What follows belongs to an exercise in optimizing a design on an open flow for small area, a short achievable clock period and few clock cycles; a production flow would make more cautious choices. Function was checked by simulation only, so behaviour that the tests miss may differ from the original. Not every run is shown, and edits may drop behaviour that the tests do not exercise.

## flow/run.sh

```bash
#!/bin/bash
# synth_recipe.tcl (not shown) runs the flow's synth.tcl, then flattens the netlist and writes it again
# the make line also repeats each setting of config.mk as NAME=value (left out here)
make -C /OpenROAD-flow-scripts/flow DESIGN_CONFIG=/design/flow/config.mk WORK_HOME=/design/flow/orfs CLKGATE_MAP_FILE= SYNTH_SCRIPT=/design/flow/synth_recipe.tcl finish
```

## flow/config.mk

```make
export PLATFORM = sky130hd
export DESIGN_NAME = Processor
export DESIGN_NICKNAME = Processor
export VERILOG_FILES = /design/flow/design.v
export SDC_FILE = /design/flow/constraint.sdc
export NUM_CORES = 4
export LEC_CHECK = 0
export CAP_MARGIN = 20
export CORE_MARGIN = 2
export CORE_UTILIZATION = 40
export SLEW_MARGIN = 20
```

## flow/constraint.sdc

```tcl
create_clock -name core_clock -period 125.0 [get_ports {Clock}]
set_input_delay 25.0000 -clock core_clock [delete_from_list [all_inputs] [get_ports {Clock}]]
set_output_delay 25.0000 -clock core_clock [all_outputs]
set_load 0.01 [all_outputs]
```

## flow/design.v

```verilog
parameter [3:0] AluOp_Add  = 4'b0010;
parameter [3:0] AluOp_Sub  = 4'b0110;
parameter [3:0] AluOp_Lui  = 4'b0100;
parameter [3:0] AluOp_Sll  = 4'b0011;
parameter [3:0] AluOp_Or   = 4'b0001;
parameter [3:0] AluOp_Mul  = 4'b1000;
parameter [3:0] AluOp_Div  = 4'b1001;
parameter [3:0] AluOp_Mfhi = 4'b1110;
parameter [3:0] AluOp_Slt  = 4'b0111;
parameter [2:0] AluCtrl_R    = 3'b000;
parameter [2:0] AluCtrl_Lui  = 3'b001;
parameter [2:0] AluCtrl_Addi = 3'b010;
parameter [2:0] AluCtrl_Ori  = 3'b011;
parameter [2:0] AluCtrl_Beq  = 3'b100;
parameter [2:0] AluCtrl_Div  = 3'b101;
parameter [2:0] AluCtrl_Bne  = AluCtrl_Beq;
parameter [2:0] AluCtrl_J    = AluCtrl_Addi;
parameter [2:0] AluCtrl_Jal  = AluCtrl_Addi;
parameter [2:0] AluCtrl_Lw   = AluCtrl_Addi;
parameter [2:0] AluCtrl_Sw   = AluCtrl_Addi;
parameter [11:0] DP_R      = 12'b00_000001_00_01;
parameter [11:0] DP_Branch = 12'b10_110000_00_00;
parameter [11:0] DP_Add   = DP_R;
parameter [11:0] DP_Addi  = 12'b00_001010_00_01;
parameter [11:0] DP_Sub   = DP_R;
parameter [11:0] DP_Lui   = 12'b00_000110_00_01;
parameter [11:0] DP_Sll   = DP_R;
parameter [11:0] DP_Ori   = 12'b00_001110_00_01;
parameter [11:0] DP_Mul   = DP_R;
parameter [11:0] DP_Div   = 12'b00_010100_00_00;
parameter [11:0] DP_Mfhi  = DP_R;
parameter [11:0] DP_Slt   = DP_R;
parameter [11:0] DP_Beq   = DP_Branch;
parameter [11:0] DP_Bne   = DP_Branch;
parameter [11:0] DP_J     = 12'b01_101000_00_00;
parameter [11:0] DP_Jal   = 12'b01_101000_00_01;
parameter [11:0] DP_Jr    = 12'b11_100000_00_00;
parameter [11:0] DP_Lw    = 12'b00_001010_01_11;
parameter [11:0] DP_Sw    = 12'b00_001010_10_00;
parameter [5:0] Op_R  = 6'b000000;
parameter [5:0] Op_R2 = 6'b011100;
parameter [5:0] Op_Add  = Op_R; 
parameter [5:0] Op_Addi = 6'b001000; 
parameter [5:0] Op_Sub  = Op_R; 
parameter [5:0] Op_Lui  = 6'b001111; 
parameter [5:0] Op_Sll  = Op_R; 
parameter [5:0] Op_Ori  = 6'b001101; 
parameter [5:0] Op_Mul  = Op_R2; 
parameter [5:0] Op_Div  = Op_R; 
parameter [5:0] Op_Mfhi = Op_R; 
parameter [5:0] Op_Slt  = Op_R; 
parameter [5:0] Op_Beq  = 6'b000100; 
parameter [5:0] Op_Bne  = 6'b000101; 
parameter [5:0] Op_J    = 6'b000010; 
parameter [5:0] Op_Jal  = 6'b000011; 
parameter [5:0] Op_Jr   = Op_R; 
parameter [5:0] Op_Lw   = 6'b100011; 
parameter [5:0] Op_Sw   = 6'b101011; 
parameter [5:0] Funct_Add  = 6'b100000;
parameter [5:0] Funct_Sub  = 6'b100010;
parameter [5:0] Funct_Sll  = 6'b000000;
parameter [5:0] Funct_Mul  = 6'b000010;
parameter [5:0] Funct_Div  = 6'b011010;
parameter [5:0] Funct_Mfhi = 6'b010000;
parameter [5:0] Funct_Slt  = 6'b101010;
parameter [5:0] Funct_Jr   = 6'b001000;
`timescale 1ns / 1ps
module ADD (
    input [31:0] A,
    input [31:0] B,
    output[31:0] C
    );
    assign C = (A + B);
endmodule
`timescale 1ns / 1ps
module Mux2 #(parameter SIZE = 32)(
    input Sel,
    input [(SIZE-1):0] In0 , In1,
    output [(SIZE-1):0] Out
    );
    assign Out = (Sel) ? In1 : In0;
endmodule
`timescale 1ns / 1ps
module Mux4 #(parameter SIZE = 32)(
    input [1:0] Sel,
    input [(SIZE-1):0] In00 , In01, In10, In11,
    output reg [(SIZE-1):0] Out
    );
    always @(*) begin
      case (Sel)
        2'b00: Out <= In00;
        2'b01: Out <= In01;
        2'b10: Out <= In10;
        2'b11: Out <= In11;
      endcase
    end
endmodule
`timescale 1ns / 1ps
module Register (
    input Clock,
    input Reset,
    input Enable,
    input [31:0] In,
    output reg [31:0] Out
    );
    always @(posedge Clock) begin
      Out <= (Reset) ? 0 : ((Enable) ? In : Out);
    end
endmodule
`timescale 1ns / 1ps
module RegisterFile(
    input Clock,
    input Reset,
    input [4:0] ReadRg1, ReadRg2, WriteRg,
    input RegWrite,
    input [31:0] WriteData,
    output [31:0] ReadData1, ReadData2 
    );
    reg [31:0] registers [0:31];
    always @(negedge Clock) begin
            if (WriteRg != 0) 
                registers[WriteRg] <= RegWrite ? WriteData : registers[WriteRg];
    end
    assign ReadData1 = (ReadRg1 == 0) ? 32'b0 : registers[ReadRg1];
    assign ReadData2 = (ReadRg2 == 0) ? 32'b0 : registers[ReadRg2];
endmodule
`timescale 1ns / 1ps
module Extender (
        input SignExt,
        input [15:0] In,
        output [31:0] Out
    );
    wire signBit = In[15];
    assign Out = (SignExt) ? ((signBit) ? { 16'hFFFF, In } : { 16'b0 , In} ) : { 16'b0, In }; 
endmodule
`timescale 1ns / 1ps
module ALU (
    input Clock,
    input Reset,
    input [31:0] A,
    input [31:0] B,
    input [4:0] Shamt,
    input [3:0] ALUOp,
    output reg [31:0] ALUOut,
    output ZERO,
    output NEGATIVE,
    output reg CARRY,
    output OVERFLOW
    );
parameter [3:0] AluOp_Add  = 4'b0010;
parameter [3:0] AluOp_Sub  = 4'b0110;
parameter [3:0] AluOp_Lui  = 4'b0100;
parameter [3:0] AluOp_Sll  = 4'b0011;
parameter [3:0] AluOp_Or   = 4'b0001;
parameter [3:0] AluOp_Mul  = 4'b1000;
parameter [3:0] AluOp_Div  = 4'b1001;
parameter [3:0] AluOp_Mfhi = 4'b1110;
parameter [3:0] AluOp_Slt  = 4'b0111;
parameter [2:0] AluCtrl_R    = 3'b000;
parameter [2:0] AluCtrl_Lui  = 3'b001;
parameter [2:0] AluCtrl_Addi = 3'b010;
parameter [2:0] AluCtrl_Ori  = 3'b011;
parameter [2:0] AluCtrl_Beq  = 3'b100;
parameter [2:0] AluCtrl_Div  = 3'b101;
parameter [2:0] AluCtrl_Bne  = AluCtrl_Beq;
parameter [2:0] AluCtrl_J    = AluCtrl_Addi;
parameter [2:0] AluCtrl_Jal  = AluCtrl_Addi;
parameter [2:0] AluCtrl_Lw   = AluCtrl_Addi;
parameter [2:0] AluCtrl_Sw   = AluCtrl_Addi;
    reg [63:0] accumulator;
    wire [31:0] hi,lo;
    wire signed [31:0] As,Bs;
    wire signed [63:0] Mul_Result;
    wire signed [31:0] Quotient;
    wire signed [31:0] Remainder;
    assign hi = accumulator[63:32];
    assign lo = accumulator[31:0];
    assign As = A;
    assign Bs = B;
    assign Mul_Result = (As * Bs);
    assign Quotient = (As / Bs);
    assign Remainder = (As % Bs);
    always @(*) begin
        CARRY <= 1'b0;
        case (ALUOp)
            AluOp_Add:  {CARRY, ALUOut}      <= (A + B);
            AluOp_Sub:  ALUOut      <= (A - B);
            AluOp_Lui:  ALUOut      <= {B[15:0], 16'b0};
            AluOp_Sll:  ALUOut      <= B << Shamt;
            AluOp_Or:   ALUOut      <= (A | B);
            AluOp_Mul:  ALUOut      <= Mul_Result[31:0];
            AluOp_Mfhi: ALUOut      <= hi;
            AluOp_Slt:  ALUOut      <= (As < Bs) ? 32'b1 : 32'b0;
            default:    ALUOut      <= 32'b0;
        endcase
    end
    always @(posedge Clock) begin
        if (Reset) begin
            accumulator <= 64'b0;
        end
        else begin
            case (ALUOp)
                AluOp_Div: accumulator <= {Remainder, Quotient};
                default: accumulator <= accumulator;
            endcase
        end
    end
    assign ZERO = ~(|ALUOut);
    assign NEGATIVE = ( (A < B) && ALUOp == AluOp_Sub) ? 1 : 0;
    assign OVERFLOW = ({CARRY, ALUOut[31]} == 2'b01);
endmodule
`timescale 1ns / 1ps
module ALUControl (
    input [5:0] Funct,
    input [2:0] ALUCtrl,
    output reg [3:0] ALUOp
    );
parameter [3:0] AluOp_Add  = 4'b0010;
parameter [3:0] AluOp_Sub  = 4'b0110;
parameter [3:0] AluOp_Lui  = 4'b0100;
parameter [3:0] AluOp_Sll  = 4'b0011;
parameter [3:0] AluOp_Or   = 4'b0001;
parameter [3:0] AluOp_Mul  = 4'b1000;
parameter [3:0] AluOp_Div  = 4'b1001;
parameter [3:0] AluOp_Mfhi = 4'b1110;
parameter [3:0] AluOp_Slt  = 4'b0111;
parameter [2:0] AluCtrl_R    = 3'b000;
parameter [2:0] AluCtrl_Lui  = 3'b001;
parameter [2:0] AluCtrl_Addi = 3'b010;
parameter [2:0] AluCtrl_Ori  = 3'b011;
parameter [2:0] AluCtrl_Beq  = 3'b100;
parameter [2:0] AluCtrl_Div  = 3'b101;
parameter [2:0] AluCtrl_Bne  = AluCtrl_Beq;
parameter [2:0] AluCtrl_J    = AluCtrl_Addi;
parameter [2:0] AluCtrl_Jal  = AluCtrl_Addi;
parameter [2:0] AluCtrl_Lw   = AluCtrl_Addi;
parameter [2:0] AluCtrl_Sw   = AluCtrl_Addi;
parameter [5:0] Op_R  = 6'b000000;
parameter [5:0] Op_R2 = 6'b011100;
parameter [5:0] Op_Add  = Op_R; 
parameter [5:0] Op_Addi = 6'b001000; 
parameter [5:0] Op_Sub  = Op_R; 
parameter [5:0] Op_Lui  = 6'b001111; 
parameter [5:0] Op_Sll  = Op_R; 
parameter [5:0] Op_Ori  = 6'b001101; 
parameter [5:0] Op_Mul  = Op_R2; 
parameter [5:0] Op_Div  = Op_R; 
parameter [5:0] Op_Mfhi = Op_R; 
parameter [5:0] Op_Slt  = Op_R; 
parameter [5:0] Op_Beq  = 6'b000100; 
parameter [5:0] Op_Bne  = 6'b000101; 
parameter [5:0] Op_J    = 6'b000010; 
parameter [5:0] Op_Jal  = 6'b000011; 
parameter [5:0] Op_Jr   = Op_R; 
parameter [5:0] Op_Lw   = 6'b100011; 
parameter [5:0] Op_Sw   = 6'b101011; 
parameter [5:0] Funct_Add  = 6'b100000;
parameter [5:0] Funct_Sub  = 6'b100010;
parameter [5:0] Funct_Sll  = 6'b000000;
parameter [5:0] Funct_Mul  = 6'b000010;
parameter [5:0] Funct_Div  = 6'b011010;
parameter [5:0] Funct_Mfhi = 6'b010000;
parameter [5:0] Funct_Slt  = 6'b101010;
parameter [5:0] Funct_Jr   = 6'b001000;
    always @(*) begin
        case (ALUCtrl)
            AluCtrl_R: begin
                case (Funct)
                    Funct_Add : ALUOp <= AluOp_Add;
                    Funct_Sub : ALUOp <= AluOp_Sub;
                    Funct_Sll : ALUOp <= AluOp_Sll;
                    Funct_Mul : ALUOp <= AluOp_Mul;
                    Funct_Div : ALUOp <= AluOp_Add;
                    Funct_Mfhi: ALUOp <= AluOp_Mfhi;
                    Funct_Slt : ALUOp <= AluOp_Slt;
                    Funct_Jr  : ALUOp <= AluOp_Add;
                    default: ALUOp <= AluOp_Add;
                endcase
            end
            AluCtrl_Lui : ALUOp <= AluOp_Lui;
            AluCtrl_Addi: ALUOp <= AluOp_Add;
            AluCtrl_Ori : ALUOp <= AluOp_Or;
            AluCtrl_Div : ALUOp <= AluOp_Div;
            AluCtrl_Beq : ALUOp <= AluOp_Sub;
            AluCtrl_Bne : ALUOp <= AluOp_Sub;
            AluCtrl_J   : ALUOp <= AluOp_Add;
            AluCtrl_Jal : ALUOp <= AluOp_Add;
            AluCtrl_Lw  : ALUOp <= AluOp_Add;
            AluCtrl_Sw  : ALUOp <= AluOp_Add;
            default: ALUOp <= AluOp_Add;
        endcase
    end
endmodule
`timescale 1ns / 1ps
module ControlUnit (
    input [5:0] Opcode,
    input [5:0] Funct,
    input Cmp_RsRt,
    output IF_Flush,
    output SignExt,
    output [1:0] PCSrc,
    output NoDest,
    output [2:0] ALUCtrl,
    output ALUSrc,
    output RegDst,
    output MemWrite,
    output MemRead,
    output RegWrite,
    output Branch,
    output MemtoReg
    );
parameter [5:0] Op_R  = 6'b000000;
parameter [5:0] Op_R2 = 6'b011100;
parameter [5:0] Op_Add  = Op_R; 
parameter [5:0] Op_Addi = 6'b001000; 
parameter [5:0] Op_Sub  = Op_R; 
parameter [5:0] Op_Lui  = 6'b001111; 
parameter [5:0] Op_Sll  = Op_R; 
parameter [5:0] Op_Ori  = 6'b001101; 
parameter [5:0] Op_Mul  = Op_R2; 
parameter [5:0] Op_Div  = Op_R; 
parameter [5:0] Op_Mfhi = Op_R; 
parameter [5:0] Op_Slt  = Op_R; 
parameter [5:0] Op_Beq  = 6'b000100; 
parameter [5:0] Op_Bne  = 6'b000101; 
parameter [5:0] Op_J    = 6'b000010; 
parameter [5:0] Op_Jal  = 6'b000011; 
parameter [5:0] Op_Jr   = Op_R; 
parameter [5:0] Op_Lw   = 6'b100011; 
parameter [5:0] Op_Sw   = 6'b101011; 
parameter [5:0] Funct_Add  = 6'b100000;
parameter [5:0] Funct_Sub  = 6'b100010;
parameter [5:0] Funct_Sll  = 6'b000000;
parameter [5:0] Funct_Mul  = 6'b000010;
parameter [5:0] Funct_Div  = 6'b011010;
parameter [5:0] Funct_Mfhi = 6'b010000;
parameter [5:0] Funct_Slt  = 6'b101010;
parameter [5:0] Funct_Jr   = 6'b001000;
parameter [11:0] DP_R      = 12'b00_000001_00_01;
parameter [11:0] DP_Branch = 12'b10_110000_00_00;
parameter [11:0] DP_Add   = DP_R;
parameter [11:0] DP_Addi  = 12'b00_001010_00_01;
parameter [11:0] DP_Sub   = DP_R;
parameter [11:0] DP_Lui   = 12'b00_000110_00_01;
parameter [11:0] DP_Sll   = DP_R;
parameter [11:0] DP_Ori   = 12'b00_001110_00_01;
parameter [11:0] DP_Mul   = DP_R;
parameter [11:0] DP_Div   = 12'b00_010100_00_00;
parameter [11:0] DP_Mfhi  = DP_R;
parameter [11:0] DP_Slt   = DP_R;
parameter [11:0] DP_Beq   = DP_Branch;
parameter [11:0] DP_Bne   = DP_Branch;
parameter [11:0] DP_J     = 12'b01_101000_00_00;
parameter [11:0] DP_Jal   = 12'b01_101000_00_01;
parameter [11:0] DP_Jr    = 12'b11_100000_00_00;
parameter [11:0] DP_Lw    = 12'b00_001010_01_11;
parameter [11:0] DP_Sw    = 12'b00_001010_10_00;
    reg [11:0] datapath;
    assign PCSrc[0]     = datapath[10];
    assign NoDest       = datapath[9];
    assign ALUCtrl      = datapath[8:6];
    assign ALUSrc       = datapath[5];
    assign RegDst       = datapath[4];
    assign MemWrite     = datapath[3];
    assign MemRead      = datapath[2];
    assign MemtoReg     = datapath[1];
    assign RegWrite     = datapath[0];
    wire Branch_Eq, Branch_Neq;
    always @(*) begin
        case (Opcode)
            Op_R: begin
                case (Funct)
                    Funct_Add:  datapath <= DP_Add;
                    Funct_Sub:  datapath <= DP_Sub;
                    Funct_Sll:  datapath <= DP_Sll;
                    Funct_Div:  datapath <= DP_Div;
                    Funct_Mfhi: datapath <= DP_Mfhi;
                    Funct_Slt:  datapath <= DP_Slt;
                    Funct_Jr :  datapath <= DP_Jr;
                    default  :  datapath <= 12'b0;
                endcase
            end
            Op_R2: begin
                case (Funct)
                    Funct_Mul: datapath <= DP_Mul;
                    default:   datapath <= 12'b0;
                endcase
            end
            Op_Addi:  datapath <= DP_Addi;
            Op_Lui :  datapath <= DP_Lui;
            Op_Ori :  datapath <= DP_Ori;
            Op_Beq :  datapath <= DP_Beq;
            Op_Bne :  datapath <= DP_Bne;
            Op_J   :  datapath <= DP_J;
            Op_Jal :  datapath <= DP_Jal;
            Op_Lw  :  datapath <= DP_Lw;
            Op_Sw  :  datapath <= DP_Sw;
            default:  datapath <= 12'b0;
        endcase
    end
    assign Branch = (datapath[11] & ~datapath[10]);
    assign Branch_Eq  =  (~Opcode[3] & Opcode[2] & ~Opcode[1] & ~Opcode[0]) & Cmp_RsRt;
    assign Branch_Neq =  (~Opcode[3] & Opcode[2] & ~Opcode[1] &  Opcode[0]) & ~Cmp_RsRt;
    assign PCSrc[1] = (Branch) ? (Branch_Eq | Branch_Neq) : datapath[11];
    assign Jump = (~datapath[11] & datapath[10]);
    assign JumpReg = (datapath[11] & datapath[10]);
    assign IF_Flush = (Branch_Eq | Branch_Neq) | (Jump | JumpReg);
    assign SignExt = (Opcode[5:2] != 4'b0011);
endmodule
`timescale 1ns / 1ps
module ForwardingUnit(
    input MEMWB_MemToReg,
    input MEMWB_RegWrite,
    input EXMEM_RegWrite,
    input EXMEM_MemWrite,
    input [4:0] IDEX_RegRs,
    input [4:0] IDEX_RegRt,
    input [4:0] EXMEM_RegRd,
    input [4:0] MEMWB_RegRd,
    output [1:0] ForA,
    output [1:0] ForB,
    output ForC
);				
    wire IDEX_EQ_EXMEM_Rs = (IDEX_RegRs == EXMEM_RegRd);
    wire IDEX_EQ_EXMEM_Rt = (IDEX_RegRt == EXMEM_RegRd);
    wire IDEX_EQ_MEMWB_Rs = (IDEX_RegRs == MEMWB_RegRd);
    wire IDEX_EQ_MEMWB_Rt = (IDEX_RegRt == MEMWB_RegRd);
    wire EXMEM_EQ_MEMWB_Rd = (EXMEM_RegRd == MEMWB_RegRd);
    wire MEM_ForwardA = (EXMEM_RegWrite & EXMEM_RegRd != 0 & IDEX_EQ_EXMEM_Rs);
    wire MEM_ForwardB = (EXMEM_RegWrite & EXMEM_RegRd != 0 & IDEX_EQ_EXMEM_Rt);
    wire WB_ForwardA = (MEMWB_RegWrite & MEMWB_RegRd != 0 & !(MEM_ForwardA) & IDEX_EQ_MEMWB_Rs);
    wire WB_ForwardB = (MEMWB_RegWrite & MEMWB_RegRd != 0 & !(MEM_ForwardB) & IDEX_EQ_MEMWB_Rt);
    wire WB_ForwardC = (MEMWB_MemToReg & EXMEM_MemWrite & EXMEM_EQ_MEMWB_Rd);
    assign ForA = (MEM_ForwardA) ? 2'b10 : ( (WB_ForwardA) ? 2'b01 : 2'b00);
    assign ForB = (MEM_ForwardB) ? 2'b10 : ( (WB_ForwardB) ? 2'b01 : 2'b00);
    assign ForC = (WB_ForwardC) ? 1'b1 : 1'b0;
endmodule
`timescale 1ns / 1ps
module BranchForwardUnit(
    input EXMEM_RegWrite,
    input MEMWB_RegWrite,
    input [4:0] IFID_RegRs,
    input [4:0] IFID_RegRt,
    input [4:0] EXMEM_RegRd,
    input [4:0] MEMWB_RegRd,
    output [1:0] ForBranchA,
    output [1:0] ForBranchB
    );
    wire IFID_EQ_EXMEM_Rs = (IFID_RegRs == EXMEM_RegRd);
    wire IFID_EQ_EXMEM_Rt = (IFID_RegRt == EXMEM_RegRd);
    wire IFID_EQ_MEMWB_Rs = (IFID_RegRs == MEMWB_RegRd);
    wire IFID_EQ_MEMWB_Rt = (IFID_RegRt == MEMWB_RegRd);
    wire MEM_ForwardA = (EXMEM_RegWrite & EXMEM_RegRd != 0 & IFID_EQ_EXMEM_Rs);
    wire MEM_ForwardB = (EXMEM_RegWrite & EXMEM_RegRd != 0 & IFID_EQ_EXMEM_Rt);
    wire WB_ForwardA = (MEMWB_RegWrite & MEMWB_RegRd != 0 & IFID_EQ_MEMWB_Rs);
    wire WB_ForwardB = (MEMWB_RegWrite & MEMWB_RegRd != 0 & IFID_EQ_MEMWB_Rt);
    assign ForBranchA = (MEM_ForwardA) ? 2'b10 : ((WB_ForwardA) ? 2'b01 : 2'b00 );
    assign ForBranchB = (MEM_ForwardB) ? 2'b10 : ((WB_ForwardB) ? 2'b01 : 2'b00 );
endmodule
`timescale 1ns / 1ps
module HazardDetectionUnit(
    input IDEX_MemRead,
    input IDEX_RegWrite,
    input EXMEM_MemWrite,
    input EXMEM_MemRead,
    input MemWrite,
    input Branch,
    input [4:0] IDEX_DestReg,
    input [4:0] IFID_RegRs,
    input [4:0] IFID_RegRt,
    input [4:0] EXMEM_RegRd,
    output IFID_Write,
    output PCWrite,
    output HazZero
);
    wire IFID_EQ_IDEX_Rs = (IFID_RegRs == IDEX_DestReg);
    wire IFID_EQ_IDEX_Rt = (IFID_RegRt == IDEX_DestReg);
    wire IFID_EQ_EXMEM_Rs = (IFID_RegRs == EXMEM_RegRd);
    wire IFID_EQ_EXMEM_Rt = (IFID_RegRt == EXMEM_RegRd);
    wire Hazard_A = (IDEX_MemRead & IDEX_DestReg != 0 & (IFID_EQ_IDEX_Rs | (IFID_EQ_IDEX_Rt & !MemWrite)));
    wire Hazard_B = (Branch & IDEX_DestReg != 0 & (IDEX_RegWrite & (IFID_EQ_IDEX_Rs | IFID_EQ_IDEX_Rt)));
    wire Hazard_C = (Branch & EXMEM_RegRd != 0 & (EXMEM_MemRead & (IFID_EQ_EXMEM_Rs | IFID_EQ_EXMEM_Rt)));
    wire EXMEM_MemUsage = (EXMEM_MemWrite || EXMEM_MemRead);
    assign IFID_Write = (Hazard_A) ? 1'b0 : ( (Hazard_B) ? 1'b0 : ( (Hazard_C) ? 1'b0 : ( (EXMEM_MemUsage) ? 1'b0 : 1'b1)));
    assign PCWrite = (Hazard_A) ? 1'b0 : ( (Hazard_B) ? 1'b0 : ( (Hazard_C) ? 1'b0 : ( (EXMEM_MemUsage) ? 1'b0 : 1'b1)));
    assign HazZero = (Hazard_A) ? 1'b1 : ( (Hazard_B) ? 1'b1 : ( (Hazard_C) ? 1'b1 : ( (EXMEM_MemUsage) ? 1'b1 : 1'b0)));
endmodule
`timescale 1ns / 1ps
module IF_ID_Stage (
    input Clock,
    input Reset,
    input [31:0] IF_PCplus4,
    input [31:0] IF_Instruction,
    input IFDWrite,
    input IF_Flush,
    output reg[31:0] ID_Instruction,
    output reg[31:0] ID_PCplus4
    );
    always@(posedge Clock) begin
        ID_Instruction <= (Reset) ? 32'd0 : ((!IFDWrite) ? ID_Instruction : ((IF_Flush) ? 32'd0 : IF_Instruction)); 
        ID_PCplus4     <= (Reset) ? 32'd0 : ((!IFDWrite) ? ID_PCplus4     : ((IF_Flush) ? 32'd0 : IF_PCplus4    )); 
    end
endmodule
`timescale 1ns / 1ps
module ID_EX_Stage (
    input Clock,
    input Reset,
    input IDEXWrite,
    input ID_Flush,
    input ID_RegWrite,
    input ID_MemtoReg,
    input ID_MemRead,
    input ID_MemWrite,
    input ID_ALUSrc,
    input [2:0] ID_ALUCtrl,
    input ID_RegDst,
    input ID_NoDest,
    input [31:0] ID_PCplus4,
    input [31:0] ID_RsData,
    input [31:0] ID_RtData,
    input [31:0] ID_Immediate,
    input [4:0] ID_RsReg,
    input [4:0] ID_RtReg,
    input [4:0] ID_RdReg,
    input [31:0] ID_Instruction,
    output reg[31:0] EX_PCplus4,
    output reg[31:0] EX_RsData,
    output reg[31:0] EX_RtData,
    output reg[31:0] EX_Immediate,
    output reg[4:0] EX_RsReg,
    output reg[4:0] EX_RtReg,
    output reg[4:0] EX_RdReg,
    output reg EX_RegWrite,
    output reg EX_MemtoReg,
    output reg EX_MemRead,
    output reg EX_MemWrite,
    output reg EX_ALUSrc,
    output reg[2:0] EX_ALUCtrl,
    output reg EX_RegDst,
    output reg EX_NoDest,
    output reg [31:0] EX_Instruction
    );
    always@(posedge Clock) begin
        EX_PCplus4    <= (Reset) ? 32'd0 : ((!IDEXWrite) ? EX_PCplus4   : ((ID_Flush) ? 32'd0 : ID_PCplus4  )); 
        EX_RsData     <= (Reset) ? 32'd0 : ((!IDEXWrite) ? EX_RsData    : ((ID_Flush) ? 32'd0 : ID_RsData   )); 
        EX_RtData     <= (Reset) ? 32'd0 : ((!IDEXWrite) ? EX_RtData    : ((ID_Flush) ? 32'd0 : ID_RtData   )); 
        EX_Immediate  <= (Reset) ? 32'd0 : ((!IDEXWrite) ? EX_Immediate : ((ID_Flush) ? 32'd0 : ID_Immediate)); 
        EX_RsReg      <= (Reset) ? 5'd0  : ((!IDEXWrite) ? EX_RsReg     : ((ID_Flush) ?  5'd0 : ID_RsReg    )); 
        EX_RtReg      <= (Reset) ? 5'd0  : ((!IDEXWrite) ? EX_RtReg     : ((ID_Flush) ?  5'd0 : ID_RtReg    )); 
        EX_RdReg      <= (Reset) ? 5'd0  : ((!IDEXWrite) ? EX_RdReg     : ((ID_Flush) ?  5'd0 : ID_RdReg    )); 
        EX_RegWrite   <= (Reset) ? 1'd0  : ((!IDEXWrite) ? EX_RegWrite  : ((ID_Flush) ?  1'd0 : ID_RegWrite )); 
        EX_MemtoReg   <= (Reset) ? 1'd0  : ((!IDEXWrite) ? EX_MemtoReg  : ((ID_Flush) ?  1'd0 : ID_MemtoReg )); 
        EX_MemRead    <= (Reset) ? 1'd0  : ((!IDEXWrite) ? EX_MemRead   : ((ID_Flush) ?  1'd0 : ID_MemRead )); 
        EX_MemWrite   <= (Reset) ? 1'd0  : ((!IDEXWrite) ? EX_MemWrite  : ((ID_Flush) ?  1'd0 : ID_MemWrite )); 
        EX_ALUSrc     <= (Reset) ? 1'd0  : ((!IDEXWrite) ? EX_ALUSrc    : ((ID_Flush) ?  1'd0 : ID_ALUSrc )); 
        EX_ALUCtrl    <= (Reset) ? 3'd0  : ((!IDEXWrite) ? EX_ALUCtrl   : ((ID_Flush) ?  3'd0 : ID_ALUCtrl )); 
        EX_RegDst     <= (Reset) ? 1'd0  : ((!IDEXWrite) ? EX_RegDst    : ((ID_Flush) ?  1'd0 : ID_RegDst )); 
        EX_NoDest     <= (Reset) ? 1'd0  : ((!IDEXWrite) ? EX_NoDest    : ((ID_Flush) ?  1'd0 : ID_NoDest )); 
        EX_Instruction <= (Reset) ? 32'd0  : ((!IDEXWrite) ? EX_Instruction    : ((ID_Flush) ?  32'd0 : ID_Instruction )); 
    end
endmodule
`timescale 1ns / 1ps
module EX_MEM_Stage (
    input Clock,
    input Reset,
    input EXMEMWrite,
    input EX_Flush,
    input EX_RegWrite,
    input EX_MemtoReg,
    input EX_MemRead,
    input EX_MemWrite,
    input [31:0] EX_ALUOut,
    input [31:0] EX_RtData,
    input [4:0] EX_RdReg,
    input [31:0] EX_Instruction,
    output reg[31:0] MEM_ALUOut,
    output reg[31:0] MEM_RtData,
    output reg[4:0] MEM_RdReg,
    output reg MEM_RegWrite,
    output reg MEM_MemtoReg,
    output reg MEM_MemRead,
    output reg MEM_MemWrite,
    output reg [31:0] MEM_Instruction
    );
    always@(posedge Clock) begin
        MEM_ALUOut    <= (Reset) ? 32'd0 : ((!EXMEMWrite) ? MEM_ALUOut   : ((EX_Flush) ? 32'd0 : EX_ALUOut  )); 
        MEM_RtData    <= (Reset) ? 32'd0 : ((!EXMEMWrite) ? MEM_RtData   : ((EX_Flush) ? 32'd0 : EX_RtData  )); 
        MEM_RdReg     <= (Reset) ?  5'd0 : ((!EXMEMWrite) ? MEM_RdReg    : ((EX_Flush) ?  5'd0 : EX_RdReg   )); 
        MEM_RegWrite  <= (Reset) ?  1'd0 : ((!EXMEMWrite) ? MEM_RegWrite : ((EX_Flush) ?  1'd0 : EX_RegWrite   )); 
        MEM_MemtoReg  <= (Reset) ?  1'd0 : ((!EXMEMWrite) ? MEM_MemtoReg : ((EX_Flush) ?  1'd0 : EX_MemtoReg   )); 
        MEM_MemRead   <= (Reset) ?  1'd0 : ((!EXMEMWrite) ? MEM_MemRead  : ((EX_Flush) ?  1'd0 : EX_MemRead   )); 
        MEM_MemWrite  <= (Reset) ?  1'd0 : ((!EXMEMWrite) ? MEM_MemWrite : ((EX_Flush) ?  1'd0 : EX_MemWrite   )); 
        MEM_Instruction  <= (Reset) ?  32'd0 : ((!EXMEMWrite) ? MEM_Instruction : ((EX_Flush) ?  32'd0 : EX_Instruction   )); 
    end
endmodule
`timescale 1ns / 1ps
module MEM_WB_Stage (
    input Clock,
    input Reset,
    input MEMWBWrite,
    input MEM_Flush,
    input MEM_RegWrite,
    input MEM_MemtoReg,
    input [31:0] MEM_MemData,
    input [31:0] MEM_ALUOut,
    input [4:0] MEM_RdReg,
    input [31:0] MEM_Instruction,
    output reg[31:0] WB_MemData,
    output reg[31:0] WB_ALUOut,
    output reg[4:0] WB_RdReg,
    output reg WB_RegWrite,
    output reg WB_MemtoReg,
    output reg[31:0] WB_Instruction
    );
    always@(posedge Clock) begin
        WB_MemData    <= (Reset) ? 32'd0 : ((!MEMWBWrite) ? WB_MemData   : ((MEM_Flush) ? 32'd0 : MEM_MemData  )); 
        WB_ALUOut     <= (Reset) ? 32'd0 : ((!MEMWBWrite) ? WB_ALUOut    : ((MEM_Flush) ? 32'd0 : MEM_ALUOut  )); 
        WB_RdReg      <= (Reset) ?  5'd0 : ((!MEMWBWrite) ? WB_RdReg     : ((MEM_Flush) ?  5'd0 : MEM_RdReg   )); 
        WB_RegWrite   <= (Reset) ?  1'd0 : ((!MEMWBWrite) ? WB_RegWrite  : ((MEM_Flush) ?  1'd0 : MEM_RegWrite   )); 
        WB_MemtoReg   <= (Reset) ?  1'd0 : ((!MEMWBWrite) ? WB_MemtoReg  : ((MEM_Flush) ?  1'd0 : MEM_MemtoReg   )); 
        WB_Instruction   <= (Reset) ?  32'd0 : ((!MEMWBWrite) ? WB_Instruction  : ((MEM_Flush) ?  32'd0 : MEM_Instruction   )); 
    end
endmodule
`timescale 1ns / 1ps
module IF_Block (
    input Clock,
    input Reset,
    input [1:0] ID_PCSrc,
    input [31:0] ID_JumpAddr, ID_BranchAddr, ID_JrRsData,
    input MEM_MemRead, MEM_MemWrite,
    input [31:0] MEM_ALUOut, MEM_RtData, WB_WriteData,
    input [31:0] Mem_ReadData,
    input IF_ForC, IF_Write, IF_PCWrite, IF_Flush,
    output [31:0] Mem_Address,
    output [31:0] Mem_WriteData,
    output [31:0] ID_Instruction,
    output [31:0] ID_PCplus4
    );
    wire [31:0] IF_PCIn, IF_PCOut, IF_PCplus4;
    wire IF_IorD = (MEM_MemRead | MEM_MemWrite);
    Register PC (
        .Clock(Clock),
        .Reset(Reset),
        .Enable(IF_PCWrite),
        .In(IF_PCIn),
        .Out(IF_PCOut)
    );
    ADD Add_PC_4 (
        .A(IF_PCOut),
        .B(32'h00000004),
        .C(IF_PCplus4)
    );
    Mux4 #(.SIZE(32)) PCSrc_Mux (
        .Sel(ID_PCSrc),
        .In00(IF_PCplus4),
        .In01(ID_JumpAddr),
        .In10(ID_BranchAddr),
        .In11(ID_JrRsData),
        .Out(IF_PCIn)
    );
    Mux2 #(.SIZE(32)) IorD_Mux (
        .Sel(IF_IorD),
        .In0(IF_PCOut),
        .In1(MEM_ALUOut),
        .Out(Mem_Address)
    );
    Mux2 #(.SIZE(32)) ForwardC_Mux (
        .Sel(IF_ForC),
        .In0(MEM_RtData),
        .In1(WB_WriteData),
        .Out(Mem_WriteData)
    );
    IF_ID_Stage IfId (
        .Clock(Clock),
        .Reset(Reset),
        .IF_PCplus4(IF_PCplus4),
        .IF_Instruction(Mem_ReadData),
        .IFDWrite(IF_Write),
        .IF_Flush(IF_Flush),
        .ID_Instruction(ID_Instruction),
        .ID_PCplus4(ID_PCplus4)
    );
endmodule
`timescale 1ns / 1ps
module ID_Block (
    input Clock,
    input Reset,
    input [31:0] ID_Instruction, ID_PCplus4, WB_WriteData, MEM_ALUOut,
    input [1:0] ForBranchA, ForBranchB,
    input HazZero, WB_RegWrite,
    input [4:0] WB_DestReg,
    output [31:0] ID_BranchAddr, ID_JumpAddr, ID_JrRsData,
    output [1:0] ID_PCSrc,
    output IF_Flush, Branch,
    output [31:0] EX_PCplus4, EX_RsData, EX_RtData, EX_Immediate,
    output [4:0] EX_RsReg, EX_RtReg, EX_RdReg,
    output EX_RegWrite, EX_MemtoReg, EX_MemRead, EX_MemWrite, EX_ALUSrc,
    output [2:0] EX_ALUCtrl,
    output EX_RegDst, EX_NoDest,
    output [31:0] EX_Instruction,
    output [4:0] ID_RsReg, ID_RtReg,
    output MemWrite
    );
    wire [5:0] ID_Opcode     = ID_Instruction[31:26];
    wire [4:0] ID_Rs         = ID_Instruction[25:21];
    wire [4:0] ID_Rt         = ID_Instruction[20:16];
    wire [4:0] ID_Rd         = ID_Instruction[15:11];
    wire [5:0] ID_Funct      = ID_Instruction[5:0];
    wire [15:0] ID_Immediate  = ID_Instruction[15:0];
    wire SignExt;
    wire [31:0] ID_ExtImmediate;
    wire [31:0] ID_RsData, ID_RtData, ID_RsDataEnd, ID_RtDataEnd;
    wire ID_NoDest;
    wire [2:0] ID_ALUCtrl;
    wire ID_ALUSrc, ID_RegDst, ID_MemWrite, ID_MemRead; 
    wire ID_RegWrite, ID_MemtoReg;
    wire [9:0] pipelineSignals = {ID_NoDest,ID_ALUCtrl,ID_ALUSrc,ID_RegDst,ID_MemWrite,ID_MemRead,ID_MemtoReg,ID_RegWrite};
    wire [9:0] pipelineSignalsEnd;
    wire ID_NoDestEnd   = pipelineSignalsEnd[9];
    wire [2:0] ID_ALUCtrlEnd  = pipelineSignalsEnd[8:6];
    wire ID_ALUSrcEnd   = pipelineSignalsEnd[5];
    wire ID_RegDstEnd   = pipelineSignalsEnd[4];
    wire ID_MemWriteEnd = pipelineSignalsEnd[3];
    wire ID_MemReadEnd  = pipelineSignalsEnd[2];
    wire ID_MemtoRegEnd = pipelineSignalsEnd[1];
    wire ID_RegWriteEnd = pipelineSignalsEnd[0];
    assign ID_JrRsData = ID_RsDataEnd;
    assign ID_JumpAddr = {4'b0000, ID_Instruction[25:0], 2'b00};
    assign ID_RsReg = ID_Rs;
    assign ID_RtReg = ID_Rt;
    assign MemWrite = ID_MemWrite;
    wire Cmp_RsRt = (ID_RsDataEnd == ID_RtDataEnd);
    ADD branchAdd (
        .A(ID_PCplus4),
        .B({ID_ExtImmediate[29:0],2'b00}),
        .C(ID_BranchAddr)
    );
    ControlUnit ctrlu (
        .Opcode(ID_Opcode),
        .Funct(ID_Funct),
        .Cmp_RsRt(Cmp_RsRt),
        .IF_Flush(IF_Flush),
        .SignExt(SignExt),
        .PCSrc(ID_PCSrc),
        .NoDest(ID_NoDest),
        .ALUCtrl(ID_ALUCtrl),
        .ALUSrc(ID_ALUSrc),
        .RegDst(ID_RegDst),
        .MemWrite(ID_MemWrite),
        .MemRead(ID_MemRead),
        .RegWrite(ID_RegWrite),
        .Branch(Branch),
        .MemtoReg(ID_MemtoReg)
    );
    Mux2 #(.SIZE(10)) stall_mux (
        .Sel(HazZero),
        .In0(pipelineSignals),
        .In1(10'b0),
        .Out(pipelineSignalsEnd)
    );
    Mux4 #(.SIZE(32)) forBranchA_Mux(
        .Sel(ForBranchA),
        .In00(ID_RsData),
        .In01(WB_WriteData),
        .In10(MEM_ALUOut),
        .In11(32'bx),
        .Out(ID_RsDataEnd)
    );
    Mux4 #(.SIZE(32)) forBranchB_Mux(
        .Sel(ForBranchB),
        .In00(ID_RtData),
        .In01(WB_WriteData),
        .In10(MEM_ALUOut),
        .In11(32'bx),
        .Out(ID_RtDataEnd)
    );
    RegisterFile registerFile(
        .Clock(Clock),
        .Reset(Reset),
        .ReadRg1(ID_Rs),
        .ReadRg2(ID_Rt),
        .WriteRg(WB_DestReg),
        .RegWrite(WB_RegWrite),
        .WriteData(WB_WriteData),
        .ReadData1(ID_RsData),
        .ReadData2(ID_RtData)
    );
    Extender ext (
        .SignExt(SignExt),
        .In(ID_Immediate),
        .Out(ID_ExtImmediate)
    );
    ID_EX_Stage IdEx(
        .Clock(Clock),
        .Reset(Reset),
        .IDEXWrite(1'b1),
        .ID_Flush(1'b0),
        .ID_RegWrite(ID_RegWriteEnd),
        .ID_MemtoReg(ID_MemtoRegEnd),
        .ID_MemRead(ID_MemReadEnd),
        .ID_MemWrite(ID_MemWriteEnd),
        .ID_ALUSrc(ID_ALUSrcEnd),
        .ID_ALUCtrl(ID_ALUCtrlEnd),
        .ID_RegDst(ID_RegDstEnd),
        .ID_NoDest(ID_NoDestEnd),
        .ID_PCplus4(ID_PCplus4),
        .ID_RsData(ID_RsDataEnd),
        .ID_RtData(ID_RtDataEnd),
        .ID_Immediate(ID_ExtImmediate),
        .ID_RsReg(ID_Rs),
        .ID_RtReg(ID_Rt),
        .ID_RdReg(ID_Rd),
        .ID_Instruction(ID_Instruction),
        .EX_PCplus4(EX_PCplus4),
        .EX_RsData(EX_RsData),
        .EX_RtData(EX_RtData),
        .EX_Immediate(EX_Immediate),
        .EX_RsReg(EX_RsReg),
        .EX_RtReg(EX_RtReg),
        .EX_RdReg(EX_RdReg),
        .EX_RegWrite(EX_RegWrite),
        .EX_MemtoReg(EX_MemtoReg),
        .EX_MemRead(EX_MemRead),
        .EX_MemWrite(EX_MemWrite),
        .EX_ALUSrc(EX_ALUSrc),
        .EX_ALUCtrl(EX_ALUCtrl),
        .EX_RegDst(EX_RegDst),
        .EX_NoDest(EX_NoDest),
        .EX_Instruction(EX_Instruction)
    );
endmodule
`timescale 1ns / 1ps
module EX_Block (
    input Clock,
    input Reset,
    input [31:0] EX_PCplus4, EX_RsData, EX_RtData, EX_Immediate, EX_Instruction,
    input [4:0] EX_RtReg, EX_RdReg,
    input  EX_RegWrite, EX_MemtoReg,
    input EX_MemRead, EX_MemWrite,
    input [2:0] EX_ALUCtrl,
    input EX_ALUSrc, EX_RegDst, EX_NoDest,
    input [1:0] ForA, ForB,
    input [31:0] WB_WriteData,
    output [31:0] MEM_ALUOut, MEM_RtData, MEM_Instruction,
    output [4:0] MEM_DestReg,
    output [4:0] EX_DestReg,
    output MEM_RegWrite, MEM_MemtoReg, MEM_MemRead, MEM_MemWrite,
    output ZERO, NEGATIVE, OVERFLOW, CARRY
    );
    wire [31:0] ALU_InA, ALU_InB_End, ALU_InB;
    wire [4:0] Shamt = EX_Immediate[10:6];
    wire [5:0] Funct = EX_Immediate[5:0];
    wire [3:0] ALUOp;
    wire [31:0] ALUOut, ALUOut_End;
    wire [4:0] DestReg, DestReg_End, LinkReg;
    wire [31:0] MEM_ALUOut_For;
    assign EX_DestReg = DestReg_End;
    assign MEM_ALUOut = MEM_ALUOut_For;
    Mux4 forA_Mux(
        .Sel(ForA),
        .In00(EX_RsData),
        .In01(WB_WriteData),
        .In10(MEM_ALUOut_For),
        .In11(32'bx),
        .Out(ALU_InA)
    );
    Mux4 forB_Mux(
        .Sel(ForB),
        .In00(EX_RtData),
        .In01(WB_WriteData),
        .In10(MEM_ALUOut_For),
        .In11(32'bx),
        .Out(ALU_InB)
    );
    Mux2 AluSrc_Mux(
        .Sel(EX_ALUSrc),
        .In0(ALU_InB),
        .In1(EX_Immediate),
        .Out(ALU_InB_End)
    );
    Mux2 aluOut_Mux(
        .Sel(EX_NoDest),
        .In0(ALUOut),
        .In1(EX_PCplus4),
        .Out(ALUOut_End)
    );
    Mux2 #(.SIZE(5)) RtRd_Mux (
        .Sel(EX_RegDst),
        .In0(EX_RtReg),
        .In1(EX_RdReg),
        .Out(DestReg)
    );
    Mux2 #(.SIZE(5)) link_Mux(
        .Sel(EX_RegWrite),
        .In0(5'b00000),
        .In1(5'b11111),
        .Out(LinkReg)
    );
    Mux2 #(.SIZE(5)) destReg_Mux (
        .Sel(EX_NoDest),
        .In0(DestReg),
        .In1(LinkReg),
        .Out(DestReg_End)
    );
    ALUControl aluCtrl(
        .Funct(Funct),
        .ALUCtrl(EX_ALUCtrl),
        .ALUOp(ALUOp)
    );
    ALU alu (
        .Clock(Clock),
        .Reset(Reset),
        .A(ALU_InA),
        .B(ALU_InB_End),
        .Shamt(Shamt),
        .ALUOp(ALUOp),
        .ALUOut(ALUOut),
        .ZERO(ZERO),
        .NEGATIVE(NEGATIVE),
        .CARRY(CARRY),
        .OVERFLOW(OVERFLOW)
    );
    EX_MEM_Stage ExMem (
        .Clock(Clock),
        .Reset(Reset),
        .EXMEMWrite(1'b1),
        .EX_Flush(1'b0),
        .EX_RegWrite(EX_RegWrite),
        .EX_MemtoReg(EX_MemtoReg),
        .EX_MemRead(EX_MemRead),
        .EX_MemWrite(EX_MemWrite),
        .EX_ALUOut(ALUOut_End),
        .EX_RtData(ALU_InB),
        .EX_RdReg(DestReg_End),
        .EX_Instruction(EX_Instruction),
        .MEM_ALUOut(MEM_ALUOut_For),
        .MEM_RtData(MEM_RtData),
        .MEM_RdReg(MEM_DestReg),
        .MEM_RegWrite(MEM_RegWrite),
        .MEM_MemtoReg(MEM_MemtoReg),
        .MEM_MemRead(MEM_MemRead),
        .MEM_MemWrite(MEM_MemWrite),
        .MEM_Instruction(MEM_Instruction)
    );
endmodule
`timescale 1ns / 1ps
module MEM_Block (
    input Clock,
    input Reset,
    input [31:0] MEM_ALUOut, MEM_RtData, MEM_Instruction,
    input [4:0] MEM_DestReg,
    input MEM_RegWrite, MEM_MemtoReg, 
    input MEM_MemRead, MEM_MemWrite, 
    input [31:0] Mem_ReadData,
    output [31:0] WB_MemData, WB_ALUOut, WB_Instruction,
    output [4:0] WB_DestReg,
    output WB_RegWrite, WB_MemtoReg
    );
    MEM_WB_Stage MemWb (
        .Clock(Clock),
        .Reset(Reset),
        .MEMWBWrite(1'b1),
        .MEM_Flush(1'b0),
        .MEM_RegWrite(MEM_RegWrite),
        .MEM_MemtoReg(MEM_MemtoReg),
        .MEM_MemData(Mem_ReadData),
        .MEM_ALUOut(MEM_ALUOut),
        .MEM_RdReg(MEM_DestReg),
        .MEM_Instruction(MEM_Instruction),
        .WB_MemData(WB_MemData),
        .WB_ALUOut(WB_ALUOut),
        .WB_RdReg(WB_DestReg),
        .WB_RegWrite(WB_RegWrite),
        .WB_MemtoReg(WB_MemtoReg),
        .WB_Instruction(WB_Instruction)
    );
endmodule
`timescale 1ns / 1ps
module WB_Block (
    input [31:0] WB_MemData, WB_ALUOut,
    input WB_MemtoReg,
    output [31:0] WB_WriteData
    );
    Mux2 MemtoReg_Mux(
        .Sel(WB_MemtoReg),
        .In0(WB_ALUOut),
        .In1(WB_MemData),
        .Out(WB_WriteData)
    );
endmodule
`timescale 1ns / 1ps
module Processor (
    input Clock,
    input Reset,
    input [31:0] Mem_DataIn,
    output [31:0] Mem_Address,
    output Mem_WriteEnable,
    output [31:0] Mem_DataOut
    );
    wire [31:0] Mem_ReadData = Mem_DataIn;
    wire HazZero, Branch;
    wire IF_ForC, IF_Write, IF_PCWrite, IF_Flush;
    wire [1:0] ID_PCSrc, ID_ForBranchA, ID_ForBranchB;
    wire [31:0] ID_JumpAddr, ID_BranchAddr, ID_JrRsData;
    wire [31:0] ID_Instruction, ID_PCplus4;
    wire [4:0] ID_RsReg, ID_RtReg;
    wire ID_MemWrite;
    wire [31:0] EX_PCplus4, EX_Immediate, EX_Instruction;
    wire [31:0] EX_RsData, EX_RtData;
    wire [4:0] EX_RsReg, EX_RtReg, EX_RdReg, EX_DestReg;
    wire EX_RegWrite, EX_ALUSrc, EX_MemRead, EX_MemWrite, EX_MemtoReg;
    wire EX_NoDest, EX_RegDst;
    wire [2:0] EX_ALUCtrl;
    wire [1:0] EX_ForA, EX_ForB;
    wire MEM_MemRead, MEM_MemWrite, MEM_RegWrite, MEM_MemtoReg;
    wire [31:0] MEM_ALUOut, MEM_RtData, MEM_Instruction;
    wire [4:0] MEM_DestReg;
    wire [31:0] WB_WriteData, WB_ALUOut, WB_Instruction, WB_MemData;
    wire WB_RegWrite, WB_MemtoReg;
    wire [4:0] WB_DestReg;
    wire ZERO, NEGATIVE, OVERFLOW, CARRY;
    assign Mem_WriteEnable = MEM_MemWrite;
    IF_Block ifblock(
        .Clock(Clock),
        .Reset(Reset),
        .ID_PCSrc(ID_PCSrc),
        .ID_JumpAddr(ID_JumpAddr),
        .ID_BranchAddr(ID_BranchAddr),
        .ID_JrRsData(ID_JrRsData),
        .MEM_MemRead(MEM_MemRead),
        .MEM_MemWrite(MEM_MemWrite),
        .MEM_ALUOut(MEM_ALUOut),
        .MEM_RtData(MEM_RtData),
        .WB_WriteData(WB_WriteData),
        .Mem_ReadData(Mem_ReadData),
        .IF_ForC(IF_ForC),
        .IF_Write(IF_Write),
        .IF_PCWrite(IF_PCWrite),
        .IF_Flush(IF_Flush),
        .Mem_Address(Mem_Address),
        .Mem_WriteData(Mem_DataOut),
        .ID_Instruction(ID_Instruction),
        .ID_PCplus4(ID_PCplus4)
    );
    ID_Block idblock(
        .Clock(Clock),
        .Reset(Reset),
        .ID_Instruction(ID_Instruction),
        .ID_PCplus4(ID_PCplus4),
        .WB_WriteData(WB_WriteData),
        .MEM_ALUOut(MEM_ALUOut),
        .ForBranchA(ID_ForBranchA),
        .ForBranchB(ID_ForBranchB),
        .HazZero(HazZero),
        .WB_RegWrite(WB_RegWrite),
        .WB_DestReg(WB_DestReg),
        .ID_BranchAddr(ID_BranchAddr),
        .ID_JumpAddr(ID_JumpAddr),
        .ID_JrRsData(ID_JrRsData),
        .ID_PCSrc(ID_PCSrc),
        .IF_Flush(IF_Flush),
        .Branch(Branch),
        .EX_PCplus4(EX_PCplus4),
        .EX_RsData(EX_RsData),
        .EX_RtData(EX_RtData),
        .EX_Immediate(EX_Immediate),
        .EX_RsReg(EX_RsReg),
        .EX_RtReg(EX_RtReg),
        .EX_RdReg(EX_RdReg),
        .EX_RegWrite(EX_RegWrite),
        .EX_MemtoReg(EX_MemtoReg),
        .EX_MemRead(EX_MemRead),
        .EX_MemWrite(EX_MemWrite),
        .EX_ALUSrc(EX_ALUSrc),
        .EX_ALUCtrl(EX_ALUCtrl),
        .EX_RegDst(EX_RegDst),
        .EX_NoDest(EX_NoDest),
        .EX_Instruction(EX_Instruction),
        .ID_RsReg(ID_RsReg),
        .ID_RtReg(ID_RtReg),
        .MemWrite(ID_MemWrite)
    );
    EX_Block exblock(
        .Clock(Clock),
        .Reset(Reset),
        .EX_PCplus4(EX_PCplus4),
        .EX_RsData(EX_RsData),
        .EX_RtData(EX_RtData),
        .EX_Immediate(EX_Immediate),
        .EX_Instruction(EX_Instruction),
        .EX_RtReg(EX_RtReg),
        .EX_RdReg(EX_RdReg),
        .EX_RegWrite(EX_RegWrite),
        .EX_MemtoReg(EX_MemtoReg),
        .EX_MemRead(EX_MemRead),
        .EX_MemWrite(EX_MemWrite),
        .EX_ALUCtrl(EX_ALUCtrl),
        .EX_ALUSrc(EX_ALUSrc),
        .EX_RegDst(EX_RegDst),
        .EX_NoDest(EX_NoDest),
        .ForA(EX_ForA),
        .ForB(EX_ForB),
        .WB_WriteData(WB_WriteData),
        .MEM_ALUOut(MEM_ALUOut),
        .MEM_RtData(MEM_RtData),
        .MEM_Instruction(MEM_Instruction),
        .MEM_DestReg(MEM_DestReg),
        .EX_DestReg(EX_DestReg),
        .MEM_RegWrite(MEM_RegWrite),
        .MEM_MemtoReg(MEM_MemtoReg),
        .MEM_MemRead(MEM_MemRead),
        .MEM_MemWrite(MEM_MemWrite),
        .ZERO(ZERO),
        .NEGATIVE(NEGATIVE),
        .OVERFLOW(OVERFLOW),
        .CARRY(CARRY)
    );
    MEM_Block memblock(
        .Clock(Clock),
        .Reset(Reset),
        .MEM_ALUOut(MEM_ALUOut),
        .MEM_RtData(MEM_RtData),
        .MEM_Instruction(MEM_Instruction),
        .MEM_DestReg(MEM_DestReg),
        .MEM_RegWrite(MEM_RegWrite),
        .MEM_MemtoReg(MEM_MemtoReg),
        .MEM_MemRead(MEM_MemRead),
        .MEM_MemWrite(MEM_MemWrite),
        .Mem_ReadData(Mem_ReadData),
        .WB_MemData(WB_MemData),
        .WB_ALUOut(WB_ALUOut),
        .WB_Instruction(WB_Instruction),
        .WB_DestReg(WB_DestReg),
        .WB_RegWrite(WB_RegWrite),
        .WB_MemtoReg(WB_MemtoReg)
    );
    WB_Block wbblock(
        .WB_MemData(WB_MemData),
        .WB_ALUOut(WB_ALUOut),
        .WB_MemtoReg(WB_MemtoReg),
        .WB_WriteData(WB_WriteData)
    );
    ForwardingUnit fu(
        .MEMWB_MemToReg(WB_MemtoReg),
        .MEMWB_RegWrite(WB_RegWrite),
        .EXMEM_RegWrite(MEM_RegWrite),
        .EXMEM_MemWrite(MEM_MemWrite),
        .IDEX_RegRs(EX_RsReg),
        .IDEX_RegRt(EX_RtReg),
        .EXMEM_RegRd(MEM_DestReg),
        .MEMWB_RegRd(WB_DestReg),
        .ForA(EX_ForA),
        .ForB(EX_ForB),
        .ForC(IF_ForC)
    );
    BranchForwardUnit bfu (
        .EXMEM_RegWrite(MEM_RegWrite),
        .MEMWB_RegWrite(WB_RegWrite),
        .IFID_RegRs(ID_RsReg),
        .IFID_RegRt(ID_RtReg),
        .EXMEM_RegRd(MEM_DestReg),
        .MEMWB_RegRd(WB_DestReg),
        .ForBranchA(ID_ForBranchA),
        .ForBranchB(ID_ForBranchB)
    );
    HazardDetectionUnit hdu (
        .IDEX_MemRead(EX_MemRead),
        .IDEX_RegWrite(EX_RegWrite),
        .EXMEM_MemWrite(MEM_MemWrite),
        .EXMEM_MemRead(MEM_MemRead),
        .MemWrite(ID_MemWrite),
        .Branch(Branch),
        .IDEX_DestReg(EX_DestReg),
        .IFID_RegRs(ID_RsReg),
        .IFID_RegRt(ID_RtReg),
        .EXMEM_RegRd(MEM_DestReg),
        .IFID_Write(IF_Write),
        .PCWrite(IF_PCWrite),
        .HazZero(HazZero)
    );
endmodule
```

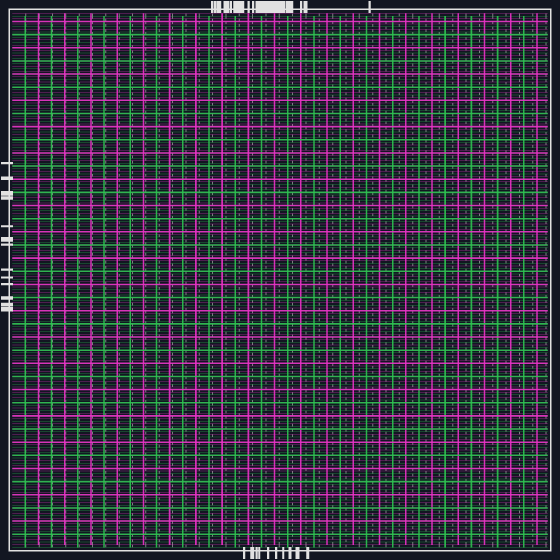
*Supply network, run 1*
Pins as bars on the die edge. Tap cells in grey.
VSS -> green
VDD -> magenta
signal pins = 99
met5 straps = 40

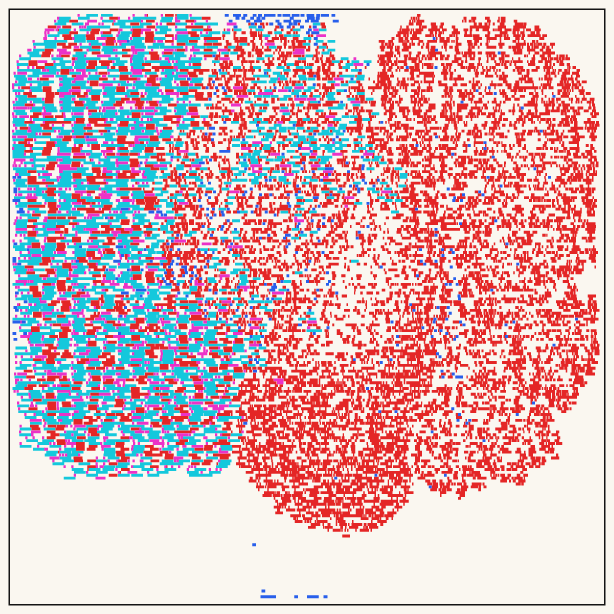
*Placed cells, one colour a class, run 1*
flip-flops -> cyan  # cells 1428
other buffers and delay cells -> blue  # cells 455
clock drivers and dummy loads -> magenta  # cells 1303
all other logic -> red  # cells 10219

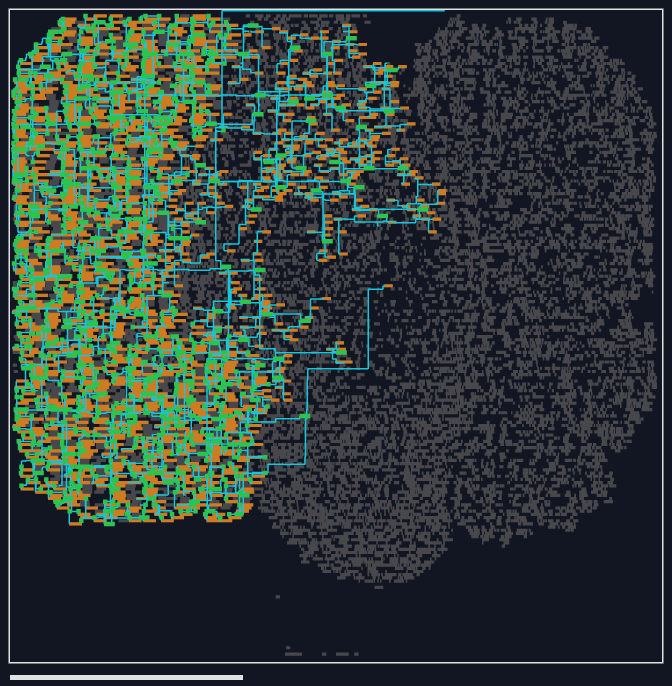
*Clock network drawn from the DEF, run 1*
Scale bar: 200 µm.
flip-flops -> orange  # count 1428
clock wires -> cyan  # length 22.9 mm
cells driving clock nets -> green  # count 1178
routed clock nets = 1179

==> flow_summary_export.csv, run 1 <==
group,metric,value,unit
status,status,"complete, no violations",
synthesis,synth_xor_area_share,4.425,%
setup_path,rr_endpoint,"exblock.alu.accumulator[59]",
sta,max_freq,9.005,MHz
finish,final_common_cell,"inv_1",
finish,seq_share,27.93,%
worst_hold_path,whs_endpoint,"exblock.ExMem.MEM_ALUOut[3]",
clocking,numCtsBuffers,154,
sta,fin_crit,111.05,ns
global_routing,grt.overflow.total,0,
finish,multi_input_area,78930,µm²
finish,layout_common_cells,"inv_1 (1847), nand2_1 (1229), nor2_1 (1076), edfxtp_1 (1024), ha_1 (806)",
setup_path,cp_data_arrival_time,111.79,ns
finish,clock_area_share,6.662,%
finish,clock_buffers,173,
global_routing,grt_max_degree,144,
finish,insertedDiodeCount,27,
setup_path,max_stage_delay,0.91,ns
sta,drv_slew,0,
placement,place_ws,18.00,ns
synthesis,synth_top_area_cell,"edfxtp_1",
sta,setup_ws,13.95,ns
finish,fillers,29201,
clocking,clk_latency,0.84,ns
worst_hold_path,min_path_cells,1,
clocking,clk_path_buf_depth,3,
finish,buffer_area_share,2.702,%
finish,multi_input_area_share,56.70,%
floorplanning,dieArea,312000,µm²
setup_path,reg2reg_from,"memblock.MemWb.WB_MemtoReg",
setup_path,crit_start,"memblock.MemWb.WB_MemtoReg",
placement,dp_hpwl,376.1,mm
worst_hold_path,min_path_type,"reg2reg",
detailed_routing,vias_per_cell,6.274,
setup_path,cp_common_cell,"o21a_1",
setup_path,path_buf_inv,23,
synthesis,syn_avg_cell_area,10.01,µm²
setup_path,reg2reg_slack,13.95,ns
floorplanning,die_y,558.6,µm
finish,dominant-cell-class,"multi-input gates",
sta,hold_viol,0,
synthesis,synth_flop_cell,"edfxtp_1",
synthesis,syn_inst,12295,
synthesis,synth-simple-area-share,14.60,%
setup_path,end_kind,"flip-flop",
clocking,tritoncts,"yes",
clocking,cts_resized,0,
setup_path,cp_top_family,"compound AO/OA/AOI/OAI gates",
floorplanning,die_x,558.6,µm
synthesis,syn_area,123000,µm²
finish,seqCellArea,38880,µm²
detailed_routing,drc,0,
detailed_routing,wl_per_cell,30.53,µm
Testbench counts for the RTL of run 1, summed over its fixed seeds: cycles 271,721.
## run 1: per-stage QoR
| step | utilization (%) | std cells | area, µm² |
|---|---|---|---|
| finish | 45.53 | 17532 | 139200 |
| global route | 45.51 | 17507 | 139200 |
| CTS | 45.48 | 17501 | 139100 |
| detailed placement | 42.45 | 16199 | 129800 |
| global placement | 42.44 | 16196 | 129800 |
| floorplan | - | 12326 | 123100 |
## run 1: metal layers
metal / track usage, % / vias up / part of all wire, % / routed length (µm)
li1: - / 47490 / - / -
met1: 40.94 / 53850 / 37 / 196200
met2: 51.10 / 6894 / 44 / 235600
met5: 0 / - / 0.019 / 103
met4: 26.38 / 18 / 8.8 / 47190
met3: 8.499 / 1747 / 10 / 56160
### Congestion heat map, run 1

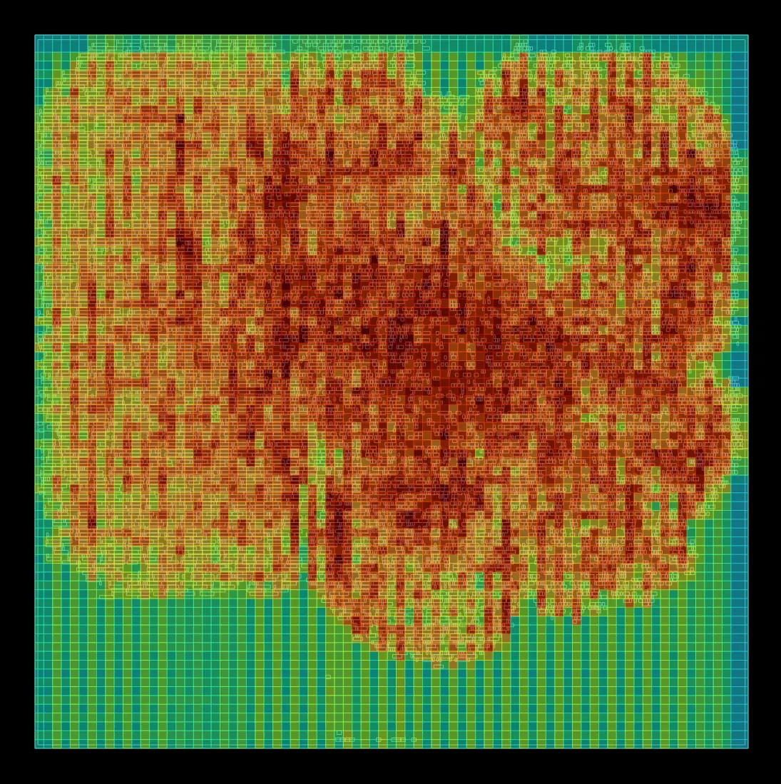

--- run 2 (changed files replaced; the others as in run 1) ---
==> flow/design.v <==
`timescale 1ns / 1ps
module Processor (
    input Clock,
    input Reset,
    input [31:0] Mem_DataIn,
    output [31:0] Mem_Address,
    output Mem_WriteEnable,
    output [31:0] Mem_DataOut
    );
    localparam DIVK = 4;                        
    localparam DIVN = 32 / DIVK;                
    reg  [31:0] mar;         
    reg         we;          
    reg  [31:0] dout;        
    reg         dcyc;        
    reg         ldp;         
    reg  [4:0]  ldrt;        
    reg  [31:0] ir;          
    reg         iv;          
    reg  [11:0] irpc;        
    reg  [30:0] hi;          
    reg         hineg;       
    reg  [31:0] dq;          
    reg  [31:0] dv;          
    reg         dcin;
    reg  [2:0]  dcnt;
    reg         dbusy;
    reg  [31:0] rf [1:31];
    assign Mem_Address     = mar;
    assign Mem_WriteEnable = we;
    assign Mem_DataOut     = dout;
    wire [5:0]  op  = ir[31:26];
    wire [4:0]  rs  = ir[25:21];
    wire [4:0]  rt  = ir[20:16];
    wire [4:0]  rd  = ir[15:11];
    wire [4:0]  sh  = ir[10:6];
    wire [5:0]  fn  = ir[5:0];
    wire [15:0] imm = ir[15:0];
    wire is_mem  = op[5];
    wire is_sw   = op[5] & op[3];
    wire is_lw   = op[5] & ~op[3];
    wire is_mul  = ~op[5] & op[4];
    wire is_imm  = ~op[5] & ~op[4] & op[3];
    wire is_addi = is_imm & ~op[0];
    wire is_lui  = is_imm & op[1] & op[0];
    wire is_ori  = is_imm & ~op[1] & op[0];
    wire is_j0   = ~op[5] & ~op[4] & ~op[3];
    wire is_br   = is_j0 & op[2];
    wire is_jmp  = is_j0 & ~op[2] & op[1];
    wire is_jal  = is_jmp & op[0];
    wire is_r    = is_j0 & ~op[2] & ~op[1];
    wire is_as   = is_r & fn[5];                
    wire is_slt  = is_as & fn[3];
    wire is_sub  = is_as & fn[1];
    wire is_div  = is_r & ~fn[5] & fn[4] & fn[3];
    wire is_mfhi = is_r & ~fn[5] & fn[4] & ~fn[3];
    wire is_jr   = is_r & ~fn[5] & ~fn[4] & fn[3];
    wire is_sll  = is_r & ~fn[5] & ~fn[4] & ~fn[3];
    wire stall = iv & is_r & ~fn[5] & fn[4] & dbusy;    
    wire ex    = iv & ~dcyc & ~stall;
    wire [31:0] A = (rs == 5'd0) ? 32'd0 : rf[rs];
    wire [31:0] B = (rt == 5'd0) ? 32'd0 : rf[rt];
    wire [31:0] simm = {{16{imm[15]}}, imm};
    wire        xzero = is_mfhi | is_div;
    wire [31:0] X = xzero ? 32'd0 : A;
    wire [31:0] Y = is_mfhi ? {1'b0, hi} :
                    is_div  ? A :
                    (is_imm | is_mem) ? simm : B;
    wire        sub = is_sub | (is_mfhi & hineg) | (is_div & A[31]);
    wire [31:0] sum = X + (Y ^ {32{sub}}) + {31'd0, sub};
    wire        lt  = (A[31] ^ B[31]) ? A[31] : sum[31];
    wire [31:0] mb   = is_sll ? (32'd1 << sh) : A;
    wire [31:0] prod = B * mb;
    wire [31:0] lg = is_lui ? {imm, 16'd0} : {A[31:16], A[15:0] | imm};
    wire [31:0] res = (is_mul | is_sll) ? prod :
                      is_imm ? (is_addi ? sum : lg) :
                      is_jal ? {18'd0, irpc, 2'b00} :
                      is_slt ? {31'd0, lt} : sum;
    wire        wr_ex = is_mul | is_imm | is_jal | (is_r & (fn[5] | ~fn[3]));
    wire [4:0]  dest  = (is_r | is_mul) ? rd : is_imm ? rt : 5'd31;
    wire        eq       = (A == B);
    wire        redirect = is_jmp | is_jr | (is_br & (eq ^ op[0]));
    wire [11:0] btarget  = irpc + imm[11:0];
    wire [11:0] target   = is_jmp ? ir[11:0] : is_jr ? A[13:2] : btarget;
    wire [11:0] seq      = mar[13:2] + 12'd1;
    wire        rf_we = dcyc ? ldp : (ex & wr_ex);
    wire [4:0]  rf_wa = dcyc ? ldrt : dest;
    wire [31:0] rf_wd = dcyc ? Mem_DataIn : res;
    integer i;
    always @(posedge Clock) begin
        for (i = 1; i < 32; i = i + 1)
            if (rf_we && rf_wa == i) rf[i] <= rf_wd;
    end
    always @(posedge Clock) begin
        if (Reset) begin
            mar  <= 32'd0;
            we   <= 1'b0;
            dcyc <= 1'b0;
            ldp  <= 1'b0;
            iv   <= 1'b0;
        end else if (dcyc) begin
            mar  <= {18'd0, irpc, 2'b00};
            we   <= 1'b0;
            dcyc <= 1'b0;
            ldp  <= 1'b0;
        end else if (!stall) begin
            ir   <= Mem_DataIn;
            irpc <= seq;
            iv   <= 1'b1;
            if (ex & is_mem) begin
                mar  <= sum;
                we   <= is_sw;
                dcyc <= 1'b1;
                ldp  <= is_lw;
            end else if (ex & redirect) begin
                mar  <= {18'd0, target, 2'b00};
                iv   <= 1'b0;
            end else begin
                mar  <= {18'd0, seq, 2'b00};
            end
        end
    end
    always @(posedge Clock) begin
        dout <= B;
        ldrt <= rt;
    end
    reg [30:0] r_n;
    reg [31:0] q_n;
    reg [32:0] t;
    integer k;
    always @(*) begin
        r_n = hi;
        q_n = dq;
        for (k = 0; k < DIVK; k = k + 1) begin
            t = {1'b0, r_n, q_n[31]} + {1'b1, dv} + {32'd0, dcin};
            r_n = t[32] ? {r_n[29:0], q_n[31]} : t[30:0];
            q_n = {q_n[30:0], 1'b0};
        end
    end
    always @(posedge Clock) begin
        if (Reset) begin
            hi    <= 31'd0;
            hineg <= 1'b0;
            dbusy <= 1'b0;
        end else if (ex & is_div) begin
            hi    <= 31'd0;
            hineg <= A[31];
            dq    <= sum;
            dv    <= B[31] ? B : ~B;
            dcin  <= ~B[31];
            dcnt  <= DIVN - 1;
            dbusy <= 1'b1;
        end else if (dbusy) begin
            hi    <= r_n;
            dq    <= q_n;
            dcnt  <= dcnt - 3'd1;
            if (dcnt == 3'd0) dbusy <= 1'b0;
        end
    end
endmodule
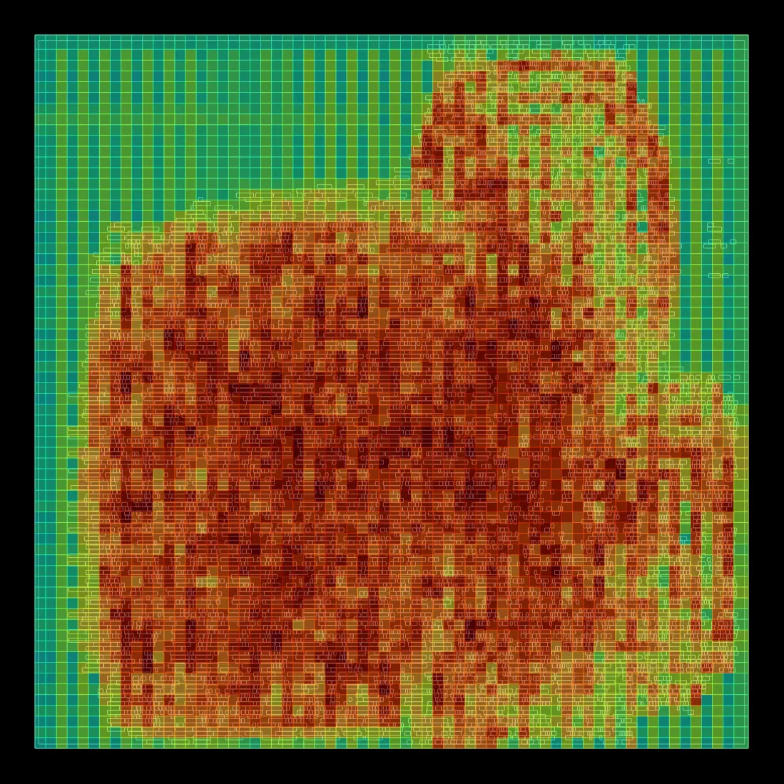
*Congestion heat map, run 2*
total track usage: 36.87%
GR Layer Usage met3: 15.55%
met2 GRT Util: 52.46%
Global Route met1 Usage: 42.84%
Final Util: 45.16%

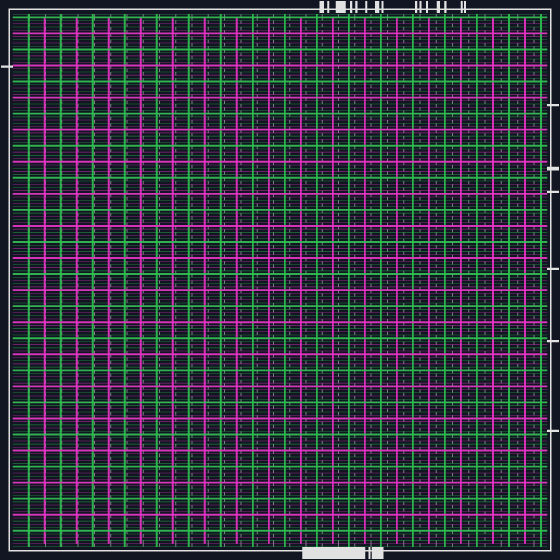
*Supply network, run 2*
Pins as bars on the die edge. Tap cells in grey.
VDD -> magenta
VSS -> green
met5 straps = 33
met1 rails = 167

==> run 2 against run 1 <==
  * Clock skew is 0.0024 ns higher
  * Sequential cell count fell by 218
  * Final cell count down 38%
  * Final area fell by 34%
  * Die area decreased by 33%
  * Worst setup slack improved by 84 ns
  * Clock-buffer cell count decreased by 17
  * Synthesized cell count down 35%
  * Critical endpoint is now ir[26]
==> flow_summary_export.csv, run 2 <==
group,metric,value,unit
detailed_routing,vias_per_cell,6.943,
setup_path,cp_data_arrival_time,27.58,ns
floorplanning,die_x,457.8,µm
setup_path,end_kind,"flip-flop",
placement,place_ws,97.12,ns
setup_path,path_buf_inv,4,
synthesis,synth-simple-area-share,18.62,%
detailed_routing,wl_met2,162.5,mm
clocking,numCtsBuffers,138,
sta,hold_viol,0,
floorplanning,start_util,40.26,%
sta,drv_slew,0,
placement,dp_hpwl,248.1,mm
detailed_routing,wl_met1,131.0,mm
sta,setup_ws,97.87,ns
finish,stdcell_count,10848,
global_routing,grt_max_degree,108,
finish,layout_common_cells,"edfxtp_1 (1104), nand2_1 (818), inv_1 (623), nand3_1 (598), and3_1 (519)",
clocking,clk_latency,0.87,ns
worst_hold_path,min_path_type,"reg2reg",
synthesis,synth_flop_cell,"edfxtp_1",
detailed_routing,wl_per_cell,36.62,µm
detailed_routing,maxUsedRoutingLayer,"met5",
synthesis,syn_inst,8039,
clocking,cts_resized,0,
sta,max_freq,36.87,MHz
finish,final_common_cell,"edfxtp_1",
clocking,tritoncts,"yes",
status,status,"complete, no violations",
synthesis,synth_top_area_cell,"edfxtp_1",
detailed_routing,dr_wl_met3,61.95,mm
setup_path,max_stage_delay,0.82,ns
floorplanning,dieArea,209600,µm²
clocking,clk_path_buf_depth,3,
floorplanning,die_y,457.8,µm
global_routing,grt.overflow.total,0,
synthesis,synth_xor_area_share,3.448,%
placement,place_area,87440,µm²
Testbench counts for the RTL of run 2, summed over its fixed seeds: cycles 284,973.
run 2: path summary, 6_finish.rpt:
path,start,slack (ns),cells past startpoint,endpoint
worst max register to register,dv[0],109.45,56,hi[17]
worst min-delay path,hineg,0.46,2,hineg
worst max-delay path,Reset,97.87,6,ir[26]
worst min register to register,hineg,0.46,2,hineg
run 2: layer usage:
| layer | track usage, % | vias to the layer above |
|---|---|---|
| li1 | - | 29404 |
| met3 | 15.55 | 2211 |
| met1 | 42.84 | 36517 |
| met2 | 52.46 | 7164 |
| met5 | 0.2526 | - |
| met4 | 31.13 | 24 |
run 2: logic make-up after synthesis:
| family | after synthesis |
|---|---|
| multiplexers | 100 |
| adder cells (fa/ha/maj) | 711 |
| XOR/XNOR | 314 |
| buffers and inverters | 1184 |
| other | 1 |
| AND/OR/NAND/NOR | 2983 |
| flip-flops | 1210 |
| AO/OA/AOI/OAI | 1536 |
run 2: cell type report:
cell class              count  area, µm²
multi-input cells        5645      43320
clock buffers             156       3536
repair buffers            394       3313
fillers                 18893     112200
diodes                     31      77.57
clock inverters            99       1154
flip-flops and latches   1210      35280
well taps                2688       3363
inverters                 625       2346
### Placed cells, one colour a class, run 2

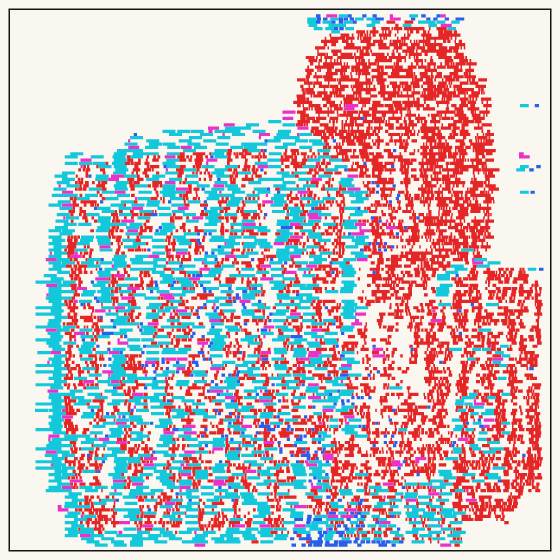

==> run 3: too many edits to list; what changed since run 2 <==
flow/design.v: 160 -> 1018 lines; modules unchanged: 0
  rf_dec: new, 6 lines
  rf_sel: new, 12 lines
  mul32lo: new, 821 lines
  Processor: edited, 159 -> 177 lines
==> module rf_dec as of run 3 <==
module rf_dec (
    input  [4:0]  a,
    output [31:0] y
    );
    assign y = 32'd1 << a;
endmodule
==> module rf_sel as of run 3 <==
module rf_sel (
    input  [31:1]       s,       
    input  [32*31-1:0]  d,       
    output reg [31:0]   y
    );
    integer i;
    always @(*) begin
        y = 32'd0;
        for (i = 1; i < 32; i = i + 1)
            y = y | ({32{s[i]}} & d[32*(i-1) +: 32]);
    end
endmodule
==> module Processor as of run 3 <==
module Processor (
    input Clock,
    input Reset,
    input [31:0] Mem_DataIn,
    output [31:0] Mem_Address,
    output Mem_WriteEnable,
    output [31:0] Mem_DataOut
    );
    localparam DIVK = 4;                        
    localparam DIVN = 32 / DIVK;                
    reg  [31:0] mar;         
    reg         we;          
    reg  [31:0] dout;        
    reg         dcyc;        
    reg         ldp;         
    reg  [4:0]  ldrt;        
    reg  [31:0] ir;          
    reg         iv;          
    reg  [11:0] irpc;        
    reg  [30:0] hi;          
    reg         hineg;       
    reg  [31:0] dq;          
    reg  [31:0] dv;          
    reg         dcin;
    reg  [2:0]  dcnt;
    reg         dbusy;
    reg  [31:0] rf [1:31];
    reg         rst;         
    assign Mem_Address     = mar;
    assign Mem_WriteEnable = we;
    assign Mem_DataOut     = dout;
    wire [5:0]  op  = ir[31:26];
    wire [4:0]  rs  = ir[25:21];
    wire [4:0]  rt  = ir[20:16];
    wire [4:0]  rd  = ir[15:11];
    wire [4:0]  sh  = ir[10:6];
    wire [5:0]  fn  = ir[5:0];
    wire [15:0] imm = ir[15:0];
    wire is_mem  = op[5];
    wire is_sw   = op[5] & op[3];
    wire is_lw   = op[5] & ~op[3];
    wire is_mul  = ~op[5] & op[4];
    wire is_imm  = ~op[5] & ~op[4] & op[3];
    wire is_addi = is_imm & ~op[0];
    wire is_lui  = is_imm & op[1] & op[0];
    wire is_ori  = is_imm & ~op[1] & op[0];
    wire is_j0   = ~op[5] & ~op[4] & ~op[3];
    wire is_br   = is_j0 & op[2];
    wire is_jmp  = is_j0 & ~op[2] & op[1];
    wire is_jal  = is_jmp & op[0];
    wire is_r    = is_j0 & ~op[2] & ~op[1];
    wire is_as   = is_r & fn[5];                
    wire is_slt  = is_as & fn[3];
    wire is_sub  = is_as & fn[1];
    wire is_div  = is_r & ~fn[5] & fn[4] & fn[3];
    wire is_mfhi = is_r & ~fn[5] & fn[4] & ~fn[3];
    wire is_jr   = is_r & ~fn[5] & ~fn[4] & fn[3];
    wire is_sll  = is_r & ~fn[5] & ~fn[4] & ~fn[3];
    wire stall = iv & is_r & ~fn[5] & fn[4] & dbusy;    
    wire ex    = iv & ~dcyc & ~stall;
    wire [32*31-1:0] rflat;
    genvar g;
    generate
        for (g = 1; g < 32; g = g + 1) begin : rfl
            assign rflat[32*(g-1) +: 32] = rf[g];
        end
    endgenerate
    wire [31:0] sela, selb;
    wire [31:0] A, B;
    rf_dec deca (.a(rs), .y(sela));
    rf_dec decb (.a(rt), .y(selb));
    rf_sel rda  (.s(sela[31:1]), .d(rflat), .y(A));
    rf_sel rdb  (.s(selb[31:1]), .d(rflat), .y(B));
    wire [31:0] simm = {{16{imm[15]}}, imm};
    wire        xzero = is_mfhi | is_div;
    wire [31:0] X = xzero ? 32'd0 : A;
    wire [31:0] Y = is_mfhi ? {1'b0, hi} :
                    is_div  ? A :
                    (is_imm | is_mem) ? simm : B;
    wire        sub = is_sub | (is_mfhi & hineg) | (is_div & A[31]);
    wire [31:0] sum = X + (Y ^ {32{sub}}) + {31'd0, sub};
    wire        lt  = (A[31] ^ B[31]) ? A[31] : sum[31];
    wire [31:0] mb   = is_sll ? (32'd1 << sh) : A;
    wire [31:0] prod;
    mul32lo mul (.a(B), .b(mb), .p(prod));
    wire [31:0] lg = is_lui ? {imm, 16'd0} : {A[31:16], A[15:0] | imm};
    wire [31:0] res = (is_mul | is_sll) ? prod :
                      is_imm ? (is_addi ? sum : lg) :
                      is_jal ? {18'd0, irpc, 2'b00} :
                      is_slt ? {31'd0, lt} : sum;
    wire        wr_ex = is_mul | is_imm | is_jal | (is_r & (fn[5] | ~fn[3]));
    wire [4:0]  dest  = (is_r | is_mul) ? rd : is_imm ? rt : 5'd31;
    wire        eq       = (A == B);
    wire        redirect = is_jmp | is_jr | (is_br & (eq ^ op[0]));
    wire [11:0] btarget  = irpc + imm[11:0];
    wire [11:0] target   = is_jmp ? ir[11:0] : is_jr ? A[13:2] : btarget;
    wire [11:0] seq      = mar[13:2] + 12'd1;
    wire        rf_we = dcyc ? ldp : (ex & wr_ex);
    wire [4:0]  rf_wa = dcyc ? ldrt : dest;
    wire [31:0] rf_wd = dcyc ? Mem_DataIn : res;
    integer i;
    always @(posedge Clock) begin
        for (i = 1; i < 32; i = i + 1)
            if (rf_we && rf_wa == i) rf[i] <= rf_wd;
    end
    always @(posedge Clock) rst <= Reset;
    always @(posedge Clock) begin
        if (rst) begin
            mar  <= 32'd0;
            we   <= 1'b0;
            dcyc <= 1'b0;
            ldp  <= 1'b0;
            iv   <= 1'b0;
        end else if (dcyc) begin
            mar  <= {18'd0, irpc, 2'b00};
            we   <= 1'b0;
            dcyc <= 1'b0;
            ldp  <= 1'b0;
        end else if (!stall) begin
            ir   <= Mem_DataIn;
            irpc <= seq;
            iv   <= 1'b1;
            if (ex & is_mem) begin
                mar  <= sum;
                we   <= is_sw;
                dcyc <= 1'b1;
                ldp  <= is_lw;
            end else if (ex & redirect) begin
                mar  <= {18'd0, target, 2'b00};
                iv   <= 1'b0;
            end else begin
                mar  <= {18'd0, seq, 2'b00};
            end
        end
    end
    always @(posedge Clock) begin
        dout <= B;
        ldrt <= rt;
    end
    reg [30:0] r_n;
    reg [31:0] q_n;
    reg [32:0] t;
    integer k;
    always @(*) begin
        r_n = hi;
        q_n = dq;
        for (k = 0; k < DIVK; k = k + 1) begin
            t = {1'b0, r_n, q_n[31]} + {1'b1, dv} + {32'd0, dcin};
            r_n = t[32] ? {r_n[29:0], q_n[31]} : t[30:0];
            q_n = {q_n[30:0], 1'b0};
        end
    end
    wire [32:0] t0 = {1'b0, dq} + {1'b1, dv} + {32'd0, dcin};
    always @(posedge Clock) begin
        if (rst) begin
            hi    <= 31'd0;
            hineg <= 1'b0;
            dbusy <= 1'b0;
        end else if (ex & is_div) begin
            hi    <= 31'd0;
            hineg <= A[31];
            dq    <= sum;
            dv    <= B[31] ? B : ~B;
            dcin  <= ~B[31];
            dcnt  <= DIVN - 1;
            dbusy <= 1'b1;
        end else if (dbusy && dcnt == DIVN - 1 && t0[32]) begin
            hi    <= dq[30:0];
            dbusy <= 1'b0;
        end else if (dbusy) begin
            hi    <= r_n;
            dq    <= q_n;
            dcnt  <= dcnt - 3'd1;
            if (dcnt == 3'd0) dbusy <= 1'b0;
        end
    end
endmodule
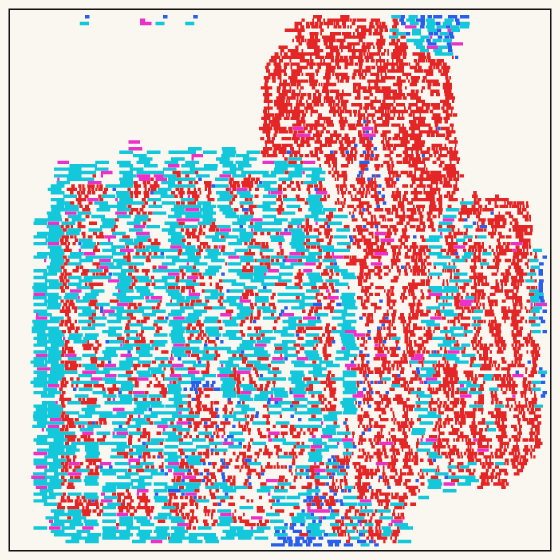
*Placed cells, one colour a class, run 3*
clock drivers and dummy loads -> magenta  # cells 235
flip-flops -> cyan  # cells 1211
all other logic -> red  # cells 4953
other buffers and delay cells -> blue  # cells 341

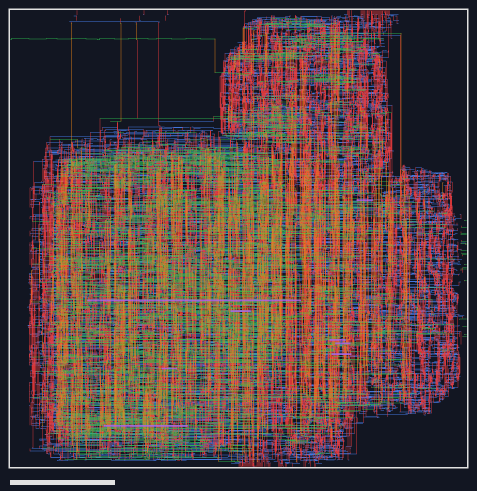
*Wiring by layer, run 3*
Scale bar: 100 µm.
met4 -> orange  # wire length 34.9 mm
met3 -> green  # wire length 59.2 mm
met2 -> red  # wire length 146 mm
met5 -> purple  # wire length 368 µm
met1 -> blue  # wire length 118 mm

==> run 3 against run 2 <==
  * Highest routed layer unchanged
  * Still clean
  * Register-to-register slack got worse by 5.7 ns
  * Clock-buffer cell count fell by 11
  * Final area fell by 9.7%
  * Via count fell by 14%
  * Clock skew fell by 0.023 ns
  * Largest cell class unchanged
==> flow_summary_export.csv, run 3 <==
group,metric,value,unit
global_routing,grt_pass1_vias,61795,
floorplanning,die_y,433.8,µm
clocking,numCtsBuffers,132,
finish,insertedDiodeCount,7,
finish,dominant-cell-class,"multi-input gates",
finish,seq_share,42.31,%
synthesis,ys_ff_latch,1211,
synthesis,synth_xor_area_share,6.718,%
setup_path,worst-setup-path-type,"reg2out",
floorplanning,die_x,433.8,µm
clocking,holdBufCountCts,0,
finish,finalCoreUtilization,45.52,%
synthesis,synth_flop_cell,"edfxtp_1",
synthesis,synth-simple-area-share,9.323,%
global_routing,grt_usage,37.23,%
setup_path,cp_data_arrival_time,1.85,ns
global_routing,grt.overflow.total,0,
finish,clock_area_share,5.327,%
finish,flops_and_latches,1211,
floorplanning,nWellTaps,2464,
clocking,tritoncts,"yes",
floorplanning,dieArea,188200,µm²
detailed_routing,vias_per_cell,7.064,
detailed_routing,wl_per_cell,38.85,µm
setup_path,crit_start,"mar[8]",
finish,seqCellArea,35300,µm²
sta,max_freq,37.24,MHz
worst_hold_path,min_from,"we",
finish,fillers,16697,
status,status,"complete, no violations",
finish,inverters,276,
finish,clock_buffers,145,
finish,multi_input_area_share,43.99,%
synthesis,synth_cell_types,100,
global_routing,grt_max_degree,67,
sta,hold_viol,0,
setup_path,end_kind,"primary output",
setup_path,max_stage_delay,0.58,ns
finish,final_common_cell,"edfxtp_1",
placement,dp_hpwl,213.0,mm
synthesis,syn_inst,6679,
clocking,clk_path_buf_depth,3,
floorplanning,start_util,40.32,%
finish,buffer_area_share,3.415,%
clocking,cts_resized,0,
Testbench counts for the RTL of run 3, summed over its fixed seeds: cycles 270,652.
[run 3: cell types whose count changed in the layout (fill, tap and decap cells not counted), sizes merged, moves of 89 or more]
| cell | change |
|---|---|
| xnor2 | +189 |
| a22o | +155 |
| a22oi | +505 |
| a221oi | +178 |
| a2111oi | -149 |
| and3 | -501 |
| inv | -349 |
| nand2 | -469 |
| nand4 | -89 |
| fa | -219 |
| nand3 | -442 |
[run 3: per-layer routing]
metal	global-route usage (%)	wire length, µm	part of all wire, %
met1	43.68	117700	33
met2	52.89	145600	41
met3	16.38	59250	17
met4	29.33	34940	9.8
met5	0.2862	368	0.10
[run 3: path summary, 6_finish.rpt]
path	endpoint	slack, ns	cells past startpoint
setup / recovery	Mem_Address[8]	98.15	1
hold / removal	we	0.46	2
setup reg to reg	hi[2]	103.73	95
hold reg to reg	we	0.46	2
[run 3: through the flow]
stage,hold slack [ns],instance area (µm²),setup WS [ns]
global placement,0.4503,78740,97.78
global route,0.5010,83420,98.11
CTS,0.4678,83180,98.13
detailed placement,0.4587,78740,97.67
finish,0.4601,83430,98.15
floorplan,0.3427,73900,98.27
### Congestion heat map, run 3

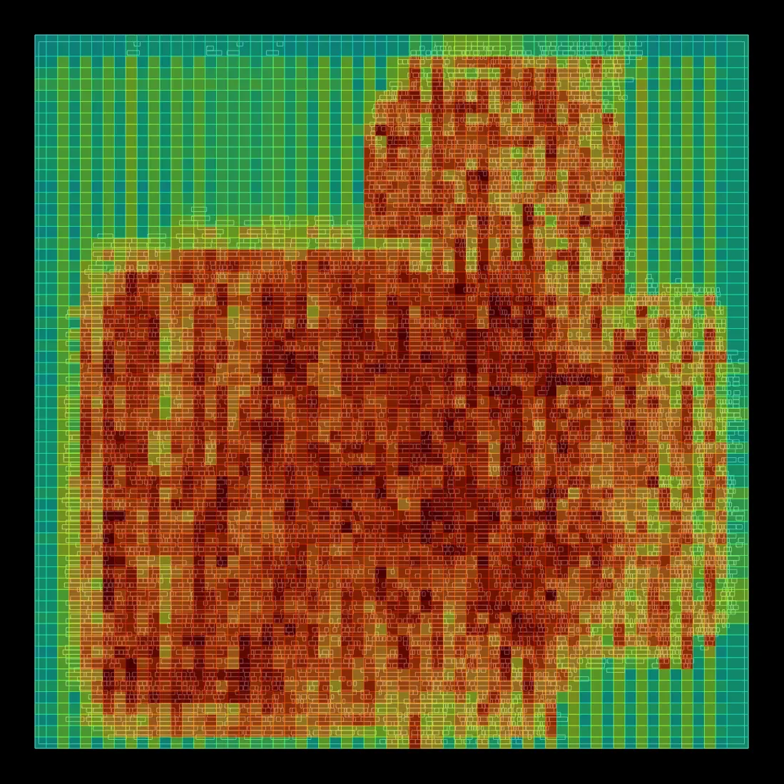

==> run 3 -> run 4 <==
--- a/flow/config.mk
+++ b/flow/config.mk
@@ -8,4 +8,6 @@
 export CAP_MARGIN = 20
 export CORE_MARGIN = 2
 export CORE_UTILIZATION = 40
+export CTS_CLUSTER_DIAMETER = 120
+export CTS_CLUSTER_SIZE = 20
 export SLEW_MARGIN = 20
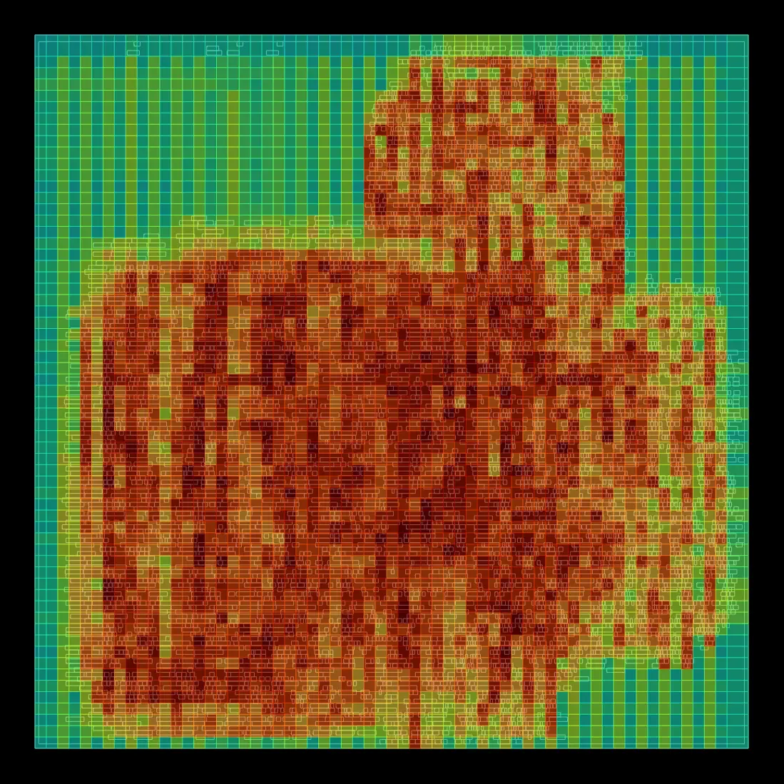
*Congestion heat map, run 4*
Global Route met1 Usage: 43.77%
GR peak layer: met2
Final Util: 44.31%

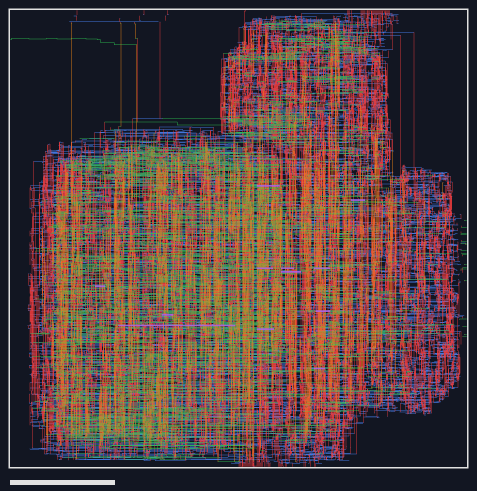
*Wiring by layer, run 4*
Scale bar: 100 µm.
met4 -> orange  # wire length 34.0 mm
met1 -> blue  # wire length 118 mm
met3 -> green  # wire length 57.3 mm
met2 -> red  # wire length 147 mm
met5 -> purple  # wire length 251 µm

==> run 4 against run 3 <==
  * Clock skew rose by 0.046 ns
  * Hold slack better by 0.0035 ns
  * Critical path depth grew 2
  * Final area down 2.7%
  * Wire length is 0.41% lower
  * Synthesized cell count did not move
  * Register-to-register slack improved by 0.06 ns
  * Sequential share of layout area grew 1.2 points
  * Die area is the same
  * Largest cell class unchanged
  * Highest routed layer unchanged
==> flow_summary_export.csv, run 4 <==
group,metric,value,unit
status,status,"complete, no violations",
sta,finClkSkew,0.1111,ns
sta,worstMarginPinSlew,1.285,ns
finish,largest-register,"rf",
floorplanning,core,183300,µm²
setup_path,end_kind,"flip-flop",
synthesis,synth_xor_area_share,6.718,%
placement,place_ws,97.67,ns
detailed_routing,drt-initial-drc-count,14032,
synthesis,synth_flop_cell,"edfxtp_1",
finish,area_growth,9.875,%
worst_hold_path,min_path_cells,2,
floorplanning,die_y,433.8,µm
setup_path,worstRegToRegCells,95,
finish,multi_input_area_share,45.20,%
synthesis,synth_compound_area_share,20.88,%
synthesis,ys_ff_latch,1211,
sta,hold_slack,0.4635,ns
synthesis,synth_adder_area_share,10.05,%
setup_path,reg2reg_slack,103.79,ns
global_routing,grt.overflow.total,0,
finish,seq_share,43.47,%
detailed_routing,ant_nets,0,
synthesis,yosys-top-cells-area,"edfxtp_1 (45%), a22oi_1 (6.8%), fa_1 (5.4%), ha_1 (4.7%), xnor2_1 (4.6%)",
detailed_routing,vias_per_cell,7.177,
clocking,cts_resized,0,
clocking,cts_setup_buffers,0,
clocking,holdBufCountCts,0,
global_routing,grt_pass1_vias,61300,
floorplanning,start_util,40.32,%
setup_path,max_stage_delay,0.79,ns
synthesis,syn_inst,6679,
clocking,tritoncts,"yes",
synthesis,synthArstFlopShare,0,%
clocking,clock_sinks,1211,
global_routing,globalRouteMet2Util,53.41,%
detailed_routing,wl,356.4,mm
finish,clock_buffers,91,
synthesis,synth-simple-area-share,9.323,%
finish,largest_reg_flops,992,
worst_hold_path,min_from,"we",
setup_path,cp_data_arrival_time,27.10,ns
synthesis,synth_top_area_cell,"edfxtp_1",
finish,fillers,16901,
finish,buffer_area_share,3.465,%
floorplanning,ioPinCount,99,
synthesis,yosysMostFrequentCell,"edfxtp_1",
detailed_routing,dr_wl_met3,57.32,mm
finish,multi_input_area,36700,µm²
floorplanning,nWellTaps,2464,
placement,gp_congestion,0.9952,
clocking,clk_latency,0.79,ns
setup_path,worst-setup-path-type,"in2reg",
sta,setup_ws,98.20,ns
global_routing,grt_max_degree,67,
detailed_routing,wl_per_cell,39.23,µm
finish,inverters,276,
floorplanning,die_x,433.8,µm
synthesis,seq_area_frac_synth,47.76,%
sta,max_freq,37.31,MHz
finish,insertedDiodeCount,12,
setup_path,crit_path_max_fanout,31,
clocking,clk_path_buf_depth,3,
sta,hold_viol,0,
finish,dominant-cell-class,"multi-input gates",
global_routing,grt_usage,36.98,%
setup_path,crit_slowest_cell,"a222oi_1",
global_routing,grt_use_met3,15.12,%
detailed_routing,wl_met2,146.5,mm
setup_path,rr_endpoint,"hi[2]",
finish,clock_area_share,2.754,%
sta,rsz0062_at_grt,"false",
floorplanning,dieArea,188200,µm²
placement,dp_hpwl,213.0,mm
detailed_routing,wl_met1,118.3,mm
finish,layout_common_cells,"edfxtp_1 (1104), a22oi_1 (673), xnor2_1 (385), nand2_1 (348), nor2_1 (285)",
finish,final_common_cell,"edfxtp_1",
synthesis,syn_area,73900,µm²
synthesis,synth_cell_types,100,
finish,flops_and_latches,1211,
worst_hold_path,whs_endpoint,"we",
finish,seqCellArea,35300,µm²
global_routing,grt_pass1_wl,486.6,mm
clocking,numCtsBuffers,74,
detailed_routing,drc,0,
detailed_routing,via_count,65200,
synthesis,synthMuxAreaShare,1.185,%
detailed_routing,dr.pass1.iters,13,
placement,io_buffers,98,
sta,setup_viol,0,
detailed_routing,maxUsedRoutingLayer,"met5",
## run 4: cell types whose count changed in the layout (fill, tap and decap cells not counted), moves of 3 or more
cell        before  now
diode_2          7   12
inv_6            6    2
clkbuf_1        11   16
inv_12           0    3
clkinv_1        25    1
clkinvlp_4       7    1
bufinv_16       15    1
clkinv_4         5    0
clkinv_2        22    0
clkbuf_16      133   74
inv_16           5    2
## run 4: through the flow
stage / std cells / area (µm²) / utilization [%]
global placement: 8965 / 78740 / 42.96
floorplan: 6679 / 73900 / -
detailed placement: 8965 / 78740 / 42.96
CTS: 9071 / 80970 / 44.18
finish: 9085 / 81200 / 44.31
global route: 9074 / 81170 / 44.29
## run 4: worst max-delay path by stage
stage / slack (ns) / start / depth (start not counted) / end
floorplan: 98.27 / Mem_DataIn[0] / 2 / rf[10][0]
global placement: 97.78 / Mem_DataIn[23] / 3 / rf[10][23]
detailed placement: 97.67 / Mem_DataIn[23] / 3 / rf[10][23]
CTS: 98.19 / mar[8] / 1 / Mem_Address[8]
global route: 98.17 / mar[8] / 1 / Mem_Address[8]
finish: 98.20 / Mem_DataIn[23] / 3 / rf[17][23]
### Clock network drawn from the DEF, run 4

Scale bar: 100 µm.
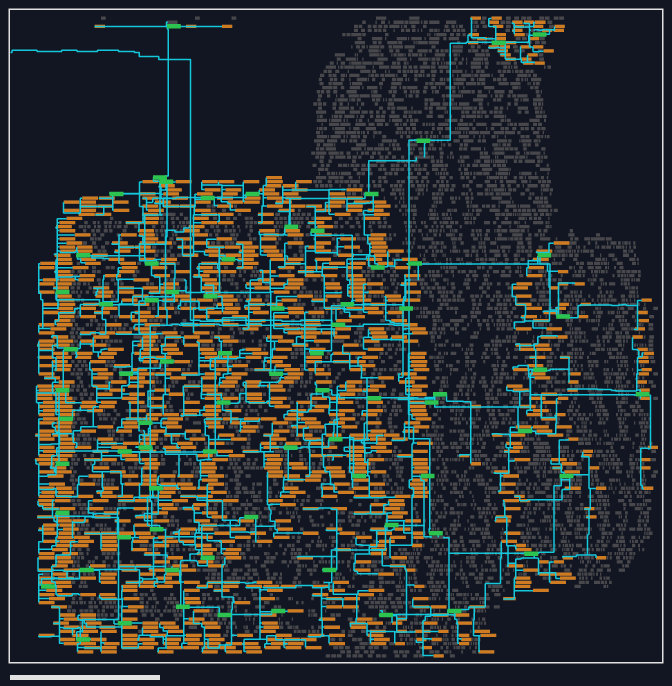

==> run 4 -> run 5 <==
--- a/flow/design.v
+++ b/flow/design.v
@@ -1,4 +1,50 @@
 `timescale 1ns / 1ps
+module add_bk #(parameter W = 32) (
+    input  [W-1:0] a,
+    input  [W-1:0] b,
+    input          ci,
+    output [W-1:0] s,
+    output         co
+    );
+    localparam integer TOPL = 64;    
+    reg [W:0] g, p;          
+    integer l, i;
+    always @(*) begin
+        g = {a & b, ci};
+        p = {a ^ b, 1'b0};
+        for (l = 1; l <= W; l = l * 2)
+            for (i = 2 * l - 1; i <= W; i = i + 2 * l) begin
+                g[i] = g[i] | (p[i] & g[i - l]);
+                p[i] = p[i] & p[i - l];
+            end
+        for (l = TOPL; l >= 1; l = l / 2)
+            for (i = 3 * l - 1; i <= W; i = i + 2 * l) begin
+                g[i] = g[i] | (p[i] & g[i - l]);
+                p[i] = p[i] & p[i - l];
+            end
+    end
+    assign s  = a ^ b ^ g[W-1:0];
+    assign co = g[W];
+endmodule
+module add_rc #(parameter W = 32) (
+    input  [W-1:0] a,
+    input  [W-1:0] b,
+    input          ci,
+    output [W-1:0] s,
+    output         co
+    );
+    wire [W:0] c;
+    assign c[0] = ci;
+    genvar k;
+    generate
+        for (k = 0; k < W; k = k + 1) begin : rc
+            assign s[k]   = a[k] ^ b[k] ^ c[k];
+            assign c[k+1] = (a[k] & b[k]) | (c[k] & (a[k] ^ b[k]));
+        end
+    endgenerate
+    assign co = c[W];
+endmodule
+`timescale 1ns / 1ps
 module rf_dec (
     input  [4:0]  a,
     output [31:0] y
@@ -847,8 +893,6 @@
     output Mem_WriteEnable,
     output [31:0] Mem_DataOut
     );
-    localparam DIVK = 4;                        
-    localparam DIVN = 32 / DIVK;                
     reg  [31:0] mar;         
     reg         we;          
     reg  [31:0] dout;        
@@ -858,13 +902,12 @@
     reg  [31:0] ir;          
     reg         iv;          
     reg  [11:0] irpc;        
-    reg  [30:0] hi;          
+    reg  [31:0] hi;          
     reg         hineg;       
-    reg  [31:0] dq;          
-    reg  [31:0] dv;          
-    reg         dcin;
-    reg  [2:0]  dcnt;
-    reg         dbusy;
+    reg  [32:0] dd;          
+    reg  [4:0]  dcnt;        
+    reg         dodd;        
+    wire        dbusy = (dcnt != 5'd0);
     reg  [31:0] rf [1:31];
     reg         rst;         
     assign Mem_Address     = mar;
@@ -915,15 +958,33 @@
     wire [31:0] simm = {{16{imm[15]}}, imm};
     wire        xzero = is_mfhi | is_div;
     wire [31:0] X = xzero ? 32'd0 : A;
-    wire [31:0] Y = is_mfhi ? {1'b0, hi} :
+    wire [31:0] Y = is_mfhi ? hi :
                     is_div  ? A :
                     (is_imm | is_mem) ? simm : B;
     wire        sub = is_sub | (is_mfhi & hineg) | (is_div & A[31]);
     wire [31:0] sum = X + (Y ^ {32{sub}}) + {31'd0, sub};
     wire        lt  = (A[31] ^ B[31]) ? A[31] : sum[31];
-    wire [31:0] mb   = is_sll ? (32'd1 << sh) : A;
+    wire [31:0] xa = A ^ {32{A[31]}};
+    wire [31:0] xb = B ^ {32{B[31]}};
+    reg  [5:0]  ca, cb;
+    integer n;
+    always @(*) begin
+        ca = 6'd32;
+        cb = 6'd32;
+        for (n = 0; n < 32; n = n + 1) begin
+            if (xa[n]) ca = 6'd31 - n;
+            if (xb[n]) cb = 6'd31 - n;
+        end
+    end
+    wire [6:0]  kd   = {1'b0, cb} - {1'b0, ca} + 7'd1;
+    wire [5:0]  k    = kd[6] ? 6'd0 : kd[5:0];   
+    wire [31:0] babs = xb + {31'd0, B[31]};      
+    wire [32:0] bsh  = {1'b0, babs} << k;
+    wire [4:0]  shamt = is_div ? k[4:0] : sh;
+    wire [31:0] mb    = (is_sll | is_div) ? ((32'd1 << shamt) & {32{~(is_div & k[5])}}) : A;
+    wire [31:0] ma    = is_div ? babs : B;
     wire [31:0] prod;
-    mul32lo mul (.a(B), .b(mb), .p(prod));
+    mul32lo mul (.a(ma), .b(mb), .p(prod));
     wire [31:0] lg = is_lui ? {imm, 16'd0} : {A[31:16], A[15:0] | imm};
     wire [31:0] res = (is_mul | is_sll) ? prod :
                       is_imm ? (is_addi ? sum : lg) :
@@ -978,41 +1039,27 @@
         dout <= B;
         ldrt <= rt;
     end
-    reg [30:0] r_n;
-    reg [31:0] q_n;
-    reg [32:0] t;
-    integer k;
-    always @(*) begin
-        r_n = hi;
-        q_n = dq;
-        for (k = 0; k < DIVK; k = k + 1) begin
-            t = {1'b0, r_n, q_n[31]} + {1'b1, dv} + {32'd0, dcin};
-            r_n = t[32] ? {r_n[29:0], q_n[31]} : t[30:0];
-            q_n = {q_n[30:0], 1'b0};
-        end
-    end
-    wire [32:0] t0 = {1'b0, dq} + {1'b1, dv} + {32'd0, dcin};
+    wire [33:0] t1, t2;
+    wire        t1co, t2co;
+    add_bk #(34) dst1 (.a({2'b0, hi}), .b({1'b1, ~dd}), .ci(1'b1), .s(t1), .co(t1co));
+    wire [31:0] r1 = t1[33] ? hi : t1[31:0];
+    add_rc #(34) dst2 (.a({2'b0, r1}), .b({2'b11, ~dd[32:1]}), .ci(1'b1), .s(t2), .co(t2co));
+    wire [31:0] r2 = t2[33] ? r1 : t2[31:0];
     always @(posedge Clock) begin
         if (rst) begin
-            hi    <= 31'd0;
+            hi    <= 32'd0;
             hineg <= 1'b0;
-            dbusy <= 1'b0;
+            dcnt  <= 5'd0;
         end else if (ex & is_div) begin
-            hi    <= 31'd0;
+            hi    <= sum;                        
             hineg <= A[31];
-            dq    <= sum;
-            dv    <= B[31] ? B : ~B;
-            dcin  <= ~B[31];
-            dcnt  <= DIVN - 1;
-            dbusy <= 1'b1;
-        end else if (dbusy && dcnt == DIVN - 1 && t0[32]) begin
-            hi    <= dq[30:0];
-            dbusy <= 1'b0;
+            dd    <= {bsh[32], prod};            
+            dcnt  <= k[5:1] + 5'd1;              
+            dodd  <= ~k[0];
         end else if (dbusy) begin
-            hi    <= r_n;
-            dq    <= q_n;
-            dcnt  <= dcnt - 3'd1;
-            if (dcnt == 3'd0) dbusy <= 1'b0;
+            hi    <= (dcnt == 5'd1 && dodd) ? r1 : r2;
+            dd    <= {2'b0, dd[32:2]};
+            dcnt  <= dcnt - 5'd1;
         end
     end
 endmodule
--- a/flow/config.mk
+++ b/flow/config.mk
@@ -11,3 +11,4 @@
 export CTS_CLUSTER_DIAMETER = 120
 export CTS_CLUSTER_SIZE = 20
 export SLEW_MARGIN = 20
+export SYNTH_HIERARCHICAL = 1
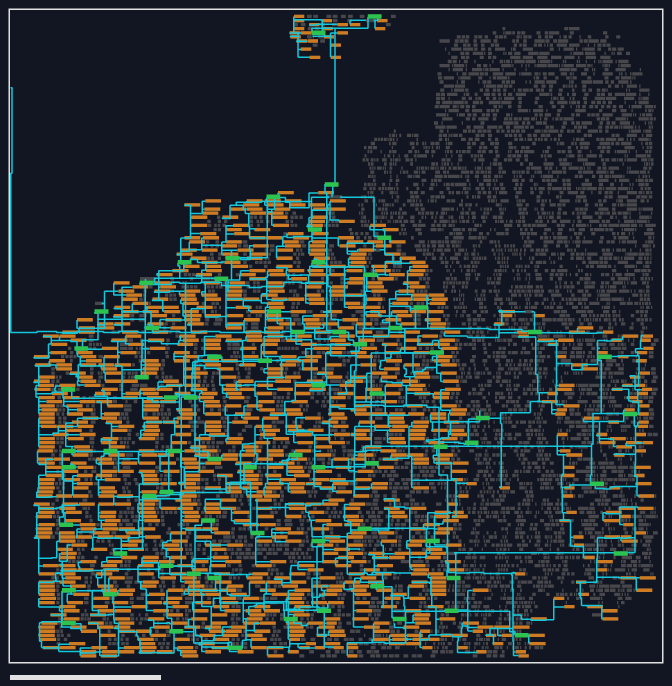
*Clock network drawn from the DEF, run 5*
Scale bar: 100 µm.
cells driving clock nets -> green  # count 71
flip-flops -> orange  # count 1182
clock wires -> cyan  # length 13900 µm
routed clock nets = 72

==> run 5 against run 4 <==
  * First-iteration DRC count fell by 24%
  * Worst setup slack improved by 0.019 ns
==> flow_summary_export.csv, run 5 <==
group,metric,value,unit
setup_path,crit_path_max_fanout,6,
detailed_routing,via_count,62955,
setup_path,crit_slowest_cell,"clkdlybuf4s50_1",
detailed_routing,ant_nets,0,
floorplanning,ioPinCount,99,
detailed_routing,wl,323.6,mm
clocking,holdBufCountCts,0,
finish,largest-register,"rf",
finish,stdcell_count,9132,
sta,hold_slack,0.4581,ns
finish,fin_area,80760,µm²
clocking,clk_latency,0.76,ns
sta,setup_viol,0,
detailed_routing,drt-initial-drc-count,10619,
clocking,cts_setup_buffers,0,
sta,rsz0062_at_grt,"false",
floorplanning,die_y,432.7,µm
sta,hold_viol,0,
placement,place_ws,97.91,ns
setup_path,crit_cells,1,
placement,io_buffers,98,
placement,dp_hpwl,203.5,mm
sta,worstMarginPinSlew,1.246,ns
floorplanning,core,182900,µm²
setup_path,max_stage_delay,0.59,ns
clocking,clock_sinks,1182,
global_routing,grt_max_degree,73,
setup_path,worstRegToRegCells,52,
finish,layout_common_cells,"edfxtp_1 (1070), a22oi_1 (1022), inv_1 (382), nand2_1 (368), xnor2_1 (288)",
placement,gp_congestion,0.9774,
clocking,numCtsBuffers,71,
detailed_routing,dr.pass1.iters,8,
global_routing,grt.overflow.total,0,
synthesis,syn_area,73500,µm²
synthesis,syn_inst,6708,
status,status,"complete, no violations",
finish,finalCoreUtilization,44.16,%
clocking,tritoncts,"yes",
clocking,clk_path_buf_depth,3,
global_routing,grt_pass1_wl,445.5,mm
finish,fillers,16842,
global_routing,grt_usage,33.59,%
setup_path,worst-setup-path-type,"reg2out",
floorplanning,start_util,40.19,%
setup_path,end_kind,"primary output",
Testbench counts for the RTL of run 5, summed over its fixed seeds: cycles 270,798.
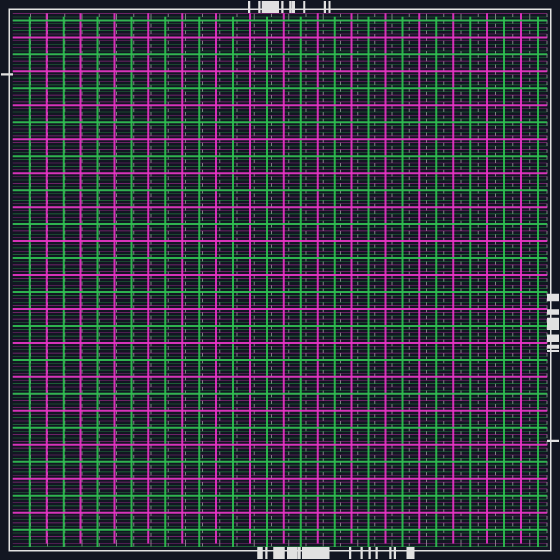
*Supply network, run 5*
Pins as bars on the die edge. Tap cells in grey.
VSS -> green
VDD -> magenta
signal pins = 99
met4 straps = 31
rows = 157
tap cells = 2464
met5 straps = 31

## run 5: cell type report
type / instances / area (µm²) / share of cell area (%)
antenna: 10 / 25.02 / 0.03098
clock buffer: 94 / 1894 / 2.346
clock inverter: 12 / 210.2 / 0.2603
inverter: 385 / 1445 / 1.789
multi-input combinational: 4619 / 36650 / 45.38
sequential: 1182 / 34380 / 42.57
tap: 2464 / 3083 / 3.817
timing repair buffer: 366 / 3074 / 3.806
## run 5: routing by layer
metal,vias to the layer above,global-route usage (%),part of all wire [%]
met4,8,22.84,8.3
met3,1357,13.41,15
met2,5279,49.57,42
met5,-,0,0.018
met1,31010,40.16,35
li1,25301,-,-
## run 5: path summary, 6_finish.rpt
| path | startpoint | endpoint | slack (ns) |
|---|---|---|---|
| setup / recovery | mar[10] | Mem_Address[10] | 98.22 |
| hold / removal | hineg | hineg | 0.46 |
| setup reg to reg | ir[20] | rf[5][31] | 106.02 |
| hold reg to reg | hineg | hineg | 0.46 |
### Placed cells, one colour a class, run 5

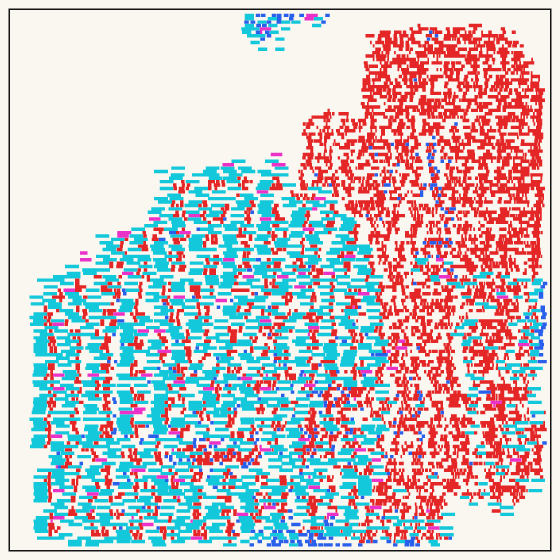

==> run 5 -> run 6 <==
--- a/flow/design.v
+++ b/flow/design.v
@@ -962,7 +962,9 @@
                     is_div  ? A :
                     (is_imm | is_mem) ? simm : B;
     wire        sub = is_sub | (is_mfhi & hineg) | (is_div & A[31]);
-    wire [31:0] sum = X + (Y ^ {32{sub}}) + {31'd0, sub};
+    wire [31:0] sum;
+    wire        sum_co;
+    add_rc #(32) alu_add (.a(X), .b(Y ^ {32{sub}}), .ci(sub), .s(sum), .co(sum_co));
     wire        lt  = (A[31] ^ B[31]) ? A[31] : sum[31];
     wire [31:0] xa = A ^ {32{A[31]}};
     wire [31:0] xb = B ^ {32{B[31]}};
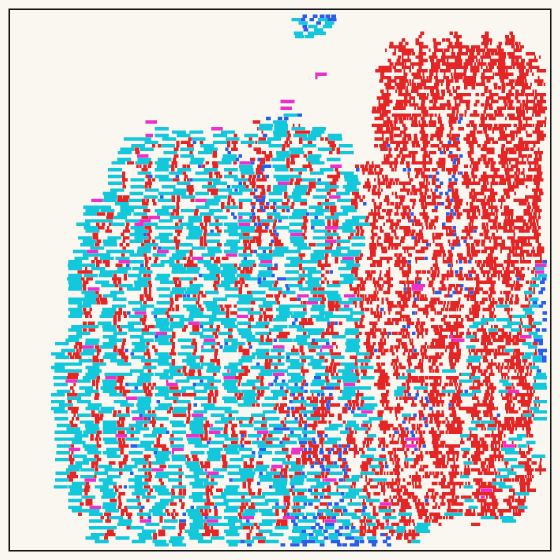
*Placed cells, one colour a class, run 6*
clock drivers and dummy loads -> magenta  # cells 101
flip-flops -> cyan  # cells 1182
other buffers and delay cells -> blue  # cells 382
all other logic -> red  # cells 4845

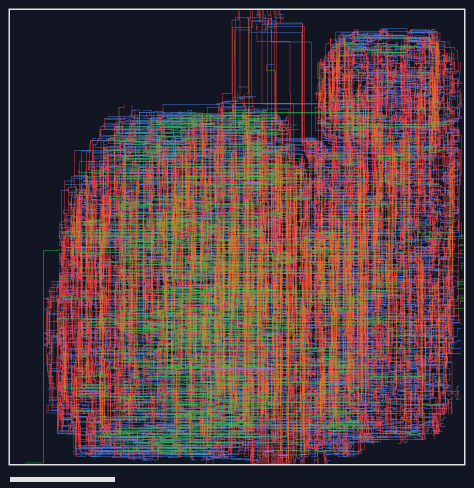
*Wiring by layer, run 6*
Scale bar: 100 µm.
met5 -> purple  # wire length 92.9 µm
met2 -> red  # wire length 137 mm
met4 -> orange  # wire length 28.2 mm
met3 -> green  # wire length 46.2 mm
met1 -> blue  # wire length 110 mm

==> run 6 against run 5 <==
  * Still clean
  * Final cell count decreased by 2.7%
  * Register-to-register slack worse by 0.30 ns
  * Critical path depth did not move
  * Non-clock buffer count is 16 higher
  * Sequential share of layout area grew 0.41 points
  * Global-route usage increased by 0.11 points
  * Critical path type unchanged
==> flow_summary_export.csv, run 6 <==
group,metric,value,unit
status,status,"complete, no violations",
setup_path,crit_path_max_fanout,7,
finish,flops_and_latches,1182,
global_routing,grt_use_met3,12.06,%
detailed_routing,maxUsedRoutingLayer,"met5",
global_routing,grt_usage,33.70,%
finish,buffer_area_share,3.979,%
finish,finalNetCount,6925,
finish,insertedDiodeCount,10,
setup_path,worst-setup-path-type,"reg2out",
sta,hold_viol,0,
finish,clock_buffers,87,
detailed_routing,wl,321.9,mm
clocking,numCtsBuffers,71,
finish,fin_area,80000,µm²
placement,io_buffers,98,
global_routing,globalRouteMet2Util,50.30,%
setup_path,end_kind,"primary output",
finish,n_all_buffers,382,
global_routing,grt.overflow.total,0,
setup_path,crit_slowest_cell,"clkdlybuf4s50_1",
synthesis,syn_inst,6556,
floorplanning,ioPinCount,99,
sta,finClkSkew,0.08602,ns
placement,gp_congestion,0.9539,
setup_path,max_stage_delay,0.58,ns
detailed_routing,ant_nets,0,
finish,final_common_cell,"edfxtp_1",
synthesis,syn_area,72800,µm²
placement,place_area,77720,µm²
clocking,cts-root-buf,"clkbuf_16",
clocking,tritoncts,"yes",
run,cap_violations,0,
floorplanning,die_y,430.6,µm
detailed_routing,via_count,61752,
finish,nMultiInputCombCells,4466,
sta,hold_slack,0.4610,ns
clocking,clk_path_buf_depth,3,
sta,worstMarginPinSlew,1.241,ns
clocking,clock_sinks,1182,
sta,setup_viol,0,
placement,place_ws,98.36,ns
clocking,clk_latency,0.76,ns
finish,fillers,16733,
detailed_routing,dr.pass1.iters,12,
floorplanning,nWellTaps,2370,
floorplanning,core,180700,µm²
finish,area_growth,9.887,%
detailed_routing,drc,0,
placement,dp_hpwl,199.0,mm
finish,largest-register,"rf",
floorplanning,dieArea,185400,µm²
detailed_routing,wl_met1,110.2,mm
finish,seq_share,42.97,%
global_routing,grt_max_degree,72,
finish,inverters,379,
sta,slew_headroom,17.26,%
detailed_routing,drt-initial-drc-count,11309,
floorplanning,start_util,40.28,%
global_routing,top_usage_layer,"met2",
finish,finalCoreUtilization,44.26,%
finish,multi_input_area_share,44.90,%
finish,stdcell_count,8890,
global_routing,grt_util_met1,40.30,%
sta,rsz0062_at_grt,"false",
finish,multi_input_area,35920,µm²
detailed_routing,dr_wl_met3,46.15,mm
detailed_routing,wl_met2,137.3,mm
sta,drv_slew,0,
finish,dominant-cell-class,"multi-input gates",
global_routing,grt_pass1_wl,442.8,mm
finish,seqCellArea,34380,µm²
clocking,cts_setup_buffers,0,
clocking,holdBufCountCts,0,
finish,layout_common_cells,"edfxtp_1 (1070), a22oi_1 (1036), inv_1 (378), nand2_1 (350), xnor2_1 (281)",
Testbench counts for the RTL of run 6, summed over its fixed seeds: cycles 270,798.
-- run 6: cell types whose count changed in the layout (fill, tap and decap cells not counted), sizes merged, moves of 17 or more --
cell,before,now
a22o,75,93
nand2,369,351
o211ai,46,14
nand2b,60,43
a21o,56,29
fa,244,275
mux2,38,59
a211oi,56,34
a21oi,256,236
ha,164,134
-- run 6: worst paths after layout --
path,startpoint,to,slack (ns),cells after the start
worst max register to register,ir[25],rf[29][0],105.72,56
worst min-delay path,hineg,hineg,0.46,2
worst max-delay path,mar[9],Mem_Address[9],98.21,1
worst min register to register,hineg,hineg,0.46,2
-- run 6: worst min-delay path, delay by kind of cell (launching register included) --
family / cells / cell delay, ns
and+or+nand+nor: 1 / 0.05
AOI/OAI and AO/OA: 1 / 0.05
DFF: 1 / 0.32
### Congestion heat map, run 6

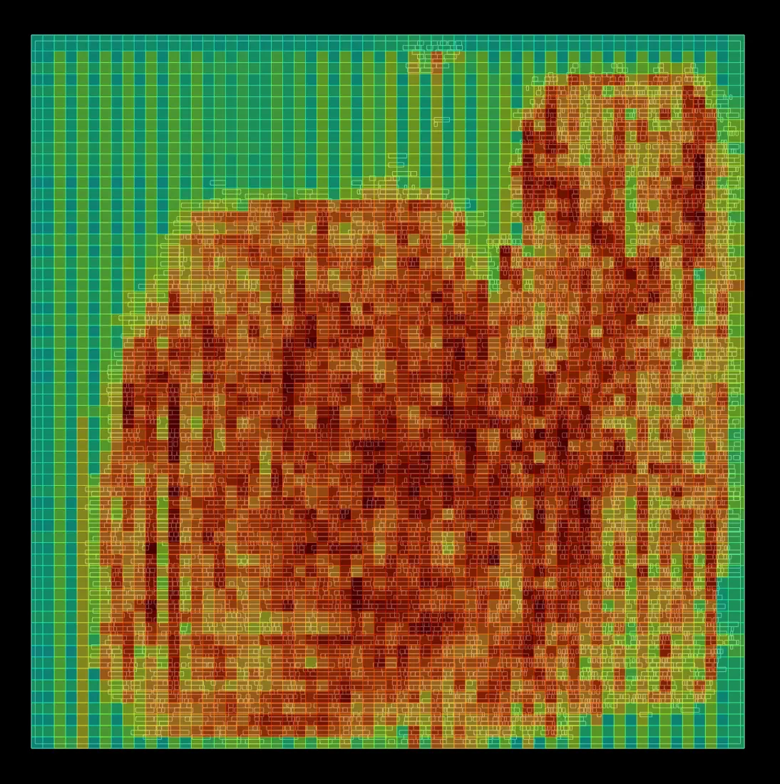

==> run 6 -> run 7 <==
==> flow/flow/run.sh (new file) <==
#!/bin/bash
# Own layout flow: the standard layout (standard.sh), with one extra step
# after placement: flow/resize.tcl sizes the buffers that ORFS puts on the
# ports, the flip-flops that drive the output buffers and the high-fanout
# gates right behind the input buffers (cell swaps and re-legalization only;
# the constraints are untouched). Each tool's output goes to its own log here.
set -euo pipefail
R=orfs/results/${FLOW_PLATFORM}/Processor/base
bash standard.sh place > std_place.log 2>&1
cp "$R/3_place.odb" "$R/3_place_unsized.odb"
IN_ODB="$R/3_place_unsized.odb" OUT_ODB="$R/3_place.odb" \
    openroad -exit flow/resize.tcl > resize.log 2>&1
bash standard.sh finish > std_finish.log 2>&1
==> flow/flow/resize.tcl (new file) <==
# Port-path sizing on the placed design (no timing constraint is changed):
#  - port buffers inserted by buffer_ports get a regular buffer (buf_2);
#  - flip-flops that drive an output buffer get drive strength 2;
#  - gates within 3 levels of an input buffer that drive 8 or more pins
#    get the strongest drive of the same cell.
# Then the placement is legalized again.
read_db $::env(IN_ODB)
set db [ord::get_db]
set block [ord::get_db_block]
set pfx sky130_fd_sc_hd__

proc stronger {m} {
  global db pfx
  set name [$m getName]
  if {![regexp {^(.*)_([0-9]+)$} $name -> base drv]} { return "" }
  foreach d {4 2} {
    if {$d <= $drv} { continue }
    set c [$db findMaster "${base}_$d"]
    if {$c != "NULL" && $c != ""} { return $c }
  }
  return ""
}
proc out_net {inst} {
  foreach it [$inst getITerms] {
    if {[$it isOutputSignal]} { return [$it getNet] }
  }
  return "NULL"
}
proc fanout {net} {
  set n 0
  foreach it [$net getITerms] { if {[$it isInputSignal]} { incr n } }
  return $n
}

set buf2 [$db findMaster ${pfx}buf_2]
set dff2 [$db findMaster ${pfx}dfxtp_2]
set nb 0; set nf 0; set ng 0
set inbufs {}
foreach inst [$block getInsts] {
  set name [$inst getName]
  set m [[$inst getMaster] getName]
  if {![string match "*buf*" $m]} { continue }
  if {[string match "output*" $name]} {
    $inst swapMaster $buf2; incr nb
    foreach it [$inst getITerms] {
      if {[$it isInputSignal] && [$it getNet] != "NULL"} {
        foreach d [[$it getNet] getITerms] {
          if {[$d isOutputSignal]} {
            set di [$d getInst]
            if {[[$di getMaster] getName] == "${pfx}dfxtp_1"} { $di swapMaster $dff2; incr nf }
          }
        }
      }
    }
  } elseif {[string match "input*" $name]} {
    $inst swapMaster $buf2; incr nb
    lappend inbufs $inst
  }
}
# forward cone of the input buffers, 3 levels
set front $inbufs
set seen [dict create]
for {set lvl 0} {$lvl < 4} {incr lvl} {
  set next {}
  foreach inst $front {
    set net [out_net $inst]
    if {$net == "NULL"} { continue }
    if {$lvl > 0 && [fanout $net] >= 8} {
      set c [stronger [$inst getMaster]]
      if {$c != ""} { $inst swapMaster $c; incr ng }
    }
    foreach it [$net getITerms] {
      if {![$it isInputSignal]} { continue }
      set s [$it getInst]
      if {[[$s getMaster] isSequential]} { continue }
      set sn [$s getName]
      if {[dict exists $seen $sn]} { continue }
      dict set seen $sn 1
      lappend next $s
    }
  }
  set front $next
}
puts "resized $nb port buffers, $nf output flip-flops, $ng input-cone gates"
detailed_placement
check_placement
write_db $::env(OUT_ODB)
==> flow/standard.sh (new file) <==
#!/bin/bash
# synth_recipe.tcl (not shown) runs the flow's synth.tcl, then flattens the netlist and writes it again
# the make line also repeats each setting of config.mk as NAME=value (left out here)
make -C /OpenROAD-flow-scripts/flow DESIGN_CONFIG=/design/flow/config.mk WORK_HOME=/design/flow/orfs CLKGATE_MAP_FILE= SYNTH_SCRIPT=/design/flow/synth_recipe.tcl "${@:-finish}"
removed: flow/run.sh
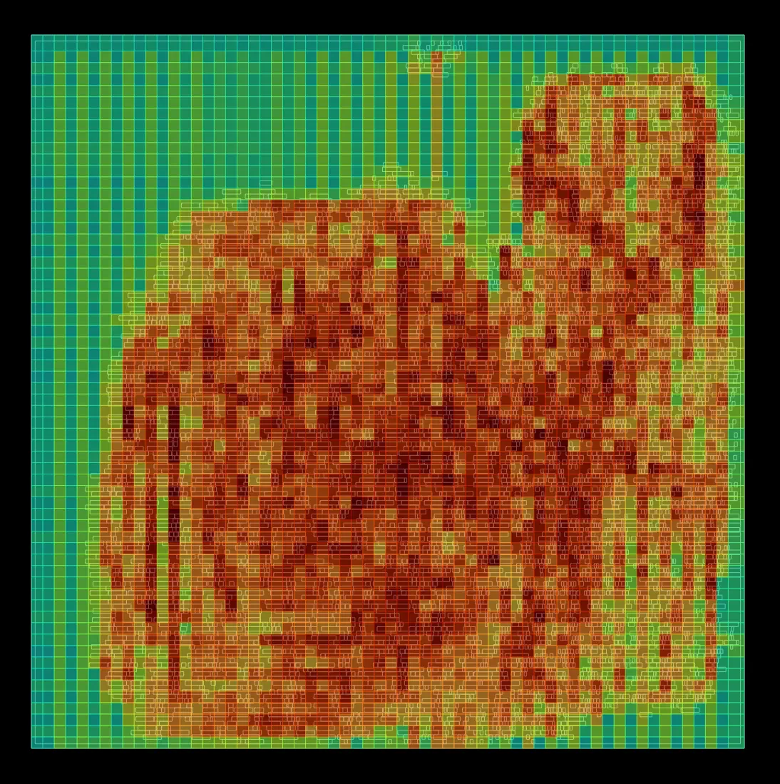
*Congestion heat map, run 7*
mean routed wirelength per cell: 36.23 µm
GR Layer Usage met3: 11.98%

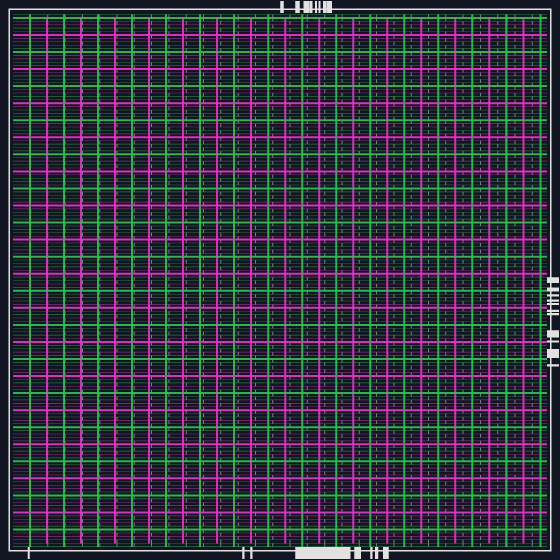
*Supply network, run 7*
Pins as bars on the die edge. Tap cells in grey.
VDD -> magenta
VSS -> green
met4 straps = 31
rows = 156

==> run 7 against run 6 <==
  * Final cell count rose by 0.12%
  * Critical path type unchanged
  * Final area down 0.32%
  * Non-clock buffer count increased by 1
==> flow_summary_export.csv, run 7 <==
group,metric,value,unit
finish,stdcell_count,8901,
placement,io_buffers,98,
floorplanning,dieArea,185400,µm²
setup_path,worstRegToRegCells,56,
detailed_routing,drc,0,
placement,dp_hpwl,199.0,mm
sta,drv_slew,0,
placement,place_area,77720,µm²
detailed_routing,drt-initial-drc-count,11095,
finish,final_common_cell,"edfxtp_1",
synthesis,syn_area,72800,µm²
sta,rsz0062_at_grt,"false",
sta,hold_slack,0.4619,ns
finish,finalNetCount,6928,
floorplanning,core,180700,µm²
detailed_routing,ant_nets,0,
clocking,clock_sinks,1182,
global_routing,grt_max_degree,72,
clocking,clk_latency,0.75,ns
clocking,tritoncts,"yes",
clocking,clkSlewWorstSetupHoldPaths,0.11,ns
setup_path,worst-setup-path-type,"reg2out",
sta,slew_headroom,17.59,%
setup_path,crit_path_max_fanout,7,
floorplanning,start_util,40.28,%
sta,hold_viol,0,
finish,finalCoreUtilization,44.12,%
global_routing,grt_usage,33.75,%
placement,gp_congestion,0.9539,
status,status,"complete, no violations",
finish,largest-register,"rf",
finish,fin_area,79750,µm²
sta,setup_viol,0,
setup_path,crit_cells,1,
setup_path,end_kind,"primary output",
detailed_routing,dr.pass1.iters,9,
sta,worstMarginPinSlew,1.236,ns
run,cap_violations,0,
clocking,cts_setup_buffers,0,
setup_path,max_stage_delay,0.41,ns
floorplanning,die_y,430.6,µm
clocking,numCtsBuffers,73,
clocking,clk_path_buf_depth,3,
clocking,cts-root-buf,"clkbuf_16",
detailed_routing,wl,322.4,mm
-- run 7: metal layers --
layer	wire length [µm]	share of wire (%)	GRT usage, %	vias to the layer above
li1	-	-	-	24633
met1	110900	34	40.49	30499
met2	137200	43	50.23	5192
met3	46260	14	11.98	1351
met4	28000	8.7	24.29	6
met5	39	0.012	0	-
-- run 7: final cells by class --
cell class	instances	area, µm²	area share, %
Tap cell	2370	2965	3.718
Timing Repair Buffer	383	2700	3.386
Inverter	379	1423	1.784
Clock inverter	16	332.8	0.4173
Clock buffer	93	1902	2.385
Multi-Input combinational cell	4466	35930	45.06
Sequential cell	1182	34460	43.21
Antenna cell	12	30.03	0.03766
-- run 7: path summary, 6_finish.rpt --
check	endpoint	slack [ns]	start
hold / removal	hineg	0.46	hineg
hold reg to reg	hineg	0.46	hineg
setup / recovery	Mem_Address[2]	98.71	mar[2]
setup reg to reg	rf[8][0]	105.79	ir[25]

what the ideal ports hide:
In the flow no input, the clock included, has a driving cell. The finished layouts below were timed again as built, in two steps. Step 1 sets driving cells, clkbuf_16 on the clock port and buf_2 on the other inputs (assumed; they add their load-dependent delay and slew). Step 2 adds t to the input delays and takes it off the output delays; t is the mean of the earliest and latest rising clock arrival at the registers after step 1. Input paths then give back, and output paths get back, about the clock's delay inside the block. Slacks: ideal / step 1 / step 2; pairs: ideal / step 1.
run | shift t [ns] | setup WS [ns] | hold slack, ns | clock arrival spread, ns
run 2 | 0.909 | 97.874 / 97.901 / 96.992 | 0.465 / 0.465 / 0.465 | 0.087 / 0.088
run 3 | 0.879 | 98.149 / 98.065 / 97.516 | 0.460 / 0.460 / 0.460 | 0.067 / 0.067
run 4 | 0.821 | 98.197 / 98.121 / 97.439 | 0.464 / 0.464 / 0.464 | 0.111 / 0.112
run 5 | 0.792 | 98.216 / 98.139 / 97.983 | 0.458 / 0.458 / 0.458 | 0.080 / 0.079
run 6 | 0.808 | 98.207 / 98.117 / 98.204 | 0.461 / 0.461 / 0.461 | 0.086 / 0.086
run 7 | 0.797 | 98.705 / 98.617 / 98.766 | 0.462 / 0.462 / 0.462 | 0.084 / 0.085
After both steps every run listed still meets setup and hold. The setup slack of run 2, which loses most, moves by +0.027 ns with the drivers and by -0.882 ns with both steps.
